Background: an optimization exercise with open tools, aiming at small area, a short achievable clock period and few clock cycles per item. Do not read the settings as production practice.
At most, simulation tests tie the RTL to the original design; equivalence was not proved.
The series may have gaps, and a smaller design here may also do less where the tests do not look.
The RTL of runs 2, 3 and 5 to 10 was laid out without a check of its function.

`flow/constraint.sdc`:
```
create_clock -name core_clock -period 4.5 [get_ports {clk}]
set_input_delay 0.9000 -clock core_clock [delete_from_list [all_inputs] [get_ports {clk}]]
set_output_delay 0.9000 -clock core_clock [all_outputs]
set_load 0.01 [all_outputs]
```
`flow/run.sh`:
```
#!/bin/bash
# synth_recipe.tcl (not shown) runs the flow's synth.tcl, then flattens the netlist and writes it again
# the make line also repeats each setting of config.mk as NAME=value (left out here)
make -C /OpenROAD-flow-scripts/flow DESIGN_CONFIG=/design/flow/config.mk WORK_HOME=/design/flow/orfs CLKGATE_MAP_FILE= SYNTH_SCRIPT=/design/flow/synth_recipe.tcl finish
```
`flow/config.mk`:
```
export PLATFORM = sky130hd
export DESIGN_NAME = TopModule
export DESIGN_NICKNAME = TopModule
export VERILOG_FILES = /design/flow/design.v
export SDC_FILE = /design/flow/constraint.sdc
export NUM_CORES = 4
export LEC_CHECK = 0
export CAP_MARGIN = 20
export CORE_MARGIN = 2
export CORE_UTILIZATION = 40
export SLEW_MARGIN = 20
```
`flow/design.v`:
```
module S00_AXI 
#(		
	  parameter integer AXI_DATA_WIDTH	= 32
	, parameter integer AXI_ADDR_WIDTH	= 10
	, parameter integer AXI_REGS_COUNT	= 20
)
(
	  AXI_ACLK
	, AXI_ARESETN
	, AXI_AWADDR
	, AXI_AWVALID
	, AXI_AWREADY
	, AXI_WDATA
	, AXI_WSTRB
	, AXI_WVALID
	, AXI_WREADY
	, AXI_BRESP
	, AXI_BVALID
	, AXI_BREADY
	, AXI_ARADDR
	, AXI_ARVALID
	, AXI_ARREADY
	, AXI_RDATA
	, AXI_RRESP
	, AXI_RVALID
	, AXI_RREADY
	, write_only_registers
	, read_only_registers
);
	localparam integer ADDR_LSB 				= (AXI_DATA_WIDTH/32) + 1;
	localparam integer OPT_MEM_ADDR_BITS 		= 4;
	typedef logic   [AXI_DATA_WIDTH - 1 : 0]    axi_data_t;
	typedef logic   [AXI_ADDR_WIDTH - 1 : 0]    axi_addr_t;
	typedef logic   [(AXI_DATA_WIDTH/8)-1 : 0]  axi_strb_t;
	typedef logic   [1 : 0]                     axi_resp_t;
	input		logic  			AXI_ACLK;
	input		logic  			AXI_ARESETN;
	input		axi_addr_t 		AXI_AWADDR;
	input		logic  			AXI_AWVALID;
	output		logic  			AXI_AWREADY;
	input		axi_data_t 		AXI_WDATA;
	input		axi_strb_t 		AXI_WSTRB;
	input		logic  			AXI_WVALID;
	output		logic  			AXI_WREADY;
	output		axi_resp_t 		AXI_BRESP;
	output		logic  			AXI_BVALID;
	input		logic  			AXI_BREADY;
	input		axi_addr_t 		AXI_ARADDR;
	input		logic  			AXI_ARVALID;
	output		logic  			AXI_ARREADY;
	output		axi_data_t 		AXI_RDATA;
	output		axi_resp_t 		AXI_RRESP;
	output		logic  			AXI_RVALID;
	input		logic  			AXI_RREADY;
	input 		axi_data_t [AXI_REGS_COUNT - 1 : 0]		write_only_registers;
	output		axi_data_t [AXI_REGS_COUNT - 1 : 0]		read_only_registers;
	axi_addr_t		axi_awaddr;
	logic  			axi_awready;
	logic  			axi_wready;
	axi_resp_t 		axi_bresp;
	logic  			axi_bvalid;
	axi_addr_t		axi_araddr;
	logic  			axi_arready;
	axi_data_t		axi_rdata;
	axi_resp_t 		axi_rresp;
	logic  			axi_rvalid;
	assign AXI_AWREADY		= axi_awready;
	assign AXI_WREADY		= axi_wready;
	assign AXI_BRESP		= axi_bresp;
	assign AXI_BVALID		= axi_bvalid;
	assign AXI_ARREADY		= axi_arready;
	assign AXI_RDATA		= axi_rdata;
	assign AXI_RRESP		= axi_rresp;
	assign AXI_RVALID		= axi_rvalid;
	axi_data_t [AXI_REGS_COUNT*2 - 1 : 0] allRegs;
	assign allRegs = {write_only_registers, read_only_registers};
	logic	aw_en;
	always_ff @(posedge AXI_ACLK)
	begin
		if(AXI_ARESETN == 1'b0)
		begin
			axi_awready	 	<= 1'b0;
			aw_en 			<= 1'b1;
		end 
		else
		begin    
			if(~axi_awready && AXI_AWVALID && AXI_WVALID && aw_en)
			begin
				axi_awready 	<= 1'b1;
				aw_en 			<= 1'b0;
			end
			else if(AXI_BREADY && axi_bvalid)
			begin
				aw_en 			<= 1'b1;
				axi_awready	 	<= 1'b0;
			end
			else           
			begin
				axi_awready <= 1'b0;
			end
		end 
	end       
	always_ff @(posedge AXI_ACLK)
	begin
		if(AXI_ARESETN == 1'b0)
		begin
			axi_awaddr <= 0;
		end 
		else
		begin    
			if(~axi_awready && AXI_AWVALID && AXI_WVALID && aw_en)
			begin
				axi_awaddr <= AXI_AWADDR;
			end
		end 
	end       
	always_ff @(posedge AXI_ACLK)
	begin
		if(AXI_ARESETN == 1'b0)
		begin
			axi_wready <= 1'b0;
		end 
		else
		begin    
			if(~axi_wready && AXI_WVALID && AXI_AWVALID && aw_en)
			begin
				axi_wready <= 1'b1;
			end
			else
			begin
				axi_wready <= 1'b0;
			end
		end 
	end       
	logic	 		writeEnable;
	axi_addr_t		writeAddr;
	assign writeEnable 				= axi_wready && AXI_WVALID && axi_awready && AXI_AWVALID;
	assign writeAddr 				= axi_awaddr[ADDR_LSB+OPT_MEM_ADDR_BITS : ADDR_LSB];
	assign writeAddr_valid 			= axi_awaddr[ADDR_LSB+OPT_MEM_ADDR_BITS : ADDR_LSB] < AXI_REGS_COUNT;
	always_ff @(posedge AXI_ACLK)
	begin
		if(AXI_ARESETN == 1'b0)
		begin
			for (integer i = 0; i < AXI_REGS_COUNT; i = i + 1) read_only_registers[i] <= 0;
		end 
		else 
		begin
			if(writeEnable & writeAddr_valid)
			begin
				for (integer byte_index = 0; byte_index <= (AXI_DATA_WIDTH/8)-1; byte_index = byte_index+1)
				begin
					if(AXI_WSTRB[byte_index] == 1) 
					begin
						read_only_registers[writeAddr][(byte_index*8) +: 8] <= AXI_WDATA[(byte_index*8) +: 8];
					end 
				end
			end
		end
	end    
	always_ff @(posedge AXI_ACLK)
	begin
		if(AXI_ARESETN == 1'b0)
		begin
			axi_bvalid  <= 0;
			axi_bresp   <= 2'b0;
		end 
		else
		begin    
			if(axi_awready && AXI_AWVALID && ~axi_bvalid && axi_wready && AXI_WVALID)
			begin
				axi_bvalid <= 1'b1;
				axi_bresp  <= 2'b0; 	       
			end
			else
			begin
				if(AXI_BREADY && axi_bvalid) 
				begin
					axi_bvalid <= 1'b0; 
				end  
			end
		end
	end   
	always_ff @(posedge AXI_ACLK)
	begin
		if(AXI_ARESETN == 1'b0)
		begin
			axi_arready <= 1'b0;
			axi_araddr  <= 32'b0;
		end 
		else
		begin    
			if(~axi_arready && AXI_ARVALID)
			begin
				axi_arready <= 1'b1;
				axi_araddr  <= AXI_ARADDR;
			end
			else
			begin
				axi_arready <= 1'b0;
			end
		end 
	end       
	always_ff @(posedge AXI_ACLK)
	begin
		if(AXI_ARESETN == 1'b0)
		begin
			axi_rvalid <= 0;
			axi_rresp  <= 0;
		end 
		else
		begin    
			if(axi_arready && AXI_ARVALID && ~axi_rvalid)
			begin
				axi_rvalid <= 1'b1;
				axi_rresp  <= 2'b0; 
			end   
			else if(axi_rvalid && AXI_RREADY)
			begin
				axi_rvalid <= 1'b0;
			end                
		end
	end    
	logic							readEnable;
	logic [AXI_DATA_WIDTH - 1 : 0]	dataOut;
	logic [AXI_ADDR_WIDTH - 1 : 0] 	readAddr;
	assign readEnable 		= axi_arready & AXI_ARVALID & ~axi_rvalid;
	assign readAddr 		= axi_araddr[ADDR_LSB+OPT_MEM_ADDR_BITS:ADDR_LSB];
	assign readAddr_valid 	= axi_araddr[ADDR_LSB+OPT_MEM_ADDR_BITS:ADDR_LSB] < AXI_REGS_COUNT*2;
	always_comb 
	begin
		dataOut <= readAddr_valid ? allRegs[readAddr] : 0;
	end
	always_ff @(posedge AXI_ACLK)
	begin
		if(AXI_ARESETN == 1'b0)
		begin
			axi_rdata  <= 0;
		end 
		else
		begin    
			if(readEnable)
			begin
				axi_rdata <= dataOut;     	        
			end   
		end
	end    
endmodule
module TopModule 
#(
      parameter integer   AXI_DATA_WIDTH	  = 32
    , parameter integer   AXI_ADDR_WIDTH	  = 8
)
(
    clk
  , areset_n
  , S00_AXI_AWADDR
  , S00_AXI_AWVALID
  , S00_AXI_AWREADY
  , S00_AXI_WDATA
  , S00_AXI_WSTRB
  , S00_AXI_WVALID
  , S00_AXI_WREADY
  , S00_AXI_BRESP
  , S00_AXI_BVALID
  , S00_AXI_BREADY
  , S00_AXI_ARADDR
  , S00_AXI_ARVALID
  , S00_AXI_ARREADY
  , S00_AXI_RDATA
  , S00_AXI_RRESP
  , S00_AXI_RVALID
  , S00_AXI_RREADY
);
  localparam integer   AXI_REGS_COUNT   = 20;
  typedef logic   [AXI_DATA_WIDTH - 1 : 0]    axi_data_t;
  typedef logic   [AXI_ADDR_WIDTH - 1 : 0]    axi_addr_t;
  typedef logic   [(AXI_DATA_WIDTH/8)-1 : 0]  axi_strb_t;
  typedef logic   [1 : 0]                     axi_resp_t;
  input     logic         clk;
  input     logic         areset_n;
  input     axi_addr_t    S00_AXI_AWADDR;
  input     logic         S00_AXI_AWVALID;
  output    logic         S00_AXI_AWREADY;
  input     axi_data_t    S00_AXI_WDATA;
  input     axi_strb_t    S00_AXI_WSTRB;
  input     logic         S00_AXI_WVALID;
  output    logic         S00_AXI_WREADY;
  output    axi_resp_t    S00_AXI_BRESP;
  output    logic         S00_AXI_BVALID;
  input     logic         S00_AXI_BREADY;
  input     axi_addr_t    S00_AXI_ARADDR;
  input     logic         S00_AXI_ARVALID;
  output    logic         S00_AXI_ARREADY;
  output    axi_data_t    S00_AXI_RDATA;
  output    axi_resp_t    S00_AXI_RRESP;
  output    logic         S00_AXI_RVALID;
  input     logic         S00_AXI_RREADY;
  axi_data_t [AXI_REGS_COUNT - 1 : 0] write_only_registers;
  axi_data_t [AXI_REGS_COUNT - 1 : 0] read_only_registers;
  always_ff @(posedge clk or negedge areset_n) 
  begin
    if(!areset_n) for (integer i = 0; i < AXI_REGS_COUNT; i = i + 1) write_only_registers[i] <= 0;
  end
  S00_AXI 
  #( 
      .AXI_DATA_WIDTH(AXI_DATA_WIDTH)
    , .AXI_ADDR_WIDTH(AXI_ADDR_WIDTH)
    , .AXI_REGS_COUNT(AXI_REGS_COUNT)
  ) 
  axi_slave 
  (
      .AXI_ACLK(        clk)
    , .AXI_ARESETN(     areset_n)
    , .AXI_AWADDR(      S00_AXI_AWADDR)
    , .AXI_AWVALID(     S00_AXI_AWVALID)
    , .AXI_AWREADY(     S00_AXI_AWREADY)
    , .AXI_WDATA(       S00_AXI_WDATA)
    , .AXI_WSTRB(       S00_AXI_WSTRB)
    , .AXI_WVALID(      S00_AXI_WVALID)
    , .AXI_WREADY(      S00_AXI_WREADY)
    , .AXI_BRESP(       S00_AXI_BRESP)
    , .AXI_BVALID(      S00_AXI_BVALID)
    , .AXI_BREADY(      S00_AXI_BREADY)
    , .AXI_ARADDR(      S00_AXI_ARADDR)
    , .AXI_ARVALID(     S00_AXI_ARVALID)
    , .AXI_ARREADY(     S00_AXI_ARREADY)
    , .AXI_RDATA(       S00_AXI_RDATA)
    , .AXI_RRESP(       S00_AXI_RRESP)
    , .AXI_RVALID(      S00_AXI_RVALID)
    , .AXI_RREADY(      S00_AXI_RREADY)
    , .write_only_registers(    write_only_registers)
    , .read_only_registers(     read_only_registers)
  );
endmodule
```
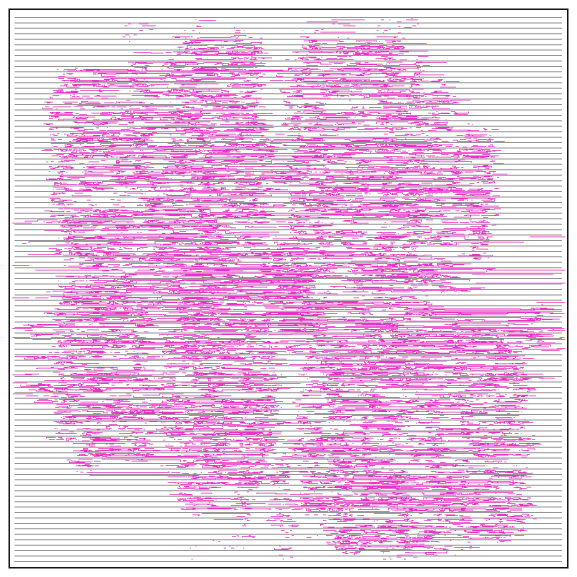
**Above:** run 1 (the metal 1 layer).
Drawn at 2 px/µm. Supply wires on this layer in grey.
The layer holds 42% of the routed length. The layer carries 42.8 mm of wire. The wires run mostly horizontal. The longest straight run is 78.2 µm.

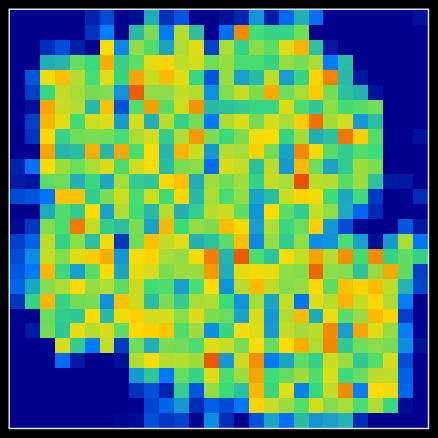
**Above:** run 1 (cell density map).
Drawn at 1.5 px/µm. 28 x 28 tiles, from dark blue (low) to red (high), 0 to 100% covered.
18% of the tiles are nearly empty. The fullest tile reaches 91%. The densest ninth of the die: centre.

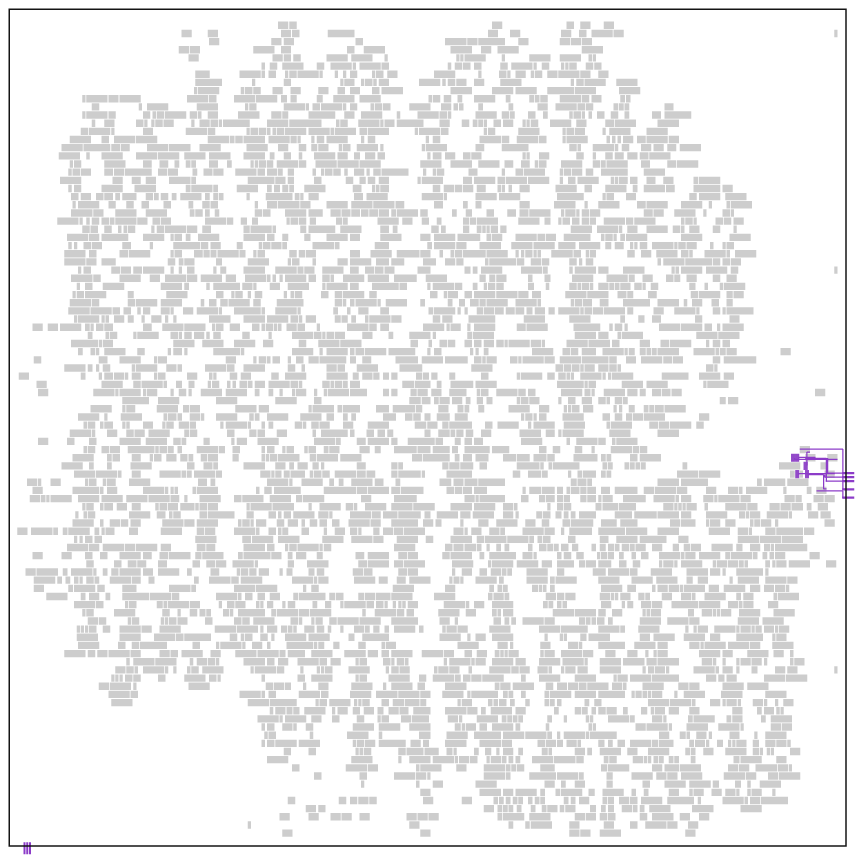
**Above:** run 1 (I/O nets highlighted).
Drawn at 3 px/µm.
`S00_AXI_AWADDR`: marked purple, direction input, end cells 5, buffers 5, wire 128 µm.

run 1: worst max-delay path, delay by kind of cell (launching register included):
family                     cells  cell delay (ns)
and+or+nand+nor                3             1.88
adders and majority gates      1             0.55
buffers and inverters          2             0.68
DFF                            1             0.33
muxes                          1             0.22
run 1: cell families (layout without fill, tap and decap cells):
| kind of cell | after synthesis | in the layout | synth area share, % |
|---|---|---|---|
| simple gates | 894 | 894 | 15.6 |
| flops | 688 | 688 | 45.7 |
| xor+xnor | 1 | 1 | 0.0291 |
| buf+inv | 331 | 341 | 4.44 |
| other cells | 1 | 4 | 0.0124 |
| fa+ha+maj | 6 | 6 | 0.249 |
| mux | 439 | 439 | 14.6 |
| compound gates | 826 | 826 | 19.3 |
run 1: registers in the layout (all words and copies together), names as in the netlist:
signal                         flops
axi_slave.read_only_registers    640
axi_slave.axi_wready               1
axi_slave.axi_awaddr               5
axi_slave.axi_awready              1
axi_slave.axi_araddr               5
axi_slave.axi_bvalid               1
axi_slave.axi_rdata               32
axi_slave.axi_rvalid               1
axi_slave.axi_arready              1
axi_slave.aw_en                    1
run 1: layer usage:
layer	vias to the layer above	routed length [µm]	GRT usage, %
met2	1068	47200	41.3
met4	2	4280	11.9
met1	12800	42800	33.1
met3	236	7650	4.82
li1	11600	-	-
met5	-	13	0
run 1: metrics by stage:
step	instances	utilization, %
floorplan	3189	-
CTS	4166	46.0
finish	4168	46.1
global route	4168	46.1
detailed placement	4033	42.7
global placement	4032	42.7
run 1: cell type report:
cell class | instances | area share [%]
Multi-Input combinational cell | 2170 | 44.2
Clock inverter | 20 | 0.715
Inverter | 41 | 0.470
Clock buffer | 113 | 6.45
Tap cell | 969 | 3.53
Sequential cell | 688 | 40.2
Timing Repair Buffer | 167 | 4.51
run 1: cells in the mapped netlist (15+ instances only):
cell type,number,area [µm²]
a21oi_1,79,395
a22o_1,96,841
a22oi_1,424,3180
a2bb2oi_1,24,210
buf_1,44,165
buf_2,37,185
clkbuf_1,196,736
dfxtp_1,688,13800
inv_1,36,135
mux2i_1,437,4370
nand2_1,129,484
nand3_1,100,500
nand4_1,27,169
nor2_1,429,1610
nor2b_1,32,200
nor3_1,15,75.1
nor4_1,35,219
nor4_4,20,425
o21ai_0,95,475
o22ai_1,72,450
o31ai_1,17,128
run 1: worst max-delay path by stage:
stage	startpoint	endpoint	slack, ns	cells past startpoint
final	axi_slave.axi_awaddr[6]	axi_slave.read_only_registers[128]	0.67	7
after global routing	axi_slave.axi_awaddr[6]	axi_slave.read_only_registers[128]	0.38	7
after CTS	axi_slave.axi_awaddr[6]	axi_slave.read_only_registers[128]	0.66	7
after detailed placement	axi_slave.axi_awaddr[6]	axi_slave.read_only_registers[128]	0.68	7
after global placement	axi_slave.axi_awaddr[6]	axi_slave.read_only_registers[134]	0.78	7
after floorplan	axi_slave.axi_awaddr[2]	axi_slave.read_only_registers[65]	1.22	13
==> results_dict.tcl, run 1 <==
set metrics [dict create \
    reg2reg_from "axi_slave.axi_awaddr[6]" \
    route.vias.total 25700 \
    drive_above_1_share_pct 8.91 \
    hold_class "register to register" \
    drc_errors 0 \
    post_dp_cell_area_mm2 0.0318 \
    ys_async_sr_fraction_pct 0 \
    ff_latch_area_mm2 0.0138 \
    post-place-ws_ns 0.676 \
    setup_slack_ns 0.667 \
    period_needed_ns 3.83 \
    fp.coreArea_mm2 0.0744 \
    ys.flop_type "dfxtp_1" \
    area_delta_synth_final_pct 13.9 \
    cts.sinks 688 \
    yosysWarnings 4 \
    worstSetupPathType "register to register" \
    hold_start "axi_slave.read_only_registers[258]" \
    worstSetupStartpointType "register" \
    vias_per_cell 6.17 \
    crit_path_max_incr_delay_ns 1.06 \
    synth_edf_count 0 \
    die_x_um 278 \
    wl_per_cell_um 24.5 \
    drv_cap 0 \
    slew_headroom_pct 19.7 \
    ff2ff_setup_slack_ns 0.67 \
    hold_violations 0 \
    stdcell_area_mm2 0.0343 \
    worstMarginPinSlew_ns 1.20 \
    setup_viol 0 \
    numPortBuffers 89 \
    synth_cells 3186 \
    whs_path_depth 2 \
    antenna_found_initial 4 \
    dr.pass1.iters 6 \
    clk_latency_ns 0.63 \
    multiInputGateArea_mm2 0.0151 \
    rsz0062_at_grt "false" \
    fillerInstances 6886 \
    grt_pass1_vias 25300 \
    drt_iter0_markers 2742 \
    synthDistinctLibCells 64 \
    finalCritPeriodShare_pct 85.2 \
    crit_path_max_fanout 20 \
    netlist_area_mm2 0.0301 \
    r2r_cells 7 \
    path_cells "clkinv_1 -> ha_1 -> nor2b_1 -> buf_4 -> nand3_1 -> or4_1 -> mux2i_1" \
    drv_slew 0 \
    totalWireLength_um 102000 \
    finalHoldWorstSlack_ns 0.449 \
    cts_buffer_depth 3 \
    slowest_stage "or4_1" \
    cts_root_buf "clkbuf_16" \
    postSynthAreaPerCell_um2 9.46 \
    num_rows 100 \
    cts_max_level 3 \
    critPathRequiredTime_ns 4.96 \
    layout_commonest_cell "dfxtp_1" \
    clock.fmax_ghz 0.261 \
    die_area_mm2 0.0775 \
    tritoncts "yes" \
    finClkSkew_ns 0.0294 \
    ys_ff_latch 688 \
    grt_overflow 0 \
    ant_nets 0 \
    yosysSeqAreaShare_pct 45.7 \
    gp_congestion 0.883 \
    tns_ns 0 \
    cts_resized 0 \
    r2r-end "axi_slave.read_only_registers[128]" \
    cts_hold_buffers 0 \
    start_util_pct 40.5 \
    grt_pass1_wl_um 154000 \
    arrival_ns 4.30 \
    outcome "complete, no violations" \
    hold_end "axi_slave.read_only_registers[258]" \
    clk_pin_slew_ns 0.06 \
    ios 100 \
    antenna_cells 0 \
    critPathCaptureType "register" \
    grt.total_usage_pct 25.6 \
    grt_start_max_net_pins 134 \
    post-cts-setup-buffer-count 0 \
    layout_common_cells "dfxtp_1 (686), mux2i_1 (437), nor2_1 (427), a22oi_1 (424), nand2_1 (129)" \
    cts_made_buffers 75 \
    die_h_um 278 \
    final_nets 3208 \
    dp_hpwl_um 66400 \
]
Testbench counts for the RTL of run 1, summed over its fixed seeds: cycles 9,600, items 3,200.
## Run 2: files that changed since run 1, shown whole
==> flow/design.v <==
module S00_AXI
#(
	  parameter integer AXI_DATA_WIDTH	= 32
	, parameter integer AXI_ADDR_WIDTH	= 8
	, parameter integer AXI_REGS_COUNT	= 20
)
(
	  input  logic                              AXI_ACLK
	, input  logic                              AXI_ARESETN
	, input  logic [AXI_ADDR_WIDTH - 1 : 0]     AXI_AWADDR
	, input  logic                              AXI_AWVALID
	, output logic                              AXI_AWREADY
	, input  logic [AXI_DATA_WIDTH - 1 : 0]     AXI_WDATA
	, input  logic [(AXI_DATA_WIDTH/8)-1 : 0]   AXI_WSTRB
	, input  logic                              AXI_WVALID
	, output logic                              AXI_WREADY
	, output logic [1 : 0]                      AXI_BRESP
	, output logic                              AXI_BVALID
	, input  logic                              AXI_BREADY
	, input  logic [AXI_ADDR_WIDTH - 1 : 0]     AXI_ARADDR
	, input  logic                              AXI_ARVALID
	, output logic                              AXI_ARREADY
	, output logic [AXI_DATA_WIDTH - 1 : 0]     AXI_RDATA
	, output logic [1 : 0]                      AXI_RRESP
	, output logic                              AXI_RVALID
	, input  logic                              AXI_RREADY
);
	localparam integer NBYTES = AXI_DATA_WIDTH/8;
	assign AXI_AWREADY = 1'b1;
	assign AXI_WREADY  = 1'b1;
	assign AXI_ARREADY = 1'b1;
	assign AXI_BRESP   = 2'b00;
	assign AXI_RRESP   = 2'b00;
	logic rst_q;
	always_ff @(posedge AXI_ACLK) rst_q <= ~AXI_ARESETN;
	logic                          aw_got, w_got, commit, bvalid;
	logic [4:0]                    waddr;
	logic [AXI_DATA_WIDTH - 1 : 0] wdata;
	logic [NBYTES - 1 : 0]         wstrb;
	logic aw_ok, w_ok;
	assign aw_ok = aw_got | AXI_AWVALID;
	assign w_ok  = w_got  | AXI_WVALID;
	always_ff @(posedge AXI_ACLK)
	begin
		if (!AXI_ARESETN)
		begin
			aw_got <= 1'b0;
			w_got  <= 1'b0;
			commit <= 1'b0;
			bvalid <= 1'b0;
		end
		else
		begin
			aw_got <= aw_ok & ~w_ok;
			w_got  <= w_ok & ~aw_ok;
			commit <= aw_ok & w_ok;
			bvalid <= bvalid ? ~AXI_BREADY : (aw_ok & w_ok);
		end
	end
	always_ff @(posedge AXI_ACLK)
	begin
		if (!aw_got) waddr <= AXI_AWADDR[6:2];
		if (!w_got)
		begin
			wdata <= AXI_WDATA;
			wstrb <= AXI_WSTRB;
		end
	end
	assign AXI_BVALID = bvalid;
	logic [AXI_DATA_WIDTH - 1 : 0] regs [AXI_REGS_COUNT];
	logic [AXI_DATA_WIDTH - 1 : 0] wdata_z;
	assign wdata_z = wdata & {AXI_DATA_WIDTH{~rst_q}};
	genvar r, b;
	generate
		for (r = 0; r < AXI_REGS_COUNT; r = r + 1)
		begin : g_row
			for (b = 0; b < NBYTES; b = b + 1)
			begin : g_byte
				logic ld;
				assign ld = rst_q | (commit & (waddr == r) & wstrb[b]);
				always_ff @(posedge AXI_ACLK)
					if (ld) regs[r][b*8 +: 8] <= wdata_z[b*8 +: 8];
			end
		end
	endgenerate
	logic                          rvalid;
	logic [AXI_DATA_WIDTH - 1 : 0] rdata;
	logic [4:0]                    ridx;
	always_ff @(posedge AXI_ACLK)
	begin
		if (!AXI_ARESETN) rvalid <= 1'b0;
		else              rvalid <= rvalid ? ~AXI_RREADY : AXI_ARVALID;
	end
	assign ridx = AXI_ARADDR[6:2];
	always_ff @(posedge AXI_ACLK)
		if (!rvalid) rdata <= (ridx < AXI_REGS_COUNT) ? regs[ridx] : '0;
	assign AXI_RDATA  = rdata;
	assign AXI_RVALID = rvalid;
endmodule
module TopModule
#(
      parameter integer   AXI_DATA_WIDTH	  = 32
    , parameter integer   AXI_ADDR_WIDTH	  = 8
)
(
    input  logic                              clk
  , input  logic                              areset_n
  , input  logic [AXI_ADDR_WIDTH - 1 : 0]     S00_AXI_AWADDR
  , input  logic                              S00_AXI_AWVALID
  , output logic                              S00_AXI_AWREADY
  , input  logic [AXI_DATA_WIDTH - 1 : 0]     S00_AXI_WDATA
  , input  logic [(AXI_DATA_WIDTH/8)-1 : 0]   S00_AXI_WSTRB
  , input  logic                              S00_AXI_WVALID
  , output logic                              S00_AXI_WREADY
  , output logic [1 : 0]                      S00_AXI_BRESP
  , output logic                              S00_AXI_BVALID
  , input  logic                              S00_AXI_BREADY
  , input  logic [AXI_ADDR_WIDTH - 1 : 0]     S00_AXI_ARADDR
  , input  logic                              S00_AXI_ARVALID
  , output logic                              S00_AXI_ARREADY
  , output logic [AXI_DATA_WIDTH - 1 : 0]     S00_AXI_RDATA
  , output logic [1 : 0]                      S00_AXI_RRESP
  , output logic                              S00_AXI_RVALID
  , input  logic                              S00_AXI_RREADY
);
  S00_AXI
  #(
      .AXI_DATA_WIDTH(AXI_DATA_WIDTH)
    , .AXI_ADDR_WIDTH(AXI_ADDR_WIDTH)
    , .AXI_REGS_COUNT(20)
  )
  axi_slave
  (
      .AXI_ACLK(        clk)
    , .AXI_ARESETN(     areset_n)
    , .AXI_AWADDR(      S00_AXI_AWADDR)
    , .AXI_AWVALID(     S00_AXI_AWVALID)
    , .AXI_AWREADY(     S00_AXI_AWREADY)
    , .AXI_WDATA(       S00_AXI_WDATA)
    , .AXI_WSTRB(       S00_AXI_WSTRB)
    , .AXI_WVALID(      S00_AXI_WVALID)
    , .AXI_WREADY(      S00_AXI_WREADY)
    , .AXI_BRESP(       S00_AXI_BRESP)
    , .AXI_BVALID(      S00_AXI_BVALID)
    , .AXI_BREADY(      S00_AXI_BREADY)
    , .AXI_ARADDR(      S00_AXI_ARADDR)
    , .AXI_ARVALID(     S00_AXI_ARVALID)
    , .AXI_ARREADY(     S00_AXI_ARREADY)
    , .AXI_RDATA(       S00_AXI_RDATA)
    , .AXI_RRESP(       S00_AXI_RRESP)
    , .AXI_RVALID(      S00_AXI_RVALID)
    , .AXI_RREADY(      S00_AXI_RREADY)
  );
endmodule
==> flow/config.mk <==
export PLATFORM = sky130hd
export DESIGN_NAME = TopModule
export DESIGN_NICKNAME = TopModule
export VERILOG_FILES = /design/flow/design.v
export SDC_FILE = /design/flow/constraint.sdc
export NUM_CORES = 4
export LEC_CHECK = 0
export CAP_MARGIN = 20
export CORE_MARGIN = 2
export CORE_UTILIZATION = 60
export SETUP_SLACK_MARGIN = 2.5
export SLEW_MARGIN = 20
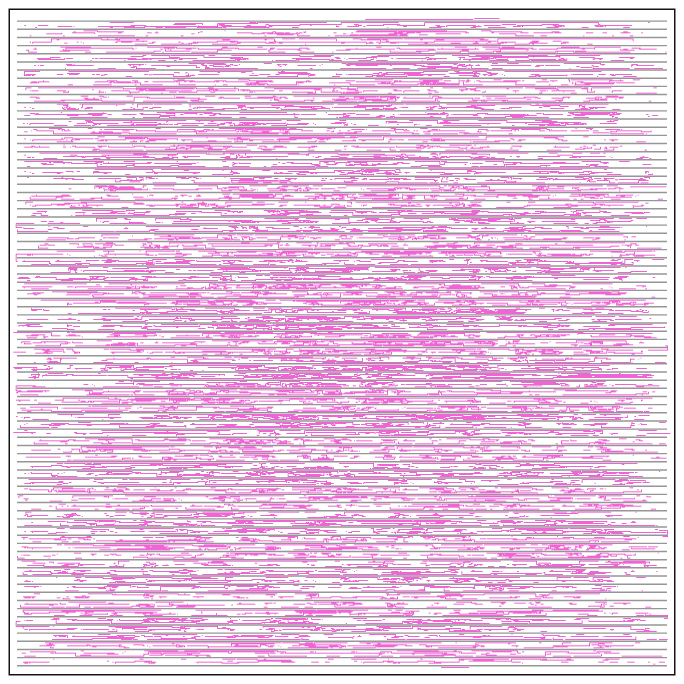
**Above:** run 2 (the metal 1 layer).
Drawn at 3 px/µm. Supply wires on this layer in grey.
The wires run mostly horizontal. 2018 nets have wire on it. The layer holds 33% of the routed length.

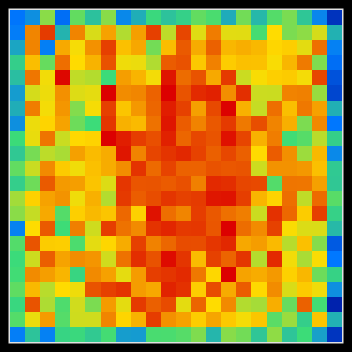
**Above:** run 2 (cell density map).
Drawn at 1.5 px/µm. 22 x 22 tiles, from dark blue (low) to red (high), 0 to 100% covered.
61% of the tiles are over 75% full. The fullest tile reaches 100%. The densest ninth of the die: centre. The mean over all tiles is 74%.

==> run 2 against run 1 <==
  * Flip-flop and latch count grew 31
  * Hold slack gained 0.047 ns
  * Area after synthesis shrank 6.0%
  * Final cell count shrank 35%
  * Critical path type is now input port to register
  * Still clean
  * Global-route usage grew 17 points
  * First-iteration DRC count grew 23%
  * Non-clock buffer count grew 237
  * Sequential share of layout area grew 18 points
  * Utilization grew 33 points
==> results_dict.tcl, run 2 <==
set metrics [dict create \
    outcome "complete, no violations" \
    wl_per_cell_um 39.5 \
    start_util_pct 60.9 \
    vias_per_cell 7.33 \
    dr.pass1.iters 6 \
    top_regs "axi_slave.regs x640, axi_slave.rdata x32, axi_slave.wdata x32" \
    finalCritPeriodShare_pct 50.6 \
    post-place-ws_ns 0.756 \
    ff2ff_setup_slack_ns 2.38 \
    numPortBuffers 86 \
    grt_pass1_vias 18500 \
    cts_max_level 3 \
    grt.total_usage_pct 42.1 \
    dp.cells 2330 \
    arrival_ns 2.62 \
    synth_cells 1695 \
    regMostFlops "axi_slave.regs" \
    grt_start_max_net_pins 42 \
    setup_slack_ns 2.22 \
    rsz0062_at_grt "true" \
    cts_hold_buffers 0 \
    clock.fmax_ghz 0.439 \
    hold_class "register to register" \
    crit_path_max_incr_delay_ns 0.47 \
    ant_nets 0 \
    die_area_mm2 0.0490 \
    ys_async_sr_fraction_pct 0 \
    slew_headroom_pct 26.5 \
    die_h_um 221 \
    period_needed_ns 2.28 \
    largest_register_ffs 640 \
    yosysMostFrequentCell "edfxtp_1" \
    yosysWarnings 2 \
    num_rows 79 \
    grt_overflow 0 \
    synth_edf_count 713 \
    worst-path-buf-inv 4 \
    path_cells "buf_16 -> buf_8 -> buf_12 -> nor3_4 -> nand2_2 -> buf_6 -> o21a_1 -> o31a_1" \
    cts_root_buf "clkbuf_16" \
    cts.sinks 719 \
    final_nets 2120 \
    setup_viol 0 \
    drive_above_1_share_pct 37.3 \
    slowest_stage "nor3_4" \
    clk_pin_slew_ns 0.06 \
    drv_slew 0 \
    ys_top_cells_by_count "edfxtp_1 (713), a22oi_1 (127), a21o_1 (91), a21oi_1 (65), mux2i_1 (58)" \
    ys.flop_type "edfxtp_1" \
    drc_errors 0 \
    path_delay_family "buffers and inverters" \
    netlist.area_leader.share_pct 75.6 \
    drt_iter0_markers 3379 \
    drv_cap 0 \
    hold_violations 0 \
    layout_common_cells "edfxtp_1 (713), buf_4 (178), a22oi_1 (86), clkbuf_16 (75), buf_12 (56)" \
    synthTopCellsByArea "edfxtp_1 (76%), a22oi_1 (3.4%), a21o_1 (2.4%)" \
    synthDistinctLibCells 73 \
    worstMarginPinSlew_ns 1.10 \
    tritoncts "yes" \
    postSynthAreaPerCell_um2 16.7 \
    yosys.area.top_type "edfxtp_1" \
    dp_hpwl_um 52900 \
    gp_congestion 0.903 \
    clk_latency_ns 0.62 \
    fp.coreArea_mm2 0.0466 \
    layout_commonest_cell "edfxtp_1" \
    yosysSeqAreaShare_pct 76.0 \
    netlist_area_mm2 0.0283 \
    ios 100 \
    cts_buffer_depth 3 \
    worstSetupPathType "input port to register" \
    grt_pass1_wl_um 141000 \
    crit_path_max_fanout 23 \
    critPathCaptureType "register" \
    route.vias.total 19900 \
    worstSetupStartpointType "input port" \
]
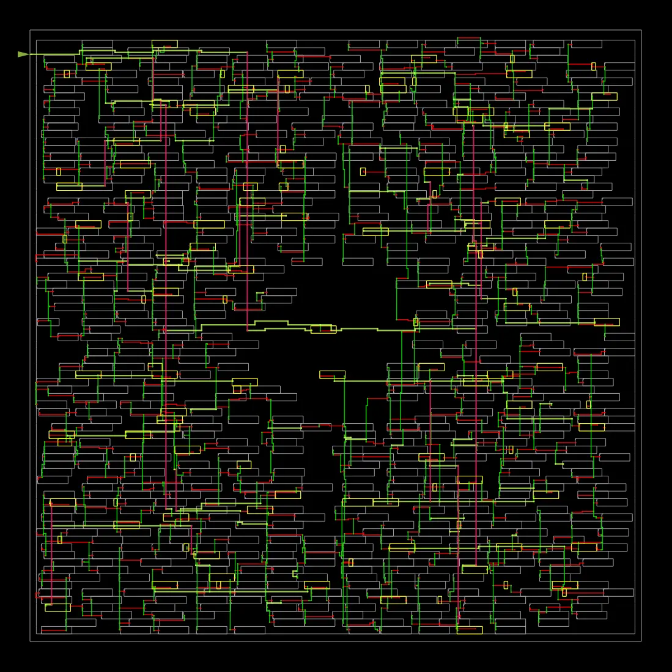
**Above:** run 2 (the clock network).
flip-flop and latch count: 719
clock buffer count: 92
CTS buffer count: 71
Worst Skew: 0.0323 ns

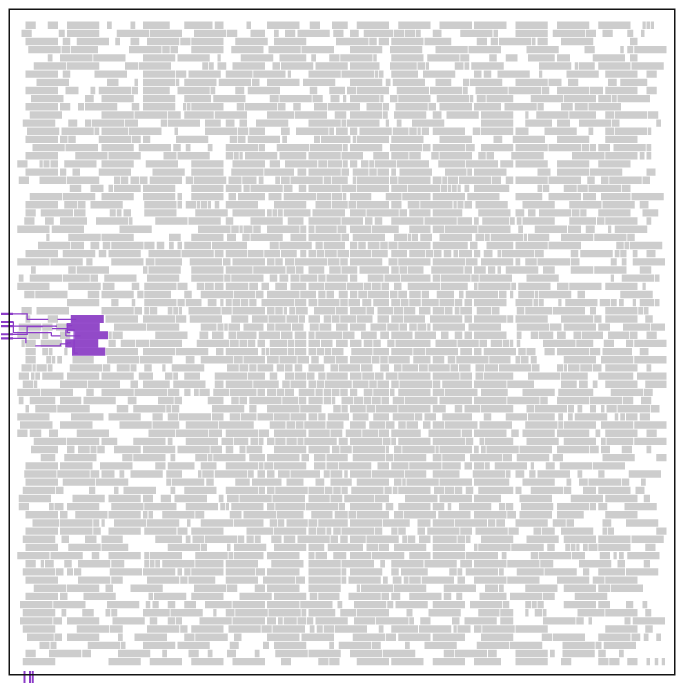
**Above:** run 2 (I/O nets highlighted).
Drawn at 3 px/µm.
`S00_AXI_AWADDR`: marked purple, direction input, end cells 5, buffers 5, wire 117 µm.

[run 2: cell types whose count changed after synthesis, moves of 61 or more]
| cell | previous run | this run |
|---|---|---|
| nand3_1 | 100 | 38 |
| o22ai_1 | 72 | 9 |
| nor2_1 | 429 | 54 |
| clkbuf_1 | 196 | 39 |
| mux2i_1 | 437 | 58 |
| o21ai_0 | 95 | 34 |
| dfxtp_1 | 688 | 6 |
| edfxtp_1 | 0 | 713 |
| nand2_1 | 129 | 24 |
| a22o_1 | 96 | 24 |
| a22oi_1 | 424 | 127 |
| a21o_1 | 0 | 91 |
[run 2: per-stage QoR]
step	area (µm²)	utilization (%)	hold slack [ns]
after floorplan	28600	-	0.438
after global placement	29800	64.0	0.463
after detailed placement	29800	64.0	0.483
after CTS	35600	76.5	0.484
after global routing	36900	79.3	0.524
final	36900	79.3	0.496
[run 2: metal layers]
layer | vias up | share of wire [%] | GRT usage [%]
met5 | - | 0.023 | 0
met4 | 4 | 7.8 | 23.7
met3 | 548 | 17 | 16.1
met2 | 2052 | 42 | 60.6
met1 | 9695 | 33 | 55.4
li1 | 7608 | - | -
[run 2: logic make-up after synthesis]
group | synth area share, %
AOI/OAI and AO/OA | 12.1
buffers and inverters | 2.68
DFF | 76.0
muxes | 2.74
other | 0.0265
and+or+nand+nor | 6.42
[run 2: area by class of cell]
class | count | area, µm²
Antenna cell | 2 | 5.00
Clock buffer | 92 | 1940
Clock inverter | 26 | 220
Fill cell | 2411 | 9640
Inverter | 9 | 41.3
Multi-Input combinational cell | 856 | 7780
Sequential cell | 719 | 21500
Tap cell | 607 | 759
Timing Repair Buffer | 404 | 4640
[run 2: worst paths after layout]
check             cells past startpoint              start                      to
setup / recovery                      8  S00_AXI_ARADDR[6]     axi_slave.rdata[12]
hold / removal                        1   axi_slave.aw_got         axi_slave.w_got
setup reg to reg                      2    axi_slave.rst_q  axi_slave.regs[19][24]
hold reg to reg                       1   axi_slave.aw_got         axi_slave.w_got
[run 2: repair_timing]
action,CTS,global route
gates resized for setup,533,138
pin swaps,103,101
endpoints found under the setup margin,1077,627
buffers inserted,178,63
gates cloned,22,2
==> run 3, diff against run 2 <==
--- a/flow/config.mk
+++ b/flow/config.mk
@@ -8,5 +8,5 @@
 export CAP_MARGIN = 20
 export CORE_MARGIN = 2
-export CORE_UTILIZATION = 60
+export CORE_UTILIZATION = 40
 export SETUP_SLACK_MARGIN = 2.5
 export SLEW_MARGIN = 20
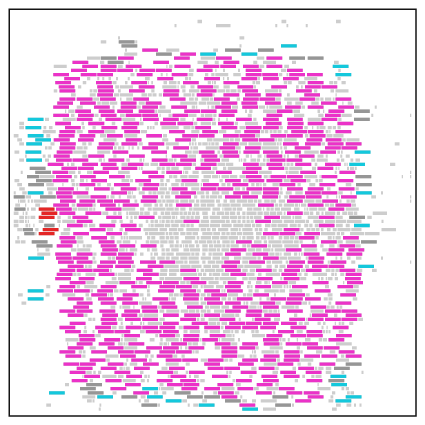
**Above:** run 3 (sequential cells coloured by netlist name).
Drawn at 1.5 px/µm. Other sequential cells in the stronger grey, the rest of the logic in the fainter grey.
`axi_slave.waddr`: marked red, sequential cells 5, where west. `axi_slave.regs`: marked magenta, sequential cells 640. `axi_slave.wdata`: marked cyan, sequential cells 32, where all over the die.

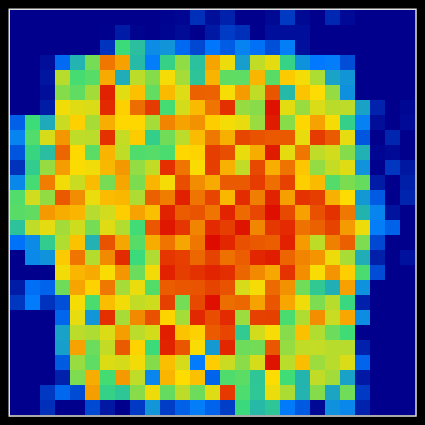
**Above:** run 3 (cell density map).
Drawn at 1.5 px/µm. 27 x 27 tiles, from dark blue (low) to red (high), 0 to 100% covered.
20% of the tiles are nearly empty. The densest ninth of the die: centre. 32% of the tiles are over 75% full.

==> run 3 against run 2 <==
  * Wire length fell by 0.26%
  * Utilization fell by 25 points
  * Final area is 2.2% higher
  * Count of clock-buffer cells in the layout rose by 13
==> results_dict.tcl, run 3 <==
set metrics [dict create \
    cts_max_level 3 \
    yosysSeqAreaShare_pct 76.0 \
    drc_errors 0 \
    reg2reg_from "axi_slave.waddr[4]" \
    worstMarginPinSlew_ns 1.13 \
    postSynthAreaPerCell_um2 16.7 \
    met2_usage_pct 41.0 \
    cts_buffer_depth 3 \
    largest_register_ffs 640 \
    gr-usage-met3_pct 9.66 \
    synth_compound_area_share_pct 12.1 \
    cts_hold_buffers 0 \
    vias_per_cell 6.38 \
    drt_iter0_markers 3339 \
    setup_viol 0 \
    finalCritPeriodShare_pct 49.2 \
    dr.pass1.iters 6 \
    clk_pin_slew_ns 0.06 \
    worstSetupPathType "input port to register" \
    die_area_mm2 0.0730 \
    drv_slew 0 \
    synth_cells 1695 \
    synthDistinctLibCells 73 \
    drv_cap 0 \
    period_needed_ns 2.22 \
    dp_hpwl_um 56500 \
    crit_path_max_incr_delay_ns 0.38 \
    ys_top_cells_by_count "edfxtp_1 (713), a22oi_1 (127), a21o_1 (91), a21oi_1 (65), mux2i_1 (58)" \
    ff2ff_setup_slack_ns 2.41 \
    grt_start_max_net_pins 41 \
    ios 100 \
    num_rows 97 \
    crit_path_max_fanout 8 \
    hold_violations 0 \
    fp.coreArea_mm2 0.0700 \
    clk_latency_ns 0.64 \
    yosys.area.top_type "edfxtp_1" \
    path_cells "buf_16 -> buf_4 -> nor2b_4 -> buf_6 -> nand2_1 -> o2bb2ai_1 -> nor4_2 -> a21oi_2" \
    ys.flop_type "edfxtp_1" \
    netlist_area_mm2 0.0283 \
    worstSetupStartpointType "input port" \
    yosysMostFrequentCell "edfxtp_1" \
    grt_pass1_vias 18500 \
    outcome "complete, no violations" \
    fillerInstances 5315 \
    die_h_um 270 \
    worstSetupEndpoint "axi_slave.rdata[17]" \
    cts_made_buffers 74 \
    r2r_cells 6 \
    multiInputGateArea_mm2 0.00767 \
    finalHoldWorstSlack_ns 0.497 \
    synth.area.mux_share_pct 2.74 \
    post_dp_cell_area_mm2 0.0304 \
    synthTopCellsByArea "edfxtp_1 (76%), a22oi_1 (3.4%), a21o_1 (2.4%)" \
    ant_nets 0 \
    grt_overflow 0 \
    regMostFlops "axi_slave.regs" \
    cts.sinks 719 \
    top_usage_layer "met2" \
    slowest_stage "nor2b_4" \
    start_util_pct 40.5 \
    layout_common_cells "edfxtp_1 (713), buf_4 (193), a22oi_1 (81), clkbuf_16 (81), buf_12 (58)" \
]
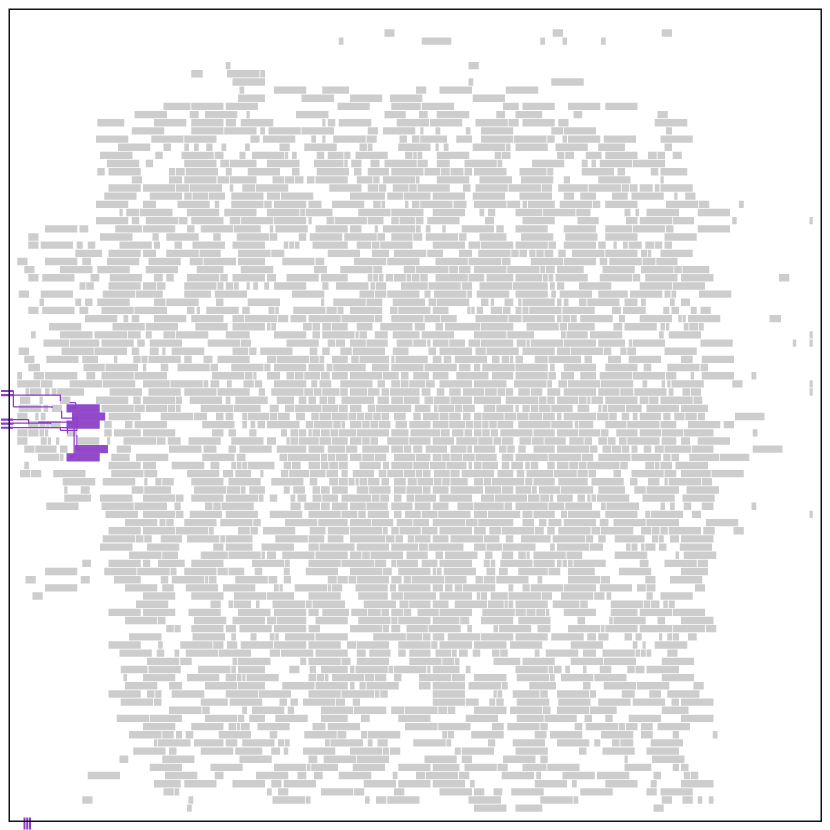
**Above:** run 3 (I/O nets highlighted).
Drawn at 3 px/µm.
`S00_AXI_AWADDR`: marked purple, direction input, end cells 5, buffers 5, wire 133 µm.

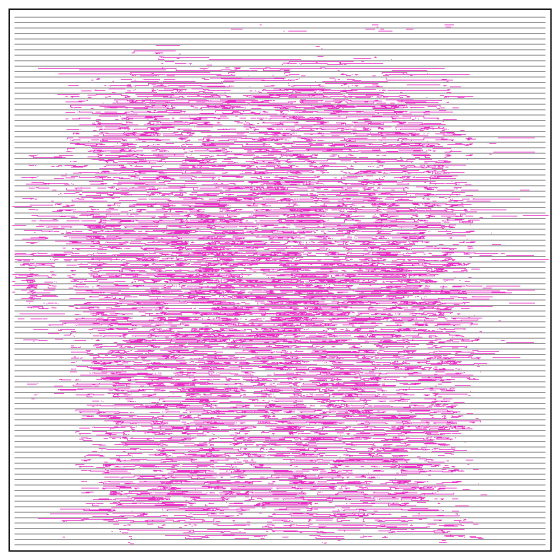
**Above:** run 3 (the metal 1 layer).
Drawn at 2 px/µm. Supply wires on this layer in grey.
The wires run mostly horizontal. The layer carries 38.3 mm of wire. 2054 nets have wire on it.

[run 3: cell types whose count changed in the layout (fill, tap and decap cells not counted), sizes merged]
cell / delta
nor2: -3
buf: +26
nor2b: -1
nand2: -1
clkinv: +2
clkbuf: +11
diode: -1
bufbuf: -1
[run 3: routing by layer]
| layer | wire [µm] | vias up | part of all wire (%) |
|---|---|---|---|
| li1 | - | 7650 | - |
| met1 | 38300 | 9837 | 36 |
| met2 | 46200 | 1741 | 43 |
| met3 | 15300 | 416 | 14 |
| met4 | 7090 | 2 | 6.6 |
| met5 | 13 | - | 0.012 |
[run 3: cell type report]
type | count | area share [%]
repair buffers | 427 | 13.1
clock buffers | 105 | 5.61
well taps | 940 | 3.12
diodes | 1 | 0.00663
inverters | 9 | 0.103
multi-input cells | 851 | 20.3
flip-flops and latches | 719 | 57.1
clock inverters | 28 | 0.604
[run 3: worst min path at each step]
| stage | startpoint | to | depth (start not counted) |
|---|---|---|---|
| detailed placement | axi_slave.aw_got | axi_slave.w_got | 1 |
| global placement | axi_slave.aw_got | axi_slave.w_got | 1 |
| finish | axi_slave.aw_got | axi_slave.w_got | 1 |
| CTS | axi_slave.aw_got | axi_slave.w_got | 1 |
| global route | axi_slave.aw_got | axi_slave.w_got | 1 |
| floorplan | axi_slave.aw_got | axi_slave.w_got | 1 |
[run 3: repair_timing]
item / in CTS / in global routing
buffers inserted: 182 / 67
pin swaps: 104 / 104
resized for setup: 517 / 149
gates cloned: 19 / 0
setup endpoints to repair: 1126 / 696
[run 3: stage by stage]
stage / cells
floorplan: 1700
global placement: 2678
detailed placement: 2678
CTS: 3012
global route: 3079
finish: 3080
[run 3: logic make-up after synthesis]
| group | count (synthesis) |
|---|---|
| flip-flops | 719 |
| AO/OA/AOI/OAI | 467 |
| AND/OR/NAND/NOR | 303 |
| buffers and inverters | 130 |
| multiplexers | 74 |
| other | 2 |
[run 3: critical path, delay by kind of cell]
kind	cells	cell delay [ns]
compound gates	2	0.53
buf+inv	3	0.53
simple gates	3	0.70
==> run 4, diff against run 3 <==
--- a/flow/design.v
+++ b/flow/design.v
@@ -85,6 +85,5 @@
 	endgenerate
 	logic                          rvalid;
-	logic [AXI_DATA_WIDTH - 1 : 0] rdata;
-	logic [4:0]                    ridx;
+	logic [AXI_REGS_COUNT - 1 : 0] rsel;
 	always_ff @(posedge AXI_ACLK)
 	begin
@@ -92,8 +91,15 @@
 		else              rvalid <= rvalid ? ~AXI_RREADY : AXI_ARVALID;
 	end
-	assign ridx = AXI_ARADDR[6:2];
 	always_ff @(posedge AXI_ACLK)
-		if (!rvalid) rdata <= (ridx < AXI_REGS_COUNT) ? regs[ridx] : '0;
-	assign AXI_RDATA  = rdata;
+	begin
+		for (integer i = 0; i < AXI_REGS_COUNT; i = i + 1)
+			if (!rvalid) rsel[i] <= (AXI_ARADDR[6:2] == i);
+	end
+	always_comb
+	begin
+		AXI_RDATA = '0;
+		for (integer i = 0; i < AXI_REGS_COUNT; i = i + 1)
+			AXI_RDATA = AXI_RDATA | ({AXI_DATA_WIDTH{rsel[i]}} & regs[i]);
+	end
 	assign AXI_RVALID = rvalid;
 endmodule
--- a/flow/config.mk
+++ b/flow/config.mk
@@ -9,4 +9,3 @@
 export CORE_MARGIN = 2
 export CORE_UTILIZATION = 40
-export SETUP_SLACK_MARGIN = 2.5
 export SLEW_MARGIN = 20
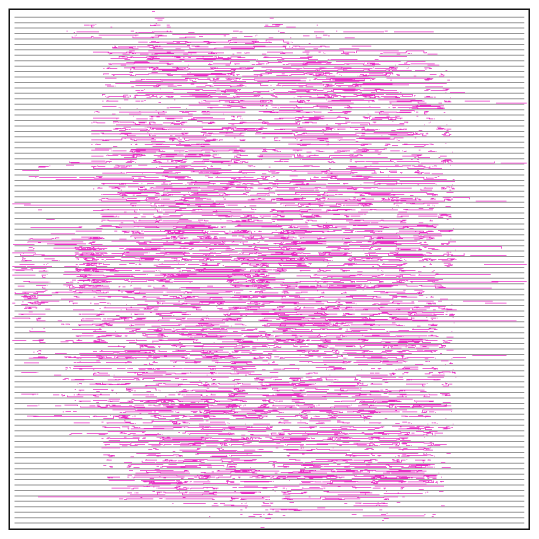
**Above:** run 4 (the metal 1 layer).
Drawn at 2 px/µm. Supply wires on this layer in grey.
The wires run mostly horizontal. The longest straight run is 116 µm.

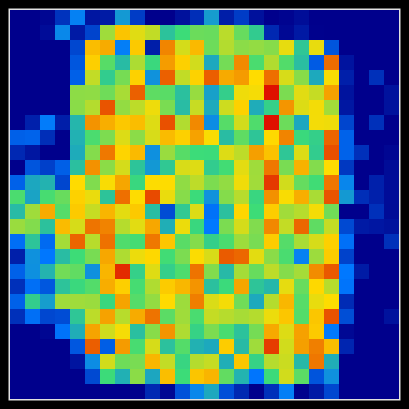
**Above:** run 4 (cell density map).
Drawn at 1.5 px/µm. 26 x 26 tiles, from dark blue (low) to red (high), 0 to 100% covered.
The fullest tile reaches 98%. 18% of the tiles are over 75% full. The densest ninth of the die: centre. 20% of the tiles are nearly empty. The mean over all tiles is 43%.

==> run 4 against run 3 <==
  * Synthesized cell count fell by 19%
  * Critical path depth fell by 2
  * Count of clock-buffer cells in the layout fell by 11
  * First-iteration DRC count fell by 46%
  * Register-to-register slack got worse by 0.66 ns
  * Global-route usage fell by 7.8 points
  * Die area fell by 7.9%
  * Utilization fell by 7.3 points
  * Critical endpoint is now S00_AXI_RDATA[27]
==> results_dict.tcl, run 4 <==
set metrics [dict create \
    outcome "complete, no violations" \
    worstSetupStartpointType "register" \
    cts_resized 0 \
    num_rows 93 \
    setup_viol 0 \
    finalHoldWorstSlack_ns 0.480 \
    slowest_stage "a221oi_1" \
    cts_hold_buffers 0 \
    post_dp_cell_area_mm2 0.0278 \
    cts_buffer_depth 3 \
    yosysSeqAreaShare_pct 81.2 \
    ios 100 \
    fp.coreArea_mm2 0.0645 \
    reg2reg_from "axi_slave.waddr[3]" \
    hold_violations 0 \
    finalCritPeriodShare_pct 86.8 \
    ff2ff_setup_slack_ns 1.75 \
    r2r_cells 4 \
    dp_hpwl_um 37800 \
    synth_cells 1375 \
    vias_per_cell 5.90 \
    antenna_cells 0 \
    largest_register_ffs 640 \
    drv_cap 0 \
    cts_max_level 3 \
    grt_start_max_net_pins 69 \
    clk_pin_slew_ns 0.06 \
    drv_slew 0 \
    start_util_pct 40.4 \
    worstMarginPinSlew_ns 0.992 \
    dr.pass1.iters 5 \
    die_h_um 259 \
    path_cells "buf_4 -> a22o_1 -> a221oi_1 -> and3_1 -> nand4_1 -> clkdlybuf4s50_1" \
    worstSetupEndpoint "S00_AXI_RDATA[27]" \
    die_area_mm2 0.0672 \
    top_regs "axi_slave.regs x640, axi_slave.wdata x32, axi_slave.rsel x20" \
    crit_path_max_fanout 32 \
    ys_top_cells_by_count "edfxtp_1 (701), a22o_1 (126), a221oi_1 (121), a21o_1 (80), a22oi_1 (64)" \
    yosysMostFrequentCell "edfxtp_1" \
    yosys.area.top_type "edfxtp_1" \
    ant_nets 0 \
    cts_made_buffers 70 \
    grt_pass1_vias 13900 \
    ys.flop_type "edfxtp_1" \
]
Testbench counts for the RTL of run 4, summed over its fixed seeds: cycles 6,400, items 3,200.
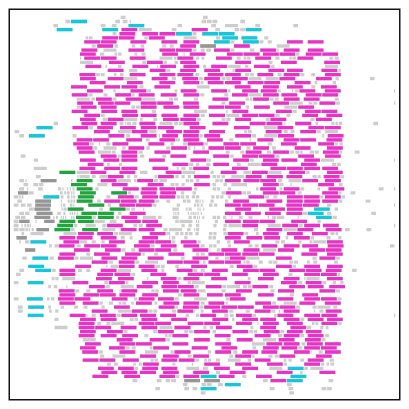
**Above:** run 4 (sequential cells coloured by netlist name).
Drawn at 1.5 px/µm. Other sequential cells in the stronger grey, the rest of the logic in the fainter grey.
`axi_slave.wdata`: marked cyan, sequential cells 32, where all over the die. `axi_slave.rsel`: marked green, sequential cells 20, where west. `axi_slave.regs`: marked magenta, sequential cells 640.

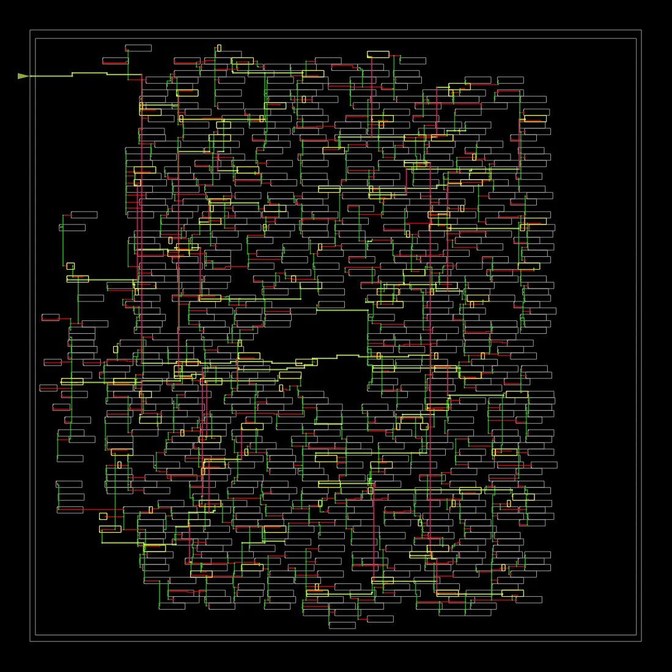
**Above:** run 4 (the clock network).
flip-flop and latch count: 707
clock sink total: 707
Worst Skew: 0.0250 ns
worst-skew pair later-pin latency: 0.62 ns

run 4: how the worst min path moves through the flow:
stage | from | end | slack, ns | cells after the start
floorplan | axi_slave.w_got | axi_slave.aw_got | 0.44 | 1
global placement | axi_slave.aw_got | axi_slave.w_got | 0.46 | 1
detailed placement | axi_slave.aw_got | axi_slave.w_got | 0.47 | 1
CTS | axi_slave.aw_got | axi_slave.w_got | 0.49 | 1
global route | axi_slave.aw_got | axi_slave.w_got | 0.51 | 1
finish | axi_slave.aw_got | axi_slave.w_got | 0.48 | 1
run 4: cells by family (layout without fill, tap and decap cells):
group / count (synthesis) / in the layout / share of synthesized area, %
AOI/OAI and AO/OA: 403 / 403 / 13.0
muxes: 1 / 1 / 0.0432
buffers and inverters: 93 / 247 / 2.07
other: 2 / 7 / 0.0288
and+or+nand+nor: 169 / 169 / 3.65
DFF: 707 / 707 / 81.2
run 4: final cells by class:
type	instances	area (µm²)	area share (%)
clock buffer	94	1950	6.49
timing repair buffer	120	1170	3.91
clock inverter	29	179	0.597
sequential	707	21200	70.6
multi-input combinational	580	4430	14.8
tap	855	1070	3.57
inverter	4	16.3	0.0542
run 4: layer usage:
layer	track usage (%)	vias to the layer above	share of wire, %
met5	0	-	0
met4	7.60	0	3.1
met3	4.51	114	8.5
met2	31.5	701	46
met1	27.9	7270	42
li1	-	6009	-
run 4: worst max-delay path, delay by kind of cell, from the launching register on:
kind | cells | cell delay, ns
buf+inv | 2 | 0.84
compound gates | 2 | 0.80
simple gates | 2 | 0.40
flops | 1 | 0.35
run 4: per-stage QoR:
| stage | std cells | setup WS (ns) |
|---|---|---|
| 3_5_place_dp | 2265 | 1.03 |
| 6_report | 2389 | 0.593 |
| 2_1_floorplan | 1380 | 2.30 |
| 3_3_place_gp | 2265 | 1.05 |
| 5_1_grt | 2389 | 0.472 |
| 4_1_cts | 2388 | 0.351 |
==> run 5, diff against run 4 <==
--- a/flow/design.v
+++ b/flow/design.v
@@ -35,5 +35,5 @@
 	always_ff @(posedge AXI_ACLK) rst_q <= ~AXI_ARESETN;
 	logic                          aw_got, w_got, commit, bvalid;
-	logic [4:0]                    waddr;
+	logic [AXI_REGS_COUNT - 1 : 0] wrow;
 	logic [AXI_DATA_WIDTH - 1 : 0] wdata;
 	logic [NBYTES - 1 : 0]         wstrb;
@@ -60,5 +60,7 @@
 	always_ff @(posedge AXI_ACLK)
 	begin
-		if (!aw_got) waddr <= AXI_AWADDR[6:2];
+		if (!aw_got)
+			for (integer i = 0; i < AXI_REGS_COUNT; i = i + 1)
+				wrow[i] <= (AXI_AWADDR[6:2] == i);
 		if (!w_got)
 		begin
@@ -78,5 +80,5 @@
 			begin : g_byte
 				logic ld;
-				assign ld = rst_q | (commit & (waddr == r) & wstrb[b]);
+				assign ld = rst_q | (wrow[r] & commit & wstrb[b]);
 				always_ff @(posedge AXI_ACLK)
 					if (ld) regs[r][b*8 +: 8] <= wdata_z[b*8 +: 8];
@@ -85,5 +87,5 @@
 	endgenerate
 	logic                          rvalid;
-	logic [AXI_REGS_COUNT - 1 : 0] rsel;
+	logic [AXI_DATA_WIDTH - 1 : 0] rdata;
 	always_ff @(posedge AXI_ACLK)
 	begin
@@ -91,15 +93,14 @@
 		else              rvalid <= rvalid ? ~AXI_RREADY : AXI_ARVALID;
 	end
-	always_ff @(posedge AXI_ACLK)
-	begin
-		for (integer i = 0; i < AXI_REGS_COUNT; i = i + 1)
-			if (!rvalid) rsel[i] <= (AXI_ARADDR[6:2] == i);
-	end
+	logic [AXI_DATA_WIDTH - 1 : 0] rnext;
 	always_comb
 	begin
-		AXI_RDATA = '0;
+		rnext = '0;
 		for (integer i = 0; i < AXI_REGS_COUNT; i = i + 1)
-			AXI_RDATA = AXI_RDATA | ({AXI_DATA_WIDTH{rsel[i]}} & regs[i]);
+			rnext = rnext | ({AXI_DATA_WIDTH{AXI_ARADDR[6:2] == i}} & regs[i]);
 	end
+	always_ff @(posedge AXI_ACLK)
+		if (!rvalid) rdata <= rnext;
+	assign AXI_RDATA  = rdata;
 	assign AXI_RVALID = rvalid;
 endmodule
--- a/flow/config.mk
+++ b/flow/config.mk
@@ -8,4 +8,5 @@
 export CAP_MARGIN = 20
 export CORE_MARGIN = 2
-export CORE_UTILIZATION = 40
+export CORE_UTILIZATION = 50
+export SETUP_SLACK_MARGIN = 1.8
 export SLEW_MARGIN = 20
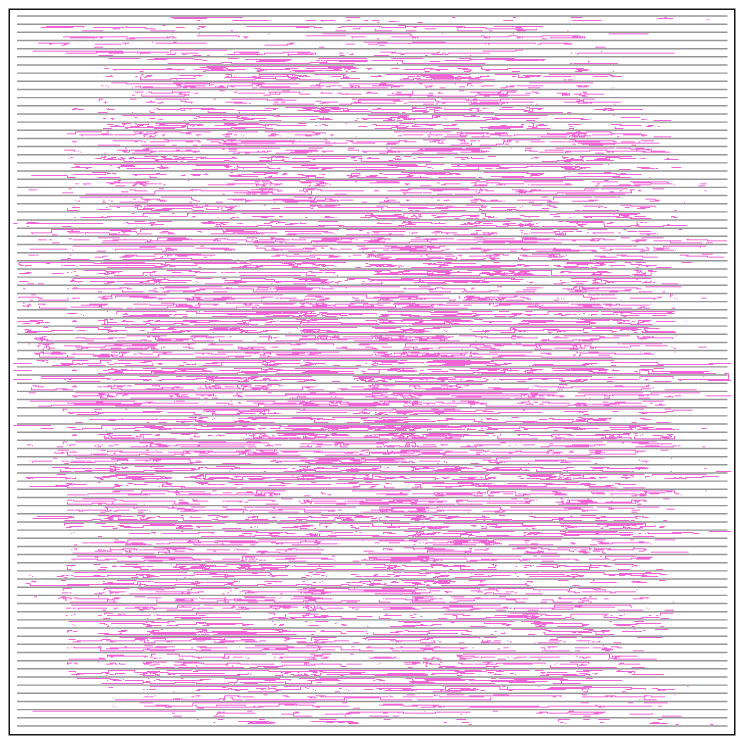
**Above:** run 5 (the metal 1 layer).
Drawn at 3 px/µm. Supply wires on this layer in grey.
1682 nets have wire on it. The longest straight run is 77.3 µm. The layer holds 41% of the routed length.

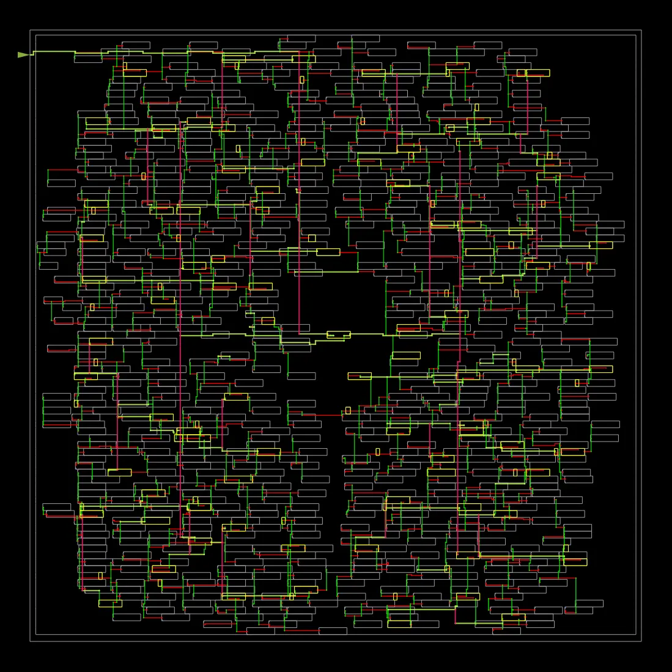
**Above:** run 5 (the clock network).
flip-flop and latch count: 734
CTS buffer count: 75
clock buffer count: 98
clock sink total: 734

==> run 5 against run 4 <==
  * Still clean
  * Count of clock-buffer cells in the layout rose by 4
  * Area after synthesis rose by 8.1%
  * Global-route usage rose by 8.9 points
  * Final cell count rose by 5.4%
  * Clock skew fell by 0.0041 ns
  * First-iteration DRC count rose by 39%
  * Hold slack improved by 0.018 ns
  * Critical path type is now input port to register
  * Highest routed layer is now met5
==> results_dict.tcl, run 5 <==
set metrics [dict create \
    outcome "complete, no violations" \
    reg2reg_from "axi_slave.rst_q" \
    finClkSkew_ns 0.0208 \
    drt_iter0_markers 2501 \
    ios 100 \
    worstSetupPathType "input port to register" \
    route.vias.total 16300 \
    period_needed_ns 2.67 \
    drv_slew 0 \
    cts_max_level 3 \
    cts_hold_buffers 0 \
    antenna_cells 0 \
    yosysMostFrequentCell "edfxtp_1" \
    worstSetupStartpointType "input port" \
    grt_start_max_net_pins 81 \
    yosys.area.top_type "edfxtp_1" \
    dr.pass1.iters 6 \
    ys_top_cells_by_count "edfxtp_1 (728), a22oi_1 (137), a31o_2 (80), mux2i_1 (65), nor2_1 (46)" \
    r2r_cells 2 \
    antenna_found_initial 3 \
    largest_register_ffs 640 \
    top_regs "axi_slave.regs x640, axi_slave.rdata x32, axi_slave.wdata x32" \
    setup_viol 0 \
    yosysSeqAreaShare_pct 78.0 \
    cts_buffer_depth 3 \
    ff2ff_setup_slack_ns 1.93 \
    finalHoldWorstSlack_ns 0.498 \
    synth_cells 1559 \
    die_h_um 241 \
    worstSetupEndpoint "axi_slave.rdata[27]" \
    synth_top_family_by_area "compound AO/OA/AOI/OAI gates" \
    post_dp_cell_area_mm2 0.0299 \
    ys.flop_type "edfxtp_1" \
    num_rows 87 \
    worstMarginPinSlew_ns 1.02 \
    finalCritPeriodShare_pct 59.3 \
    die_area_mm2 0.0583 \
    synth_compound_area_share_pct 10.8 \
    clk_pin_slew_ns 0.06 \
    ys_async_sr_fraction_pct 0 \
    grt_pass1_vias 15200 \
    hold_violations 0 \
    vias_per_cell 6.46 \
    fp.coreArea_mm2 0.0561 \
    synthXorXnorAreaFrac_pct 0 \
    synth_fa_ha_area_share_pct 0 \
    clk_latency_ns 0.62 \
    synthTopCellsByArea "edfxtp_1 (78%), a22oi_1 (3.7%), a31o_2 (2.5%)" \
    start_util_pct 50.3 \
    drv_cap 0 \
    yosys.area_share.simple_pct 5.37 \
    ant_nets 0 \
    synth.area.mux_share_pct 3.15 \
]
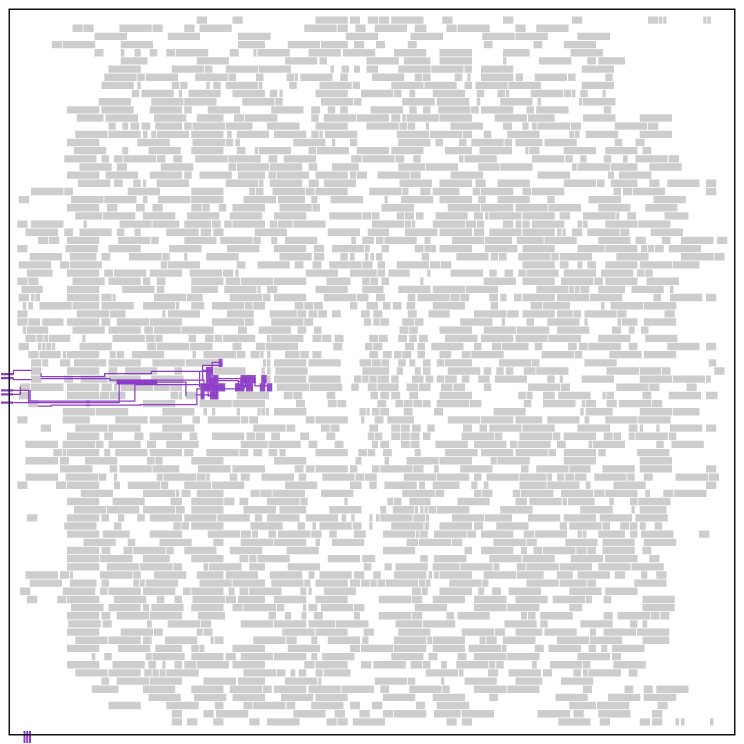
**Above:** run 5 (I/O nets highlighted).
Drawn at 3 px/µm.
`S00_AXI_AWADDR`: marked purple, direction input, end cells 19, buffers 5, wire 478 µm.

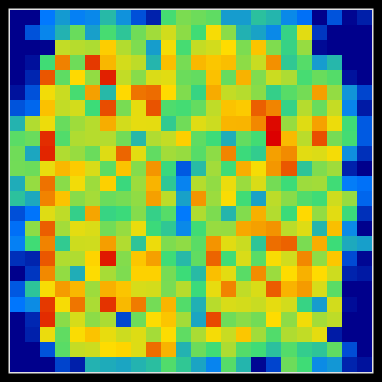
**Above:** run 5 (cell density map).
Drawn at 1.5 px/µm. 24 x 24 tiles, from dark blue (low) to red (high), 0 to 100% covered.
6.8% of the tiles are nearly empty. The fullest tile reaches 100%. The mean over all tiles is 54%. 19% of the tiles are over 75% full.

[run 5: changes by cell type in the layout (fill, tap and decap cells not counted), sizes merged, moves of 27 or more]
cell	previous run	this run
a21o	80	2
a221oi	128	33
a22o	128	32
a22oi	64	139
a31o	0	80
buf	34	91
edfxtp	701	728
mux2i	0	65
nand2	7	34
nor2	36	66
[run 5: area by class of cell]
type                       instances  area, µm²
clock buffer                      98       2040
clock inverter                    32        280
fill                            4177      23600
inverter                           4       16.3
multi-input combinational        721       5590
sequential                       734      22000
tap                              756        946
timing repair buffer             174       1630
[run 5: logic make-up (layout without fill, tap and decap cells)]
family | after synthesis | in the layout
AOI/OAI and AO/OA | 381 | 381
buffers and inverters | 109 | 308
DFF | 734 | 734
muxes | 83 | 83
other | 2 | 7
and+or+nand+nor | 250 | 250
[run 5: worst min-delay path by stage]
stage | start | to | cells past startpoint
final | axi_slave.w_got | axi_slave.aw_got | 1
after global routing | axi_slave.w_got | axi_slave.aw_got | 1
after CTS | axi_slave.w_got | axi_slave.aw_got | 1
after detailed placement | axi_slave.w_got | axi_slave.aw_got | 1
after global placement | axi_slave.w_got | axi_slave.aw_got | 1
after floorplan | axi_slave.aw_got | axi_slave.w_got | 1
[run 5: stage by stage]
stage               setup slack, ns  std cells  utilization [%]
floorplan                      2.01       1564                -
finish                         1.83       2519             57.9
global placement              0.467       2375             53.3
global route                   1.85       2519             57.9
detailed placement            0.498       2375             53.3
CTS                            1.78       2518             57.8
[run 5: worst max-delay path, stage by stage]
cell and delay, ns:
clkdlybuf4s15_2 0.32, nand3b_4 0.37, nor2_2 0.77, buf_4 0.35, a22oi_1 0.12, nand4_1 0.12, nand4b_1 0.17
[run 5: what timing repair did]
item                       4_1_cts  5_1_grt
pin swaps                        4        0
resized for setup               19        4
buffers inserted                13        0
setup endpoints to repair       32        9
cloned                           0        0
[run 5: per-layer routing]
metal	part of all wire (%)	vias to the layer above	GRT usage (%)
li1	-	6735	-
met1	41	8423	42.0
met2	46	952	44.3
met3	9.7	163	5.41
met4	3.7	8	11.5
met5	0.060	-	0
==> run 6, diff against run 5 <==
--- a/flow/config.mk
+++ b/flow/config.mk
@@ -9,4 +9,4 @@
 export CORE_MARGIN = 2
 export CORE_UTILIZATION = 50
-export SETUP_SLACK_MARGIN = 1.8
+export SETUP_SLACK_MARGIN = 2.3
 export SLEW_MARGIN = 20
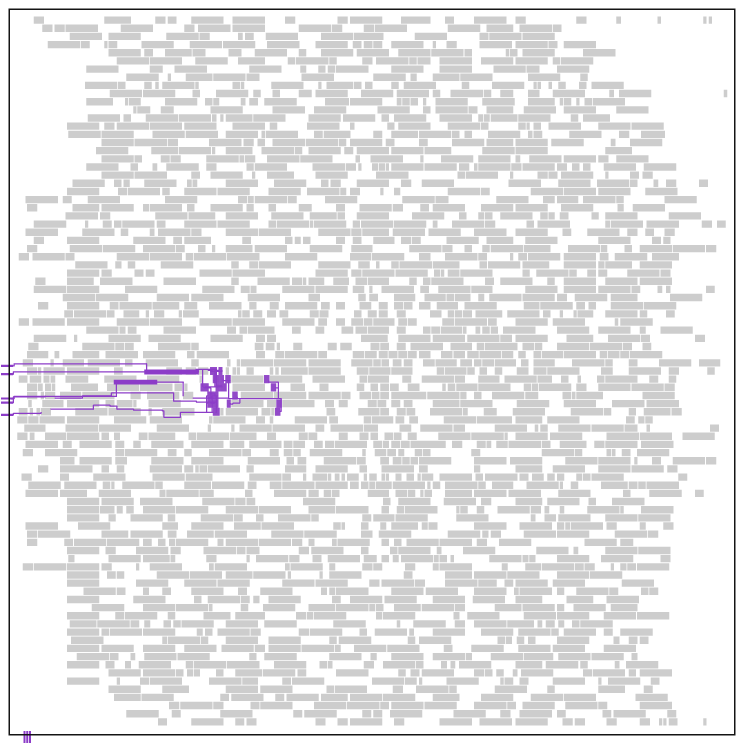
**Above:** run 6 (I/O nets highlighted).
Drawn at 3 px/µm.
`S00_AXI_AWADDR`: marked purple, direction input, end cells 19, buffers 5, wire 464 µm.

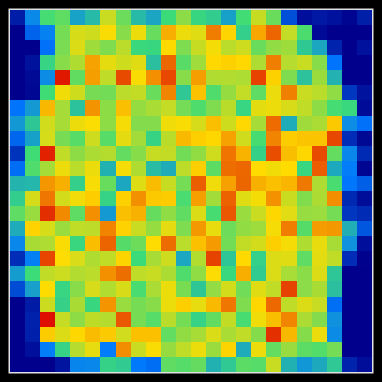
**Above:** run 6 (cell density map).
Drawn at 1.5 px/µm. 24 x 24 tiles, from dark blue (low) to red (high), 0 to 100% covered.
The fullest tile reaches 98%. 6.6% of the tiles are nearly empty. The densest ninth of the die: centre. The mean over all tiles is 56%.

==> run 6 against run 5 <==
  * Critical path depth unchanged
  * Register-to-register slack better by 0.50 ns
  * Count of clock-buffer cells in the layout up 5
  * Clock skew is essentially flat
  * Global-route usage is 1.1 points higher
  * First-iteration DRC count rose by 0.24%
  * Synthesized cell count unchanged
  * Critical endpoint is now axi_slave.rdata[17]
  * Largest cell class unchanged
==> results_dict.tcl, run 6 <==
set metrics [dict create \
    vias_per_cell 6.45 \
    dp.cells 2366 \
    r2r-end "axi_slave.regs[12][29]" \
    tns_ns 0 \
    drc_errors 0 \
    slew_headroom_pct 37.6 \
    ff2ff_setup_slack_ns 2.43 \
    worstSetupPathType "input port to register" \
    final_nets 1812 \
    largest_register_ffs 640 \
    antenna_found_initial 4 \
    critPathRequiredTime_ns 4.82 \
    worstSetupStartpointType "input port" \
    period_needed_ns 2.23 \
    cts_made_buffers 74 \
    yosysMostFrequentCell "edfxtp_1" \
    fillerInstances 4147 \
    numPortBuffers 86 \
    cts_hold_buffers 0 \
    finalHoldWorstSlack_ns 0.512 \
    clk_latency_ns 0.62 \
    start_util_pct 50.3 \
    cts_buffer_depth 3 \
    path_delay_family "simple AND/OR/NAND/NOR gates" \
    outcome "complete, no violations" \
    grt_pass1_vias 15700 \
    ys_top_cells_by_count "edfxtp_1 (728), a22oi_1 (137), a31o_2 (80), mux2i_1 (65), nor2_1 (46)" \
    yosys.area.top_type "edfxtp_1" \
    ys_ff_latch 734 \
    post-place-ws_ns 0.729 \
    final_cells 2569 \
    r2r_cells 2 \
    setup_viol 0 \
    drive_above_1_share_pct 24.6 \
    arrival_ns 2.56 \
    grt_start_max_net_pins 81 \
    hold_end "axi_slave.aw_got" \
    synthDistinctLibCells 67 \
    critPathCaptureType "register" \
    ys.flop_type "edfxtp_1" \
    grt_pass1_wl_um 119000 \
    cts_max_level 3 \
    ant_nets 0 \
    netlist_area_mm2 0.0282 \
    regMostFlops "axi_slave.regs" \
    route.vias.total 16600 \
    drv_slew 0 \
    hold_violations 0 \
    cts.sinks 734 \
    postSynthAreaPerCell_um2 18.1 \
    finalCritPeriodShare_pct 49.6 \
    totalWireLength_um 86800 \
    wl_per_cell_um 33.8 \
    synth_cells 1559 \
    fp.coreArea_mm2 0.0561 \
    slowest_stage "a221oi_1" \
    drt_iter0_markers 2507 \
    worst-path-buf-inv 2 \
    worstMarginPinSlew_ns 0.933 \
    yosysSeqAreaShare_pct 78.0 \
    ff_latch_area_mm2 0.0220 \
    clock.fmax_ghz 0.448 \
    whs_path_depth 1 \
    crit_path_max_incr_delay_ns 0.39 \
    finClkSkew_ns 0.0212 \
    drv_cap 0 \
    dr.pass1.iters 5 \
    clk_pin_slew_ns 0.06 \
    ios 100 \
    path_cells "clkbuf_4 -> buf_12 -> and3b_1 -> nand2_4 -> o22ai_1 -> a221oi_1 -> nand4_1" \
    die_h_um 241 \
    ys_async_sr_fraction_pct 0 \
    synth_edf_count 728 \
    num_rows 87 \
    die_area_mm2 0.0583 \
    tritoncts "yes" \
    hold_start "axi_slave.w_got" \
    yosysWarnings 2 \
    reg2reg_from "axi_slave.rst_q" \
    multiInputGateArea_mm2 0.00583 \
    top_regs "axi_slave.regs x640, axi_slave.rdata x32, axi_slave.wdata x32" \
    setup_slack_ns 2.27 \
    layout_commonest_cell "edfxtp_1" \
    dp_hpwl_um 49900 \
    area_delta_synth_final_pct 19.2 \
    synthTopCellsByArea "edfxtp_1 (78%), a22oi_1 (3.7%), a31o_2 (2.5%)" \
]
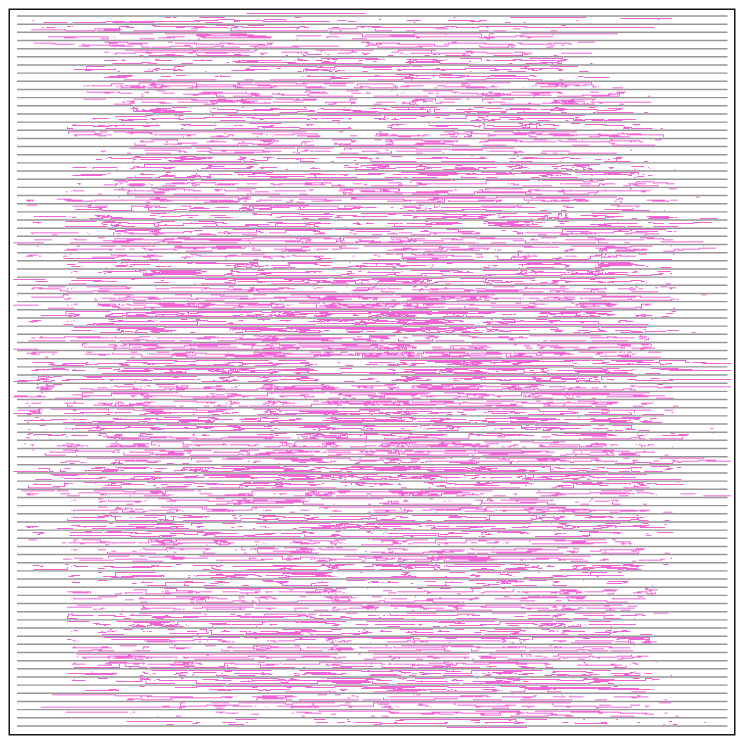
**Above:** run 6 (the metal 1 layer).
Drawn at 3 px/µm. Supply wires on this layer in grey.
The longest straight run is 86.9 µm. The wires run mostly horizontal.

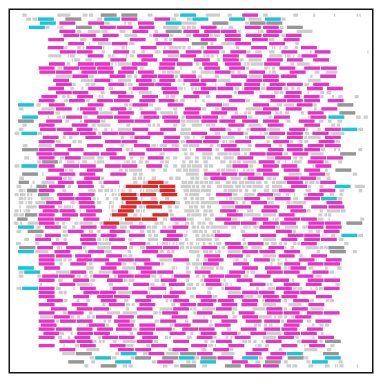
**Above:** run 6 (sequential cells coloured by netlist name).
Drawn at 1.5 px/µm. Other sequential cells in the stronger grey, the rest of the logic in the fainter grey.
`axi_slave.wdata`: marked cyan, sequential cells 32, where all over the die. `axi_slave.wrow`: marked red, sequential cells 20. `axi_slave.regs`: marked magenta, sequential cells 640, where all over the die.
Another 42 sequential cells are not coloured.

-- run 6: cell counts after synthesis --
Identical to the previous run, type by type.
-- run 6: timing repair --
action,4_1_cts,5_1_grt
buffers inserted,42,19
pin swaps,16,17
endpoints found under the setup margin,474,30
resized for setup,109,36
cloned,5,0
-- run 6: cell families after synthesis --
logic type / after synthesis / share of synthesized area, %
flip-flops: 734 / 78.0
AO/OA/AOI/OAI: 381 / 10.8
AND/OR/NAND/NOR: 250 / 5.37
buffers and inverters: 109 / 2.62
multiplexers: 83 / 3.15
other: 2 / 0.0267
-- run 6: layer usage --
layer	track usage (%)	wire [µm]	share of wire, %
met1	43.1	35000	40
met5	0	29	0.033
met4	13.7	3820	4.4
met2	45.5	39200	45
met3	5.87	8680	10
-- run 6: how the worst max path moves through the flow --
stage,end,slack (ns),from,cells after the start
floorplan,axi_slave.rdata[21],2.11,S00_AXI_ARADDR[2],8
global placement,axi_slave.rdata[7],0.71,S00_AXI_ARADDR[6],8
detailed placement,axi_slave.rdata[7],0.73,S00_AXI_ARADDR[6],8
CTS,axi_slave.rdata[25],2.22,S00_AXI_ARADDR[4],8
global route,axi_slave.rdata[9],2.27,S00_AXI_ARADDR[4],10
finish,axi_slave.rdata[17],2.27,S00_AXI_ARADDR[5],7
-- run 6: cell type report --
class	count	area share, %
clock buffers	103	6.43
diodes	1	0.00745
inverters	4	0.0485
flip-flops and latches	734	65.5
multi-input cells	723	17.4
well taps	756	2.82
clock inverters	32	0.790
repair buffers	216	7.04
-- run 6: through the flow --
stage	util, %	cell area (µm²)
floorplan	-	28400
global placement	53.4	29900
detailed placement	53.4	29900
CTS	59.0	33100
global route	59.9	33600
finish	59.9	33600
==> run 7, diff against run 6 <==
--- a/flow/design.v
+++ b/flow/design.v
@@ -32,10 +32,8 @@
 	assign AXI_BRESP   = 2'b00;
 	assign AXI_RRESP   = 2'b00;
-	logic rst_q;
-	always_ff @(posedge AXI_ACLK) rst_q <= ~AXI_ARESETN;
 	logic                          aw_got, w_got, commit, bvalid;
 	logic [AXI_REGS_COUNT - 1 : 0] wrow;
+	logic [NBYTES - 1 : 0]         wstrb;
 	logic [AXI_DATA_WIDTH - 1 : 0] wdata;
-	logic [NBYTES - 1 : 0]         wstrb;
 	logic aw_ok, w_ok;
 	assign aw_ok = aw_got | AXI_AWVALID;
@@ -47,5 +45,4 @@
 			aw_got <= 1'b0;
 			w_got  <= 1'b0;
-			commit <= 1'b0;
 			bvalid <= 1'b0;
 		end
@@ -54,23 +51,31 @@
 			aw_got <= aw_ok & ~w_ok;
 			w_got  <= w_ok & ~aw_ok;
-			commit <= aw_ok & w_ok;
 			bvalid <= bvalid ? ~AXI_BREADY : (aw_ok & w_ok);
 		end
 	end
+	assign AXI_BVALID = bvalid;
 	always_ff @(posedge AXI_ACLK)
 	begin
-		if (!aw_got)
-			for (integer i = 0; i < AXI_REGS_COUNT; i = i + 1)
-				wrow[i] <= (AXI_AWADDR[6:2] == i);
-		if (!w_got)
+		if (!AXI_ARESETN)
 		begin
-			wdata <= AXI_WDATA;
-			wstrb <= AXI_WSTRB;
+			commit <= 1'b1;
+			wrow   <= '1;
+			wstrb  <= '1;
+			wdata  <= '0;
+		end
+		else
+		begin
+			commit <= aw_ok & w_ok;
+			if (!aw_got)
+				for (integer i = 0; i < AXI_REGS_COUNT; i = i + 1)
+					wrow[i] <= (AXI_AWADDR[6:2] == i);
+			if (!w_got)
+			begin
+				wstrb <= AXI_WSTRB;
+				wdata <= AXI_WDATA;
+			end
 		end
 	end
-	assign AXI_BVALID = bvalid;
 	logic [AXI_DATA_WIDTH - 1 : 0] regs [AXI_REGS_COUNT];
-	logic [AXI_DATA_WIDTH - 1 : 0] wdata_z;
-	assign wdata_z = wdata & {AXI_DATA_WIDTH{~rst_q}};
 	genvar r, b;
 	generate
@@ -79,8 +84,6 @@
 			for (b = 0; b < NBYTES; b = b + 1)
 			begin : g_byte
-				logic ld;
-				assign ld = rst_q | (wrow[r] & commit & wstrb[b]);
 				always_ff @(posedge AXI_ACLK)
-					if (ld) regs[r][b*8 +: 8] <= wdata_z[b*8 +: 8];
+					if (commit & wrow[r] & wstrb[b]) regs[r][b*8 +: 8] <= wdata[b*8 +: 8];
 			end
 		end
@@ -96,10 +99,9 @@
 	always_comb
 	begin
-		rnext = '0;
+		rnext = {AXI_DATA_WIDTH{rvalid}} & rdata;
 		for (integer i = 0; i < AXI_REGS_COUNT; i = i + 1)
-			rnext = rnext | ({AXI_DATA_WIDTH{AXI_ARADDR[6:2] == i}} & regs[i]);
+			rnext = rnext | ({AXI_DATA_WIDTH{~rvalid & (AXI_ARADDR[6:2] == i)}} & regs[i]);
 	end
-	always_ff @(posedge AXI_ACLK)
-		if (!rvalid) rdata <= rnext;
+	always_ff @(posedge AXI_ACLK) rdata <= rnext;
 	assign AXI_RDATA  = rdata;
 	assign AXI_RVALID = rvalid;
--- a/flow/config.mk
+++ b/flow/config.mk
@@ -9,4 +9,4 @@
 export CORE_MARGIN = 2
 export CORE_UTILIZATION = 50
-export SETUP_SLACK_MARGIN = 2.3
+export SETUP_SLACK_MARGIN = 2.6
 export SLEW_MARGIN = 20
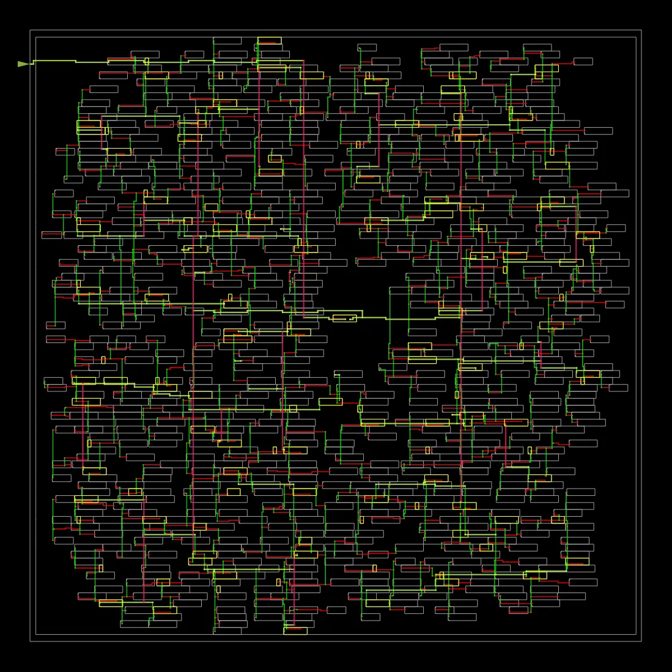
**Above:** run 7 (the clock network).
Worst Skew: 0.0270 ns
flip-flop and latch count: 733

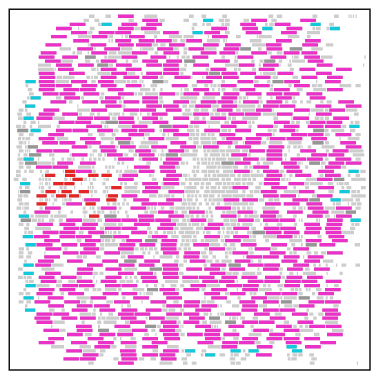
**Above:** run 7 (sequential cells coloured by netlist name).
Drawn at 1.5 px/µm. Other sequential cells in the stronger grey, the rest of the logic in the fainter grey.
`axi_slave.wdata`: marked cyan, sequential cells 32, where all over the die. `axi_slave.regs`: marked magenta, sequential cells 640, where all over the die. `axi_slave.wrow`: marked red, sequential cells 20, where west.
Another 41 sequential cells are not coloured.

==> run 7 against run 6 <==
  * Utilization grew 2.0 points
  * Critical path depth grew 3
  * Wire length fell by 3.5%
  * Clock skew is 0.0058 ns higher
  * Flip-flop and latch count decreased by 1
  * Still clean
  * Register-to-register slack worse by 0.11 ns
==> results_dict.tcl, run 7 <==
set metrics [dict create \
    stdcell_area_mm2 0.0340 \
    layout_commonest_cell "edfxtp_1" \
    fillerInstances 3990 \
    top_regs "axi_slave.regs x640, axi_slave.rdata x32, axi_slave.wdata x32" \
    final_cells 2658 \
    reg2reg_from "axi_slave.rvalid" \
    dp_hpwl_um 50000 \
    worst-path-stages 10 \
    worst-path-buf-inv 5 \
    crit_path_max_incr_delay_ns 0.50 \
    synthTopCellsByArea "edfxtp_1 (69%), dfxtp_1 (6.7%), mux2i_1 (3.4%)" \
    slowest_stage "or4_4" \
    area_delta_synth_final_pct 22.8 \
    final_nets 1906 \
    yosys.area.top_type "edfxtp_1" \
    ys.flop_type "edfxtp_1" \
    grt_pass1_vias 16500 \
    grt_start_max_net_pins 81 \
    r2r_cells 10 \
    multiInputGateArea_mm2 0.00658 \
    slew_headroom_pct 38.3 \
    antenna_cells 0 \
    drv_cap 0 \
    netlist_area_mm2 0.0277 \
    whs_path_depth 2 \
    worstSetupPathType "register to register" \
    worstMarginPinSlew_ns 0.925 \
    cts_hold_buffers 0 \
    dp.cells 2406 \
    vias_per_cell 6.31 \
    yosysMostFrequentCell "edfxtp_1" \
    ff_latch_area_mm2 0.0212 \
    post_dp_cell_area_mm2 0.0296 \
    die_h_um 239 \
    wl_per_cell_um 31.5 \
    hold_start "axi_slave.regs[5][0]" \
    period_needed_ns 2.18 \
    drive_above_1_share_pct 26.7 \
    synth_cells 1620 \
    fp.coreArea_mm2 0.0550 \
    grt_pass1_wl_um 119000 \
    critPathCaptureType "register" \
    totalWireLength_um 83800 \
    yosysWarnings 2 \
    drc_errors 0 \
    ios 100 \
    cp-startpoint "axi_slave.rvalid" \
    postSynthAreaPerCell_um2 17.1 \
    yosysSeqAreaShare_pct 76.0 \
    die_area_mm2 0.0573 \
    finalCritPeriodShare_pct 48.5 \
    hold_violations 0 \
    setup_viol 0 \
    cts_made_buffers 75 \
    clk_pin_slew_ns 0.07 \
    outcome "complete, no violations" \
    largest_register_ffs 640 \
    clock.fmax_ghz 0.458 \
    path_cells "buf_6 -> buf_12 -> or4_4 -> buf_8 -> buf_12 -> nor2_4 -> buf_12 -> a221oi_1 -> and3_1 -> nand4_1" \
    clk_latency_ns 0.63 \
    ys_top_cells_by_count "edfxtp_1 (640), a22oi_1 (99), mux2i_1 (94), dfxtp_1 (93), and3_1 (86)" \
    drt_iter0_markers 2106 \
    post-place-ws_ns 0.709 \
    path_delay_family "simple AND/OR/NAND/NOR gates" \
    num_rows 86 \
    critPathRequiredTime_ns 5.07 \
    drv_slew 0 \
    synthDistinctLibCells 58 \
    worstSetupStartpointType "register" \
    ff2ff_setup_slack_ns 2.32 \
    route.vias.total 16800 \
    dr.pass1.iters 5 \
    cts_max_level 3 \
]
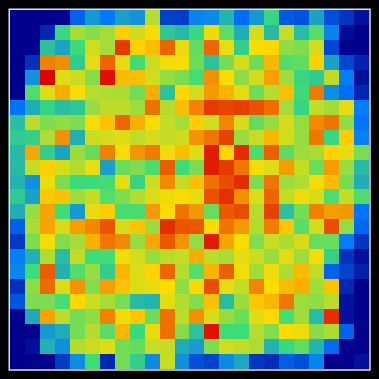
**Above:** run 7 (cell density map).
Drawn at 1.5 px/µm. 24 x 24 tiles, from dark blue (low) to red (high), 0 to 100% covered.
The fullest tile reaches 100%. The mean over all tiles is 58%. 25% of the tiles are over 75% full. 5.0% of the tiles are nearly empty. The densest ninth of the die: centre.

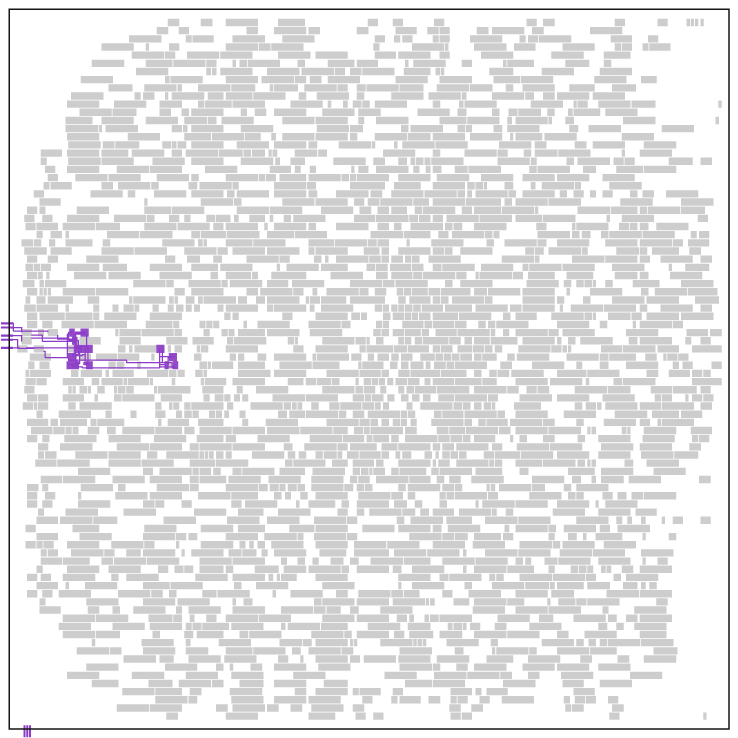
**Above:** run 7 (I/O nets highlighted).
Drawn at 3 px/µm.
`S00_AXI_AWADDR`: marked purple, direction input, end cells 15, buffers 5, wire 287 µm.

run 7: area by class of cell:
| class | instances | share of cell area [%] |
|---|---|---|
| Tap cell | 748 | 2.75 |
| Clock buffer | 112 | 6.25 |
| Clock inverter | 28 | 0.912 |
| Inverter | 3 | 0.0441 |
| Multi-Input combinational cell | 782 | 19.3 |
| Sequential cell | 733 | 62.2 |
| Timing Repair Buffer | 252 | 8.53 |
run 7: cells by family (layout without fill, tap and decap cells):
logic type	after synthesis	in the layout	share of synthesized area, %
flops	733	733	76.0
simple gates	315	318	6.36
compound gates	289	289	7.96
mux	168	168	7.62
buf+inv	113	395	1.98
other cells	2	7	0.0271
run 7: timing repair:
item / 4_1_cts / 5_1_grt
resized for setup: 377 / 40
buffers inserted: 87 / 15
pin swaps: 63 / 31
cloned: 10 / 0
setup endpoints to repair: 674 / 180
run 7: path summary, 6_finish.rpt:
path / end
max: axi_slave.rdata[10]
min reg2reg: axi_slave.rdata[0]
max reg2reg: axi_slave.rdata[10]
min: axi_slave.rdata[0]
run 7: metal layers:
| layer | vias to the layer above | wire (µm) | GRT usage (%) |
|---|---|---|---|
| met5 | - | 8 | 0 |
| met4 | 2 | 3320 | 12.1 |
| met3 | 190 | 8550 | 7.23 |
| met2 | 926 | 38000 | 45.4 |
| met1 | 8636 | 33900 | 41.8 |
| li1 | 7027 | - | - |
run 7: through the flow:
step	hold slack [ns]	util, %
floorplan	0.432	-
global placement	0.448	53.8
detailed placement	0.456	53.8
CTS	0.472	61.4
global route	0.497	61.9
finish	0.471	61.9
run 7: worst register-to-register path: cells and delay by family (launching register included):
kind	cells	cell delay (ns)
buf+inv	5	0.73
flops	1	0.36
compound gates	1	0.10
simple gates	4	0.92
==> run 8, diff against run 7 <==
--- a/flow/config.mk
+++ b/flow/config.mk
@@ -9,4 +9,4 @@
 export CORE_MARGIN = 2
 export CORE_UTILIZATION = 50
-export SETUP_SLACK_MARGIN = 2.6
+export SETUP_SLACK_MARGIN = 2.3
 export SLEW_MARGIN = 20
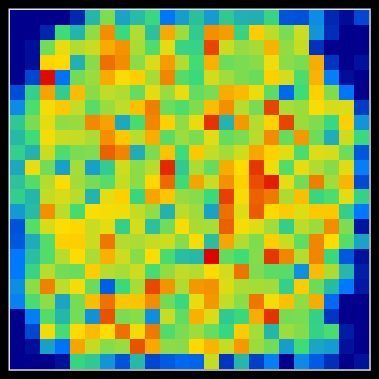
**Above:** run 8 (cell density map).
Drawn at 1.5 px/µm. 24 x 24 tiles, from dark blue (low) to red (high), 0 to 100% covered.
The fullest tile reaches 100%. The mean over all tiles is 56%. 22% of the tiles are over 75% full. 5.4% of the tiles are nearly empty.

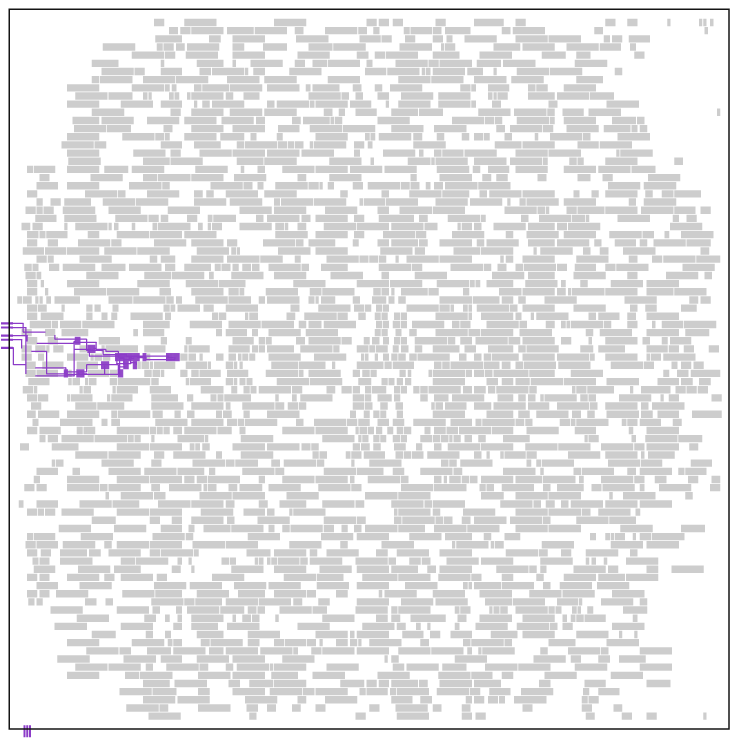
**Above:** run 8 (I/O nets highlighted).
Drawn at 3 px/µm.
`S00_AXI_AWADDR`: marked purple, direction input, end cells 15, buffers 5, wire 314 µm.

==> run 8 against run 7 <==
  * Still clean on timing, DRC and antenna
  * First-iteration DRC count is 2.0% lower
  * Wire length decreased by 0.64%
  * Utilization fell by 2.3 points
  * Synthesized cell count unchanged
  * Final cell count is 2.3% lower
  * Critical endpoint is now S00_AXI_RVALID
  * Highest routed layer is now met4
==> results_dict.tcl, run 8 <==
set metrics [dict create \
    drive_above_1_share_pct 18.6 \
    synth_compound_area_share_pct 7.96 \
    die_h_um 239 \
    slew_headroom_pct 40.9 \
    period_needed_ns 2.30 \
    dr_wl_met2_um 38900 \
    dr.pass1.iters 5 \
    critPathCaptureType "output port" \
    finalCritPeriodShare_pct 51.1 \
    wl_per_cell_um 32.1 \
    yosys.area_share.simple_pct 6.36 \
    top_regs "axi_slave.regs x640, axi_slave.rdata x32, axi_slave.wdata x32" \
    drv_cap 0 \
    synth.area.mux_share_pct 7.62 \
    fillerInstances 4141 \
    rsz0062_at_grt "true" \
    grt.total_usage_pct 29.0 \
    antenna_found_initial 1 \
    drv_slew 0 \
    setup_viol 0 \
    yosys.area.top_type "edfxtp_1" \
    num_rows 86 \
    fp.coreArea_mm2 0.0550 \
    dp.cells 2406 \
    clock.fmax_ghz 0.435 \
    synthDistinctLibCells 58 \
    wl_met1_um 33200 \
    ff_latch_area_mm2 0.0211 \
    synth_cells 1620 \
    die_x_um 239 \
    crit_path_max_fanout 6 \
    final_cells 2596 \
    cts_root_buf "clkbuf_16" \
    synthXorXnorAreaFrac_pct 0 \
    netlist_area_mm2 0.0277 \
    highest_layer "met4" \
    wl_met3_um 8490 \
    postSynthAreaPerCell_um2 17.1 \
    outcome "complete, no violations" \
    ios 100 \
    drt_iter0_markers 2063 \
    final_nets 1847 \
    cts_made_buffers 74 \
    area_delta_synth_final_pct 18.2 \
    ys.flop_type "edfxtp_1" \
    yosysSeqAreaShare_pct 76.0 \
    hold_violations 0 \
    route.vias.total 16500 \
    antenna_cells 0 \
    largest_register_ffs 640 \
    yosysWarnings 2 \
    synthTopCellsByArea "edfxtp_1 (69%), dfxtp_1 (6.7%), mux2i_1 (3.4%)" \
    synth_top_family_by_area "compound AO/OA/AOI/OAI gates" \
    cts_hold_buffers 0 \
    cts_buffer_depth 3 \
    grt_overflow 0 \
    grt_start_max_net_pins 81 \
    worstMarginPinSlew_ns 0.885 \
    clk_latency_ns 0.62 \
    die_area_mm2 0.0573 \
    dp_hpwl_um 49300 \
    ys_top_cells_by_count "edfxtp_1 (640), a22oi_1 (99), mux2i_1 (94), dfxtp_1 (93), and3_1 (86)" \
    layout_commonest_cell "edfxtp_1" \
    grt_pass1_vias 15900 \
    multiInputGateArea_mm2 0.00632 \
    critPathRequiredTime_ns 3.60 \
    yosysMostFrequentCell "edfxtp_1" \
    clk_pin_slew_ns 0.06 \
    synth_fa_ha_area_share_pct 0 \
    fin_util_pct 59.6 \
    worstSetupPathType "register to output port" \
    cts_max_level 3 \
    drc_errors 0 \
    grt_pass1_wl_um 115000 \
    vias_per_cell 6.34 \
    totalWireLength_um 83200 \
    worstSetupStartpointType "register" \
]
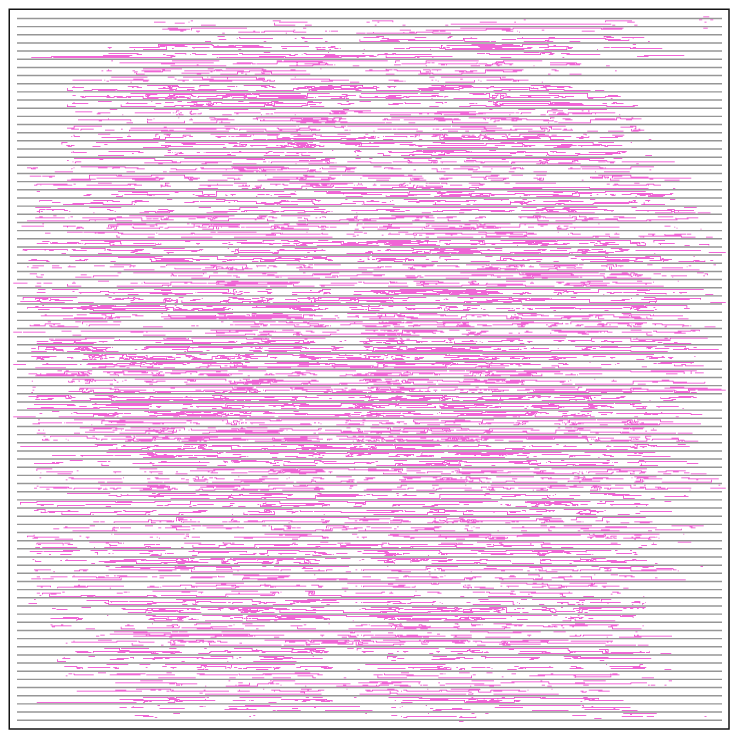
**Above:** run 8 (the metal 1 layer).
Drawn at 3 px/µm. Supply wires on this layer in grey.
1757 nets have wire on it. The layer holds 40% of the routed length. The layer carries 33.2 mm of wire.

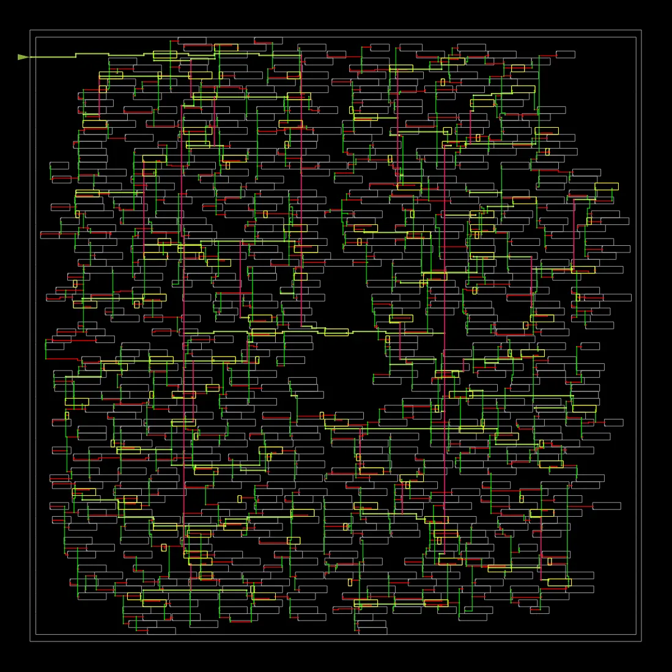
**Above:** run 8 (the clock network).
Worst Skew: 0.0247 ns
clock sink total: 733

## run 8: cell count changes in the layout (fill, tap and decap cells not counted), moves of 13 or more
cell           delta
and3_1           +16
dlygate4sd2_1    +24
buf_6            -55
dfxtp_1          +23
dfxtp_4          -13
and3_2           -16
buf_12           -17
buf_4            -14
## run 8: metrics by stage
step	cell area, µm²	setup WS (ns)	hold WS (ns)
3_3_place_gp	29600	0.728	0.449
4_1_cts	32400	2.04	0.471
6_report	32800	2.20	0.461
3_5_place_dp	29600	0.697	0.454
5_1_grt	32800	2.19	0.503
2_1_floorplan	27900	2.08	0.432
## run 8: critical path, cell delays in order (launching register included)
cell and delay, ns:
dfxtp_4 0.41, buf_12 0.14, clkdlybuf4s15_1 0.24
## run 8: final timing paths
path	from	to	slack [ns]	depth (start not counted)
worst min-delay path	axi_slave.regs[16][14]	axi_slave.rdata[14]	0.46	2
worst max-delay path	axi_slave.rvalid	S00_AXI_RVALID	2.20	2
worst max register to register	axi_slave.rvalid	axi_slave.rdata[19]	2.22	8
worst min register to register	axi_slave.regs[16][14]	axi_slave.rdata[14]	0.46	2
## run 8: final cells by class
class / count / share of cell area [%]
Timing Repair Buffer: 195 / 6.34
Multi-Input combinational cell: 781 / 19.3
Inverter: 3 / 0.0344
Clock inverter: 11 / 0.252
Tap cell: 748 / 2.86
Sequential cell: 733 / 64.4
Clock buffer: 125 / 6.86
## run 8: per-layer routing
layer,GRT usage (%),vias up
li1,-,6880
met1,40.2,8463
met2,45.8,936
met3,6.17,171
met4,10.1,0
met5,0,-
## run 8: cells by family (layout without fill, tap and decap cells)
family | count (synthesis) | after routing
AOI/OAI and AO/OA | 289 | 289
muxes | 168 | 168
buffers and inverters | 113 | 334
and+or+nand+nor | 315 | 317
other | 2 | 7
DFF | 733 | 733
## run 8: what timing repair did
| item | CTS | global route |
|---|---|---|
| endpoints found under the setup margin | 74 | 28 |
| gates resized for setup | 105 | 30 |
| endpoints found under the hold margin | 0 | 0 |
| gates cloned | 4 | 5 |
| setup buffers | 27 | 18 |
| pin swaps | 9 | 7 |
==> run 9, diff against run 8 <==
--- a/flow/config.mk
+++ b/flow/config.mk
@@ -6,7 +6,8 @@
 export NUM_CORES = 4
 export LEC_CHECK = 0
+export ABC_CLOCK_PERIOD_IN_PS = 1500
 export CAP_MARGIN = 20
 export CORE_MARGIN = 2
 export CORE_UTILIZATION = 50
-export SETUP_SLACK_MARGIN = 2.3
+export SETUP_SLACK_MARGIN = 2.6
 export SLEW_MARGIN = 20
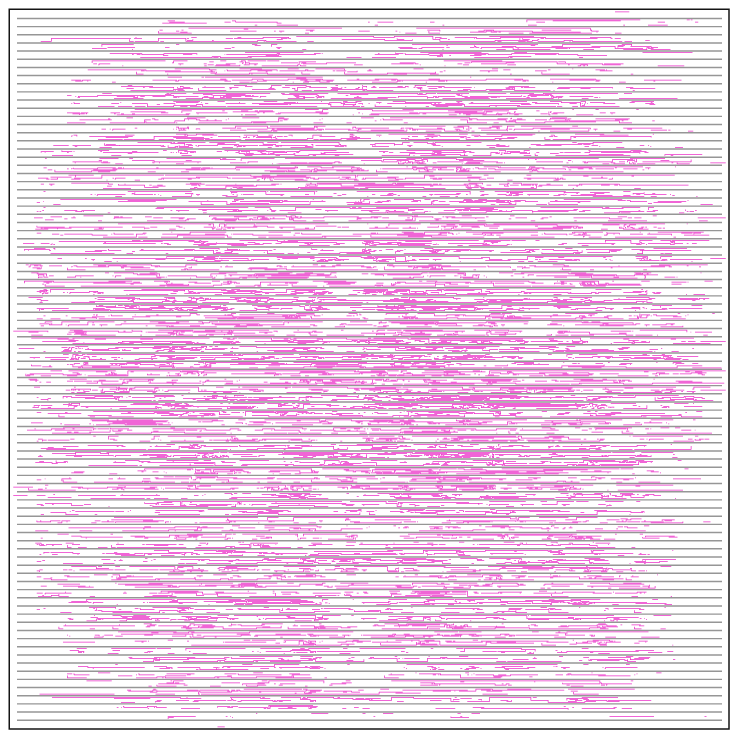
**Above:** run 9 (the metal 1 layer).
Drawn at 3 px/µm. Supply wires on this layer in grey.
The layer carries 33.9 mm of wire. The layer holds 41% of the routed length. The wires run mostly horizontal.

==> run 9 against run 8 <==
  * Still clean on timing, DRC and antenna
  * Critical path depth grew 8
  * Sequential share of layout area down 2.2 points
  * Worst setup slack better by 0.12 ns
  * Non-clock buffer count up 57
  * Clock skew grew 0.0023 ns
  * Critical path type is now register to register
==> results_dict.tcl, run 9 <==
set metrics [dict create \
    reg2reg_from "axi_slave.rvalid" \
    critPathMostFrequentCell "buf_12" \
    drt_iter0_markers 2106 \
    yosysMostFrequentCell "edfxtp_1" \
    crit_path_max_fanout 11 \
    finalCritPeriodShare_pct 48.5 \
    top_regs "axi_slave.regs x640, axi_slave.rdata x32, axi_slave.wdata x32" \
    grt_start_max_net_pins 81 \
    vias_per_cell 6.31 \
    cts_max_level 3 \
    yosysSeqAreaShare_pct 76.0 \
    synthTopCellsByArea "edfxtp_1 (69%), dfxtp_1 (6.7%), mux2i_1 (3.4%)" \
    r2r_cells 10 \
    num_rows 86 \
    worstMarginPinSlew_ns 0.925 \
    drc_errors 0 \
    grt.total_usage_pct 29.9 \
    critPathRequiredTime_ns 5.07 \
    largest_register_ffs 640 \
    netlist_area_mm2 0.0277 \
    ff2ff_setup_slack_ns 2.32 \
    cts_made_buffers 75 \
    worst-path-stages 10 \
    clk_pin_slew_ns 0.07 \
    cts.sinks 733 \
    setup_viol 0 \
    ios 100 \
    regMostFlops "axi_slave.regs" \
    antenna_found_initial 2 \
    worstSetupEndpoint "axi_slave.rdata[10]" \
    ys.flop_type "edfxtp_1" \
    yosysWarnings 2 \
    path_delay_family "simple AND/OR/NAND/NOR gates" \
    grt_overflow 0 \
    slew_headroom_pct 38.3 \
    die_h_um 239 \
    worst-path-buf-inv 5 \
    hold_class "register to register" \
    grt_pass1_vias 16500 \
    grt_pass1_wl_um 119000 \
    ys_top_cells_by_count "edfxtp_1 (640), a22oi_1 (99), mux2i_1 (94), dfxtp_1 (93), and3_1 (86)" \
    synth_cells 1620 \
    path_cells "buf_6 -> buf_12 -> or4_4 -> buf_8 -> buf_12 -> nor2_4 -> buf_12 -> a221oi_1 -> and3_1 -> nand4_1" \
    fp.coreArea_mm2 0.0550 \
    clk_latency_ns 0.63 \
    hold_violations 0 \
    worstSetupPathType "register to register" \
    drv_cap 0 \
    slowest_stage "or4_4" \
    gp_congestion 0.837 \
    cts_hold_buffers 0 \
    clock.fmax_ghz 0.458 \
    period_needed_ns 2.18 \
    synthDistinctLibCells 58 \
    cts_buffer_depth 3 \
    layout_common_cells "edfxtp_1 (640), mux2i_1 (94), buf_4 (90), a22oi_1 (87), clkbuf_16 (76)" \
    route.vias.total 16800 \
    fillerInstances 3990 \
    final_nets 1906 \
    drv_slew 0 \
    antenna_cells 0 \
    totalWireLength_um 83800 \
    rsz0062_at_grt "true" \
    outcome "complete, no violations" \
    wl_per_cell_um 31.5 \
    area_delta_synth_final_pct 22.8 \
    die_x_um 239 \
    fin_util_pct 61.9 \
    yosys.area.top_type "edfxtp_1" \
    layout_commonest_cell "edfxtp_1" \
    crit_path_max_incr_delay_ns 0.50 \
    drive_above_1_share_pct 26.7 \
    cp-startpoint "axi_slave.rvalid" \
    finClkSkew_ns 0.0270 \
    dp_hpwl_um 50000 \
    postSynthAreaPerCell_um2 17.1 \
    dr.pass1.iters 5 \
    cts_root_buf "clkbuf_16" \
    critPathCaptureType "register" \
    die_area_mm2 0.0573 \
]
-- run 9: cell counts after synthesis --
No cell type changed its count.
-- run 9: what timing repair did --
item | CTS | global route
gates resized for setup | 377 | 40
pin swaps | 63 | 31
cloned | 10 | 0
buffers inserted | 87 | 15
endpoints found under the setup margin | 674 | 180
-- run 9: cell families after synthesis --
| group | after synthesis | share of synthesized area [%] |
|---|---|---|
| flops | 733 | 76.0 |
| simple gates | 315 | 6.36 |
| compound gates | 289 | 7.96 |
| mux | 168 | 7.62 |
| buf+inv | 113 | 1.98 |
| other cells | 2 | 0.0271 |
-- run 9: how the worst min path moves through the flow --
stage	slack, ns	to	cells after the start	start
global placement	0.45	axi_slave.rdata[14]	2	axi_slave.regs[16][14]
floorplan	0.43	axi_slave.rdata[14]	2	axi_slave.regs[16][14]
finish	0.47	axi_slave.rdata[0]	2	axi_slave.regs[5][0]
global route	0.50	axi_slave.rdata[30]	2	axi_slave.regs[5][30]
detailed placement	0.46	axi_slave.rdata[0]	2	axi_slave.regs[5][0]
CTS	0.47	axi_slave.rdata[0]	2	axi_slave.regs[5][0]
-- run 9: area by class of cell --
cell class / count / area, µm² / share of cell area (%)
Tap cell: 748 / 936 / 2.75
Multi-Input combinational cell: 782 / 6580 / 19.3
Inverter: 3 / 15.0 / 0.0441
Clock buffer: 112 / 2130 / 6.25
Sequential cell: 733 / 21200 / 62.2
Timing Repair Buffer: 252 / 2900 / 8.53
Clock inverter: 28 / 310 / 0.912
-- run 9: worst min-delay path, cell delays in order (launching register included) --
cell	delay, ns
edfxtp_1	0.32
nand2_1	0.05
nand4_1	0.07
-- run 9: stage by stage --
| step | setup slack, ns | hold slack (ns) | cell area, µm² | std cells |
|---|---|---|---|---|
| after detailed placement | 0.709 | 0.456 | 29600 | 2406 |
| after global routing | 2.28 | 0.497 | 34000 | 2658 |
| after floorplan | 2.08 | 0.432 | 27900 | 1625 |
| after CTS | 2.35 | 0.472 | 33800 | 2643 |
| final | 2.32 | 0.471 | 34000 | 2658 |
| after global placement | 0.721 | 0.448 | 29600 | 2406 |
-- run 9: per-layer routing --
layer  global-route usage [%]  part of all wire, %
met4                     12.1                  4.0
met2                     45.4                   45
met1                     41.8                   41
met5                        0               0.0096
met3                     7.23                   10
==> run 10, diff against run 9 <==
--- a/flow/config.mk
+++ b/flow/config.mk
@@ -6,8 +6,9 @@
 export NUM_CORES = 4
 export LEC_CHECK = 0
-export ABC_CLOCK_PERIOD_IN_PS = 1500
 export CAP_MARGIN = 20
 export CORE_MARGIN = 2
 export CORE_UTILIZATION = 50
+export CTS_CLUSTER_DIAMETER = 80
+export CTS_CLUSTER_SIZE = 25
 export SETUP_SLACK_MARGIN = 2.6
 export SLEW_MARGIN = 20
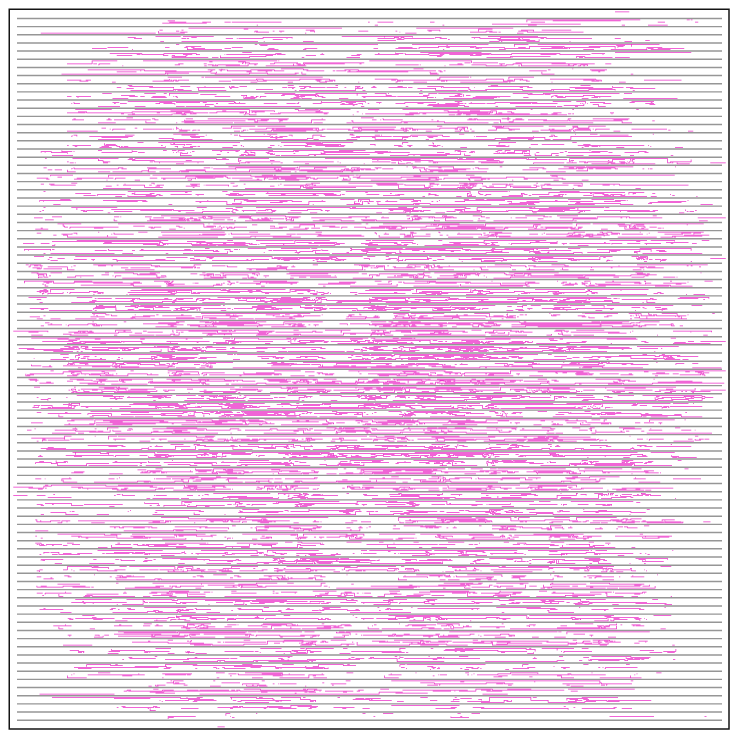
**Above:** run 10 (the metal 1 layer).
Drawn at 3 px/µm. Supply wires on this layer in grey.
The wires run mostly horizontal. The layer holds 40% of the routed length. 1797 nets have wire on it. The layer carries 33.7 mm of wire.

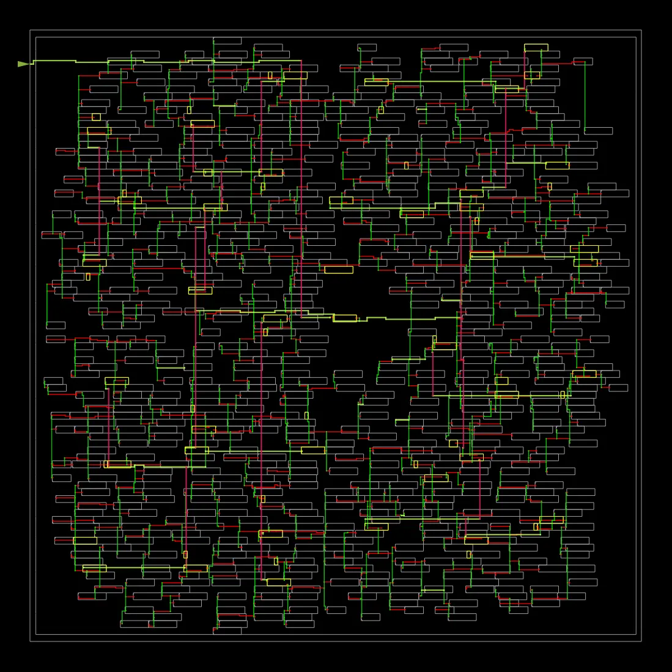
**Above:** run 10 (the clock network).
CTS buffer count: 36
worst-skew pair later-pin latency: 0.61 ns

==> run 10 against run 9 <==
  * Register-to-register slack worse by 0.06 ns
  * First-iteration DRC count is 11% higher
  * Worst setup slack worse by 0.056 ns
  * Area after synthesis stayed put
  * Die area stayed put
  * Critical path type unchanged
  * Hold slack better by 0.0041 ns
  * Wire length is 0.74% higher
  * Non-clock buffer count is 23 higher
  * Clock skew is 0.00082 ns higher
==> results_dict.tcl, run 10 <==
set metrics [dict create \
    post_dp_cell_area_mm2 0.0296 \
    worstSetupPathType "register to register" \
    clk_pin_slew_ns 0.10 \
    fp.coreArea_mm2 0.0550 \
    rsz0062_at_grt "true" \
    drv_slew 0 \
    cts_root_buf "clkbuf_16" \
    grt_pass1_vias 16200 \
    cts.sinks 733 \
    critPathRequiredTime_ns 4.97 \
    num_rows 86 \
    slew_headroom_pct 38.8 \
    route.vias.total 16600 \
    top_regs "axi_slave.regs x640, axi_slave.rdata x32, axi_slave.wdata x32" \
    finClkSkew_ns 0.0278 \
    ys_top_cells_by_count "edfxtp_1 (640), a22oi_1 (99), mux2i_1 (94), dfxtp_1 (93), and3_1 (86)" \
    cts_hold_buffers 0 \
    setup_slack_ns 2.26 \
    yosysSeqAreaShare_pct 76.0 \
    die_h_um 239 \
    layout_common_cells "edfxtp_1 (640), buf_4 (98), mux2i_1 (94), a22oi_1 (82), buf_6 (77)" \
    final_nets 1889 \
    regMostFlops "axi_slave.regs" \
    wl_per_cell_um 32.3 \
    synthDistinctLibCells 58 \
    yosysWarnings 2 \
    postSynthAreaPerCell_um2 17.1 \
    totalWireLength_um 84400 \
    drt_iter0_markers 2346 \
    ys.flop_type "edfxtp_1" \
    layout_commonest_cell "edfxtp_1" \
    grt_pass1_wl_um 119000 \
    crit_path_max_fanout 7 \
    hold_violations 0 \
    synth_cells 1620 \
    yosysMostFrequentCell "edfxtp_1" \
    antenna_found_initial 1 \
    netlist_area_mm2 0.0277 \
    gp_congestion 0.837 \
    outcome "complete, no violations" \
    drc_errors 0 \
    finalCritPeriodShare_pct 49.7 \
    grt_start_max_net_pins 81 \
    die_x_um 239 \
    setup_viol 0 \
    drv_cap 0 \
    dp_hpwl_um 50000 \
    largest_register_ffs 640 \
    dr.pass1.iters 6 \
    cts_max_level 2 \
    grt_overflow 0 \
    fillerInstances 4072 \
    worstMarginPinSlew_ns 0.917 \
    hold_class "register to register" \
]
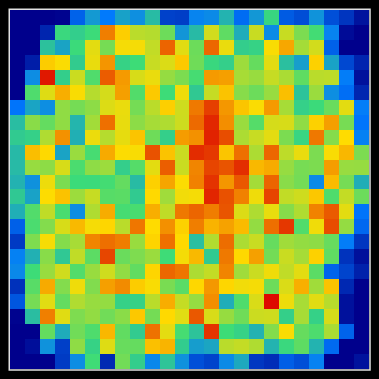
**Above:** run 10 (cell density map).
Drawn at 1.5 px/µm. 24 x 24 tiles, from dark blue (low) to red (high), 0 to 100% covered.
The densest ninth of the die: centre. 5.0% of the tiles are nearly empty. The fullest tile reaches 99%. 23% of the tiles are over 75% full. The mean over all tiles is 56%.

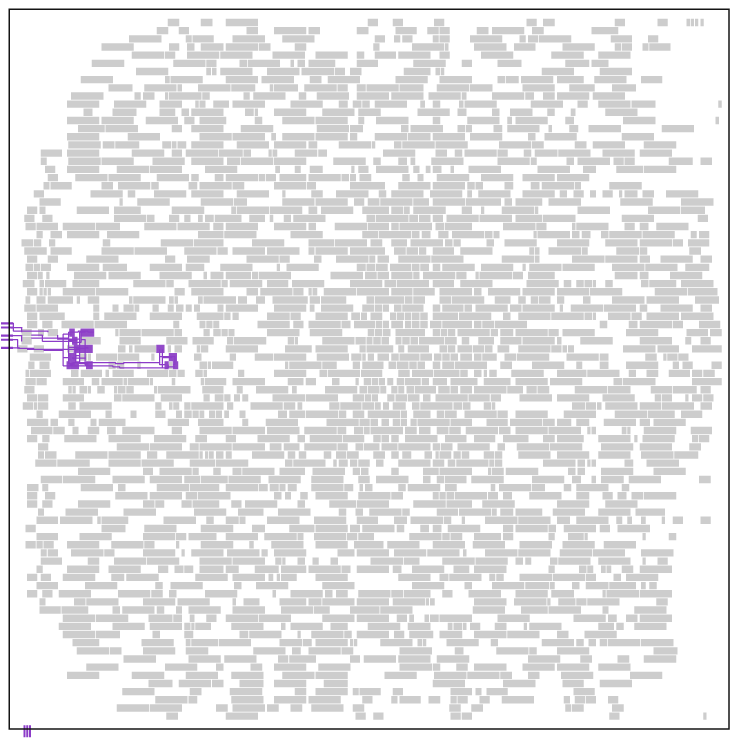
**Above:** run 10 (I/O nets highlighted).
Drawn at 3 px/µm.
`S00_AXI_AWADDR`: marked purple, direction input, end cells 15, buffers 5, wire 285 µm.

run 10: cell counts after synthesis:
Identical to the previous run, type by type.
run 10: stage by stage:
step	std cells	hold WS (ns)	utilization (%)
floorplan	1625	0.432	-
global placement	2406	0.448	53.8
detailed placement	2406	0.456	53.8
CTS	2590	0.480	59.8
global route	2606	0.506	60.4
finish	2609	0.475	60.5
run 10: layer usage:
| metal | routed length, µm | global-route usage (%) | share of wire [%] |
|---|---|---|---|
| met5 | 0 | 0 | 0 |
| met4 | 3300 | 11.2 | 3.9 |
| met3 | 8590 | 5.68 | 10 |
| met2 | 38800 | 45.7 | 46 |
| met1 | 33700 | 42.7 | 40 |
run 10: cell type report:
type,instances,area [µm²],share of cell area [%]
flip-flops and latches,733,21200,63.7
multi-input cells,781,6760,20.3
repair buffers,275,3210,9.65
clock buffers,58,1040,3.12
well taps,748,936,2.82
clock inverters,8,111,0.335
inverters,3,15.0,0.0452
diodes,3,7.51,0.0226
run 10: timing repair:
action | 4_1_cts | 5_1_grt
gates cloned | 11 | 0
gates resized for setup | 403 | 59
pin swaps | 68 | 42
setup endpoints to repair | 675 | 185
buffers inserted | 107 | 16
run 10: final timing paths:
path	cells after the start	endpoint	from
worst max-delay path	9	axi_slave.rdata[19]	axi_slave.rvalid
worst min-delay path	2	axi_slave.rdata[6]	axi_slave.regs[2][6]
worst max register to register	9	axi_slave.rdata[19]	axi_slave.rvalid
worst min register to register	2	axi_slave.rdata[6]	axi_slave.regs[2][6]
run 10: cells by family after synthesis:
group | Yosys count | share of synthesized area (%)
buffers and inverters | 113 | 1.98
AND/OR/NAND/NOR | 315 | 6.36
multiplexers | 168 | 7.62
AO/OA/AOI/OAI | 289 | 7.96
flip-flops | 733 | 76.0
other | 2 | 0.0271
run 10: critical path, cell delays in order (launching register included):
cell	delay (ns)
dfxtp_4	0.38
buf_6	0.14
buf_12	0.11
or4_4	0.13
buf_8	0.14
nor2_4	0.06
buf_12	0.14
a222oi_1	0.38
o21ai_1	0.10
or4_1	0.52

port drivers added, routing unchanged:
No port has a modelled driver above. Below, the same layouts with a new extraction and two added sets of constraints.
Step 1 (the two cells are an assumption about what drives the block):
set clk [get_ports {clk}]
set_driving_cell -lib_cell sky130_fd_sc_hd__clkbuf_16 $clk
set_driving_cell -lib_cell sky130_fd_sc_hd__buf_2 [delete_from_list [all_inputs] $clk]
Step 2 moves the port delays by t, midway between the first and last clock arrival at a register: inputs arrive t later, outputs are due t later. That takes back most of the time a late clock gives input paths.
a / b / c = no drivers / after step 1 / after step 2; a / b = the first two.
run | t, ns | slack for setup (ns) | slew at the worst register clock pin (ns)
run 1 | 0.685 | 0.667 / 0.667 / 0.667 | 0.06 / 0.06
run 2 | 0.672 | 2.222 / 2.026 / 1.354 | 0.07 / 0.07
run 3 | 0.691 | 2.284 / 2.068 / 1.377 | 0.07 / 0.07
run 4 | 0.667 | 0.593 / 0.530 / 1.197 | 0.07 / 0.07
run 5 | 0.665 | 1.830 / 1.868 / 1.202 | 0.06 / 0.06
run 6 | 0.672 | 2.268 / 2.127 / 1.455 | 0.06 / 0.06
run 7 | 0.681 | 2.318 / 2.259 / 1.578 | 0.07 / 0.07
run 8 | 0.669 | 2.203 / 2.130 / 1.461 | 0.06 / 0.06
run 9 | 0.681 | 2.318 / 2.259 / 1.578 | 0.07 / 0.07
run 10 | 0.653 | 2.262 / 2.200 / 1.547 | 0.10 / 0.10
After both steps setup and hold are still met in every run listed. For run 3, which loses most, drivers alone change the setup slack by -0.216 ns; drivers and shift together by -0.907 ns.
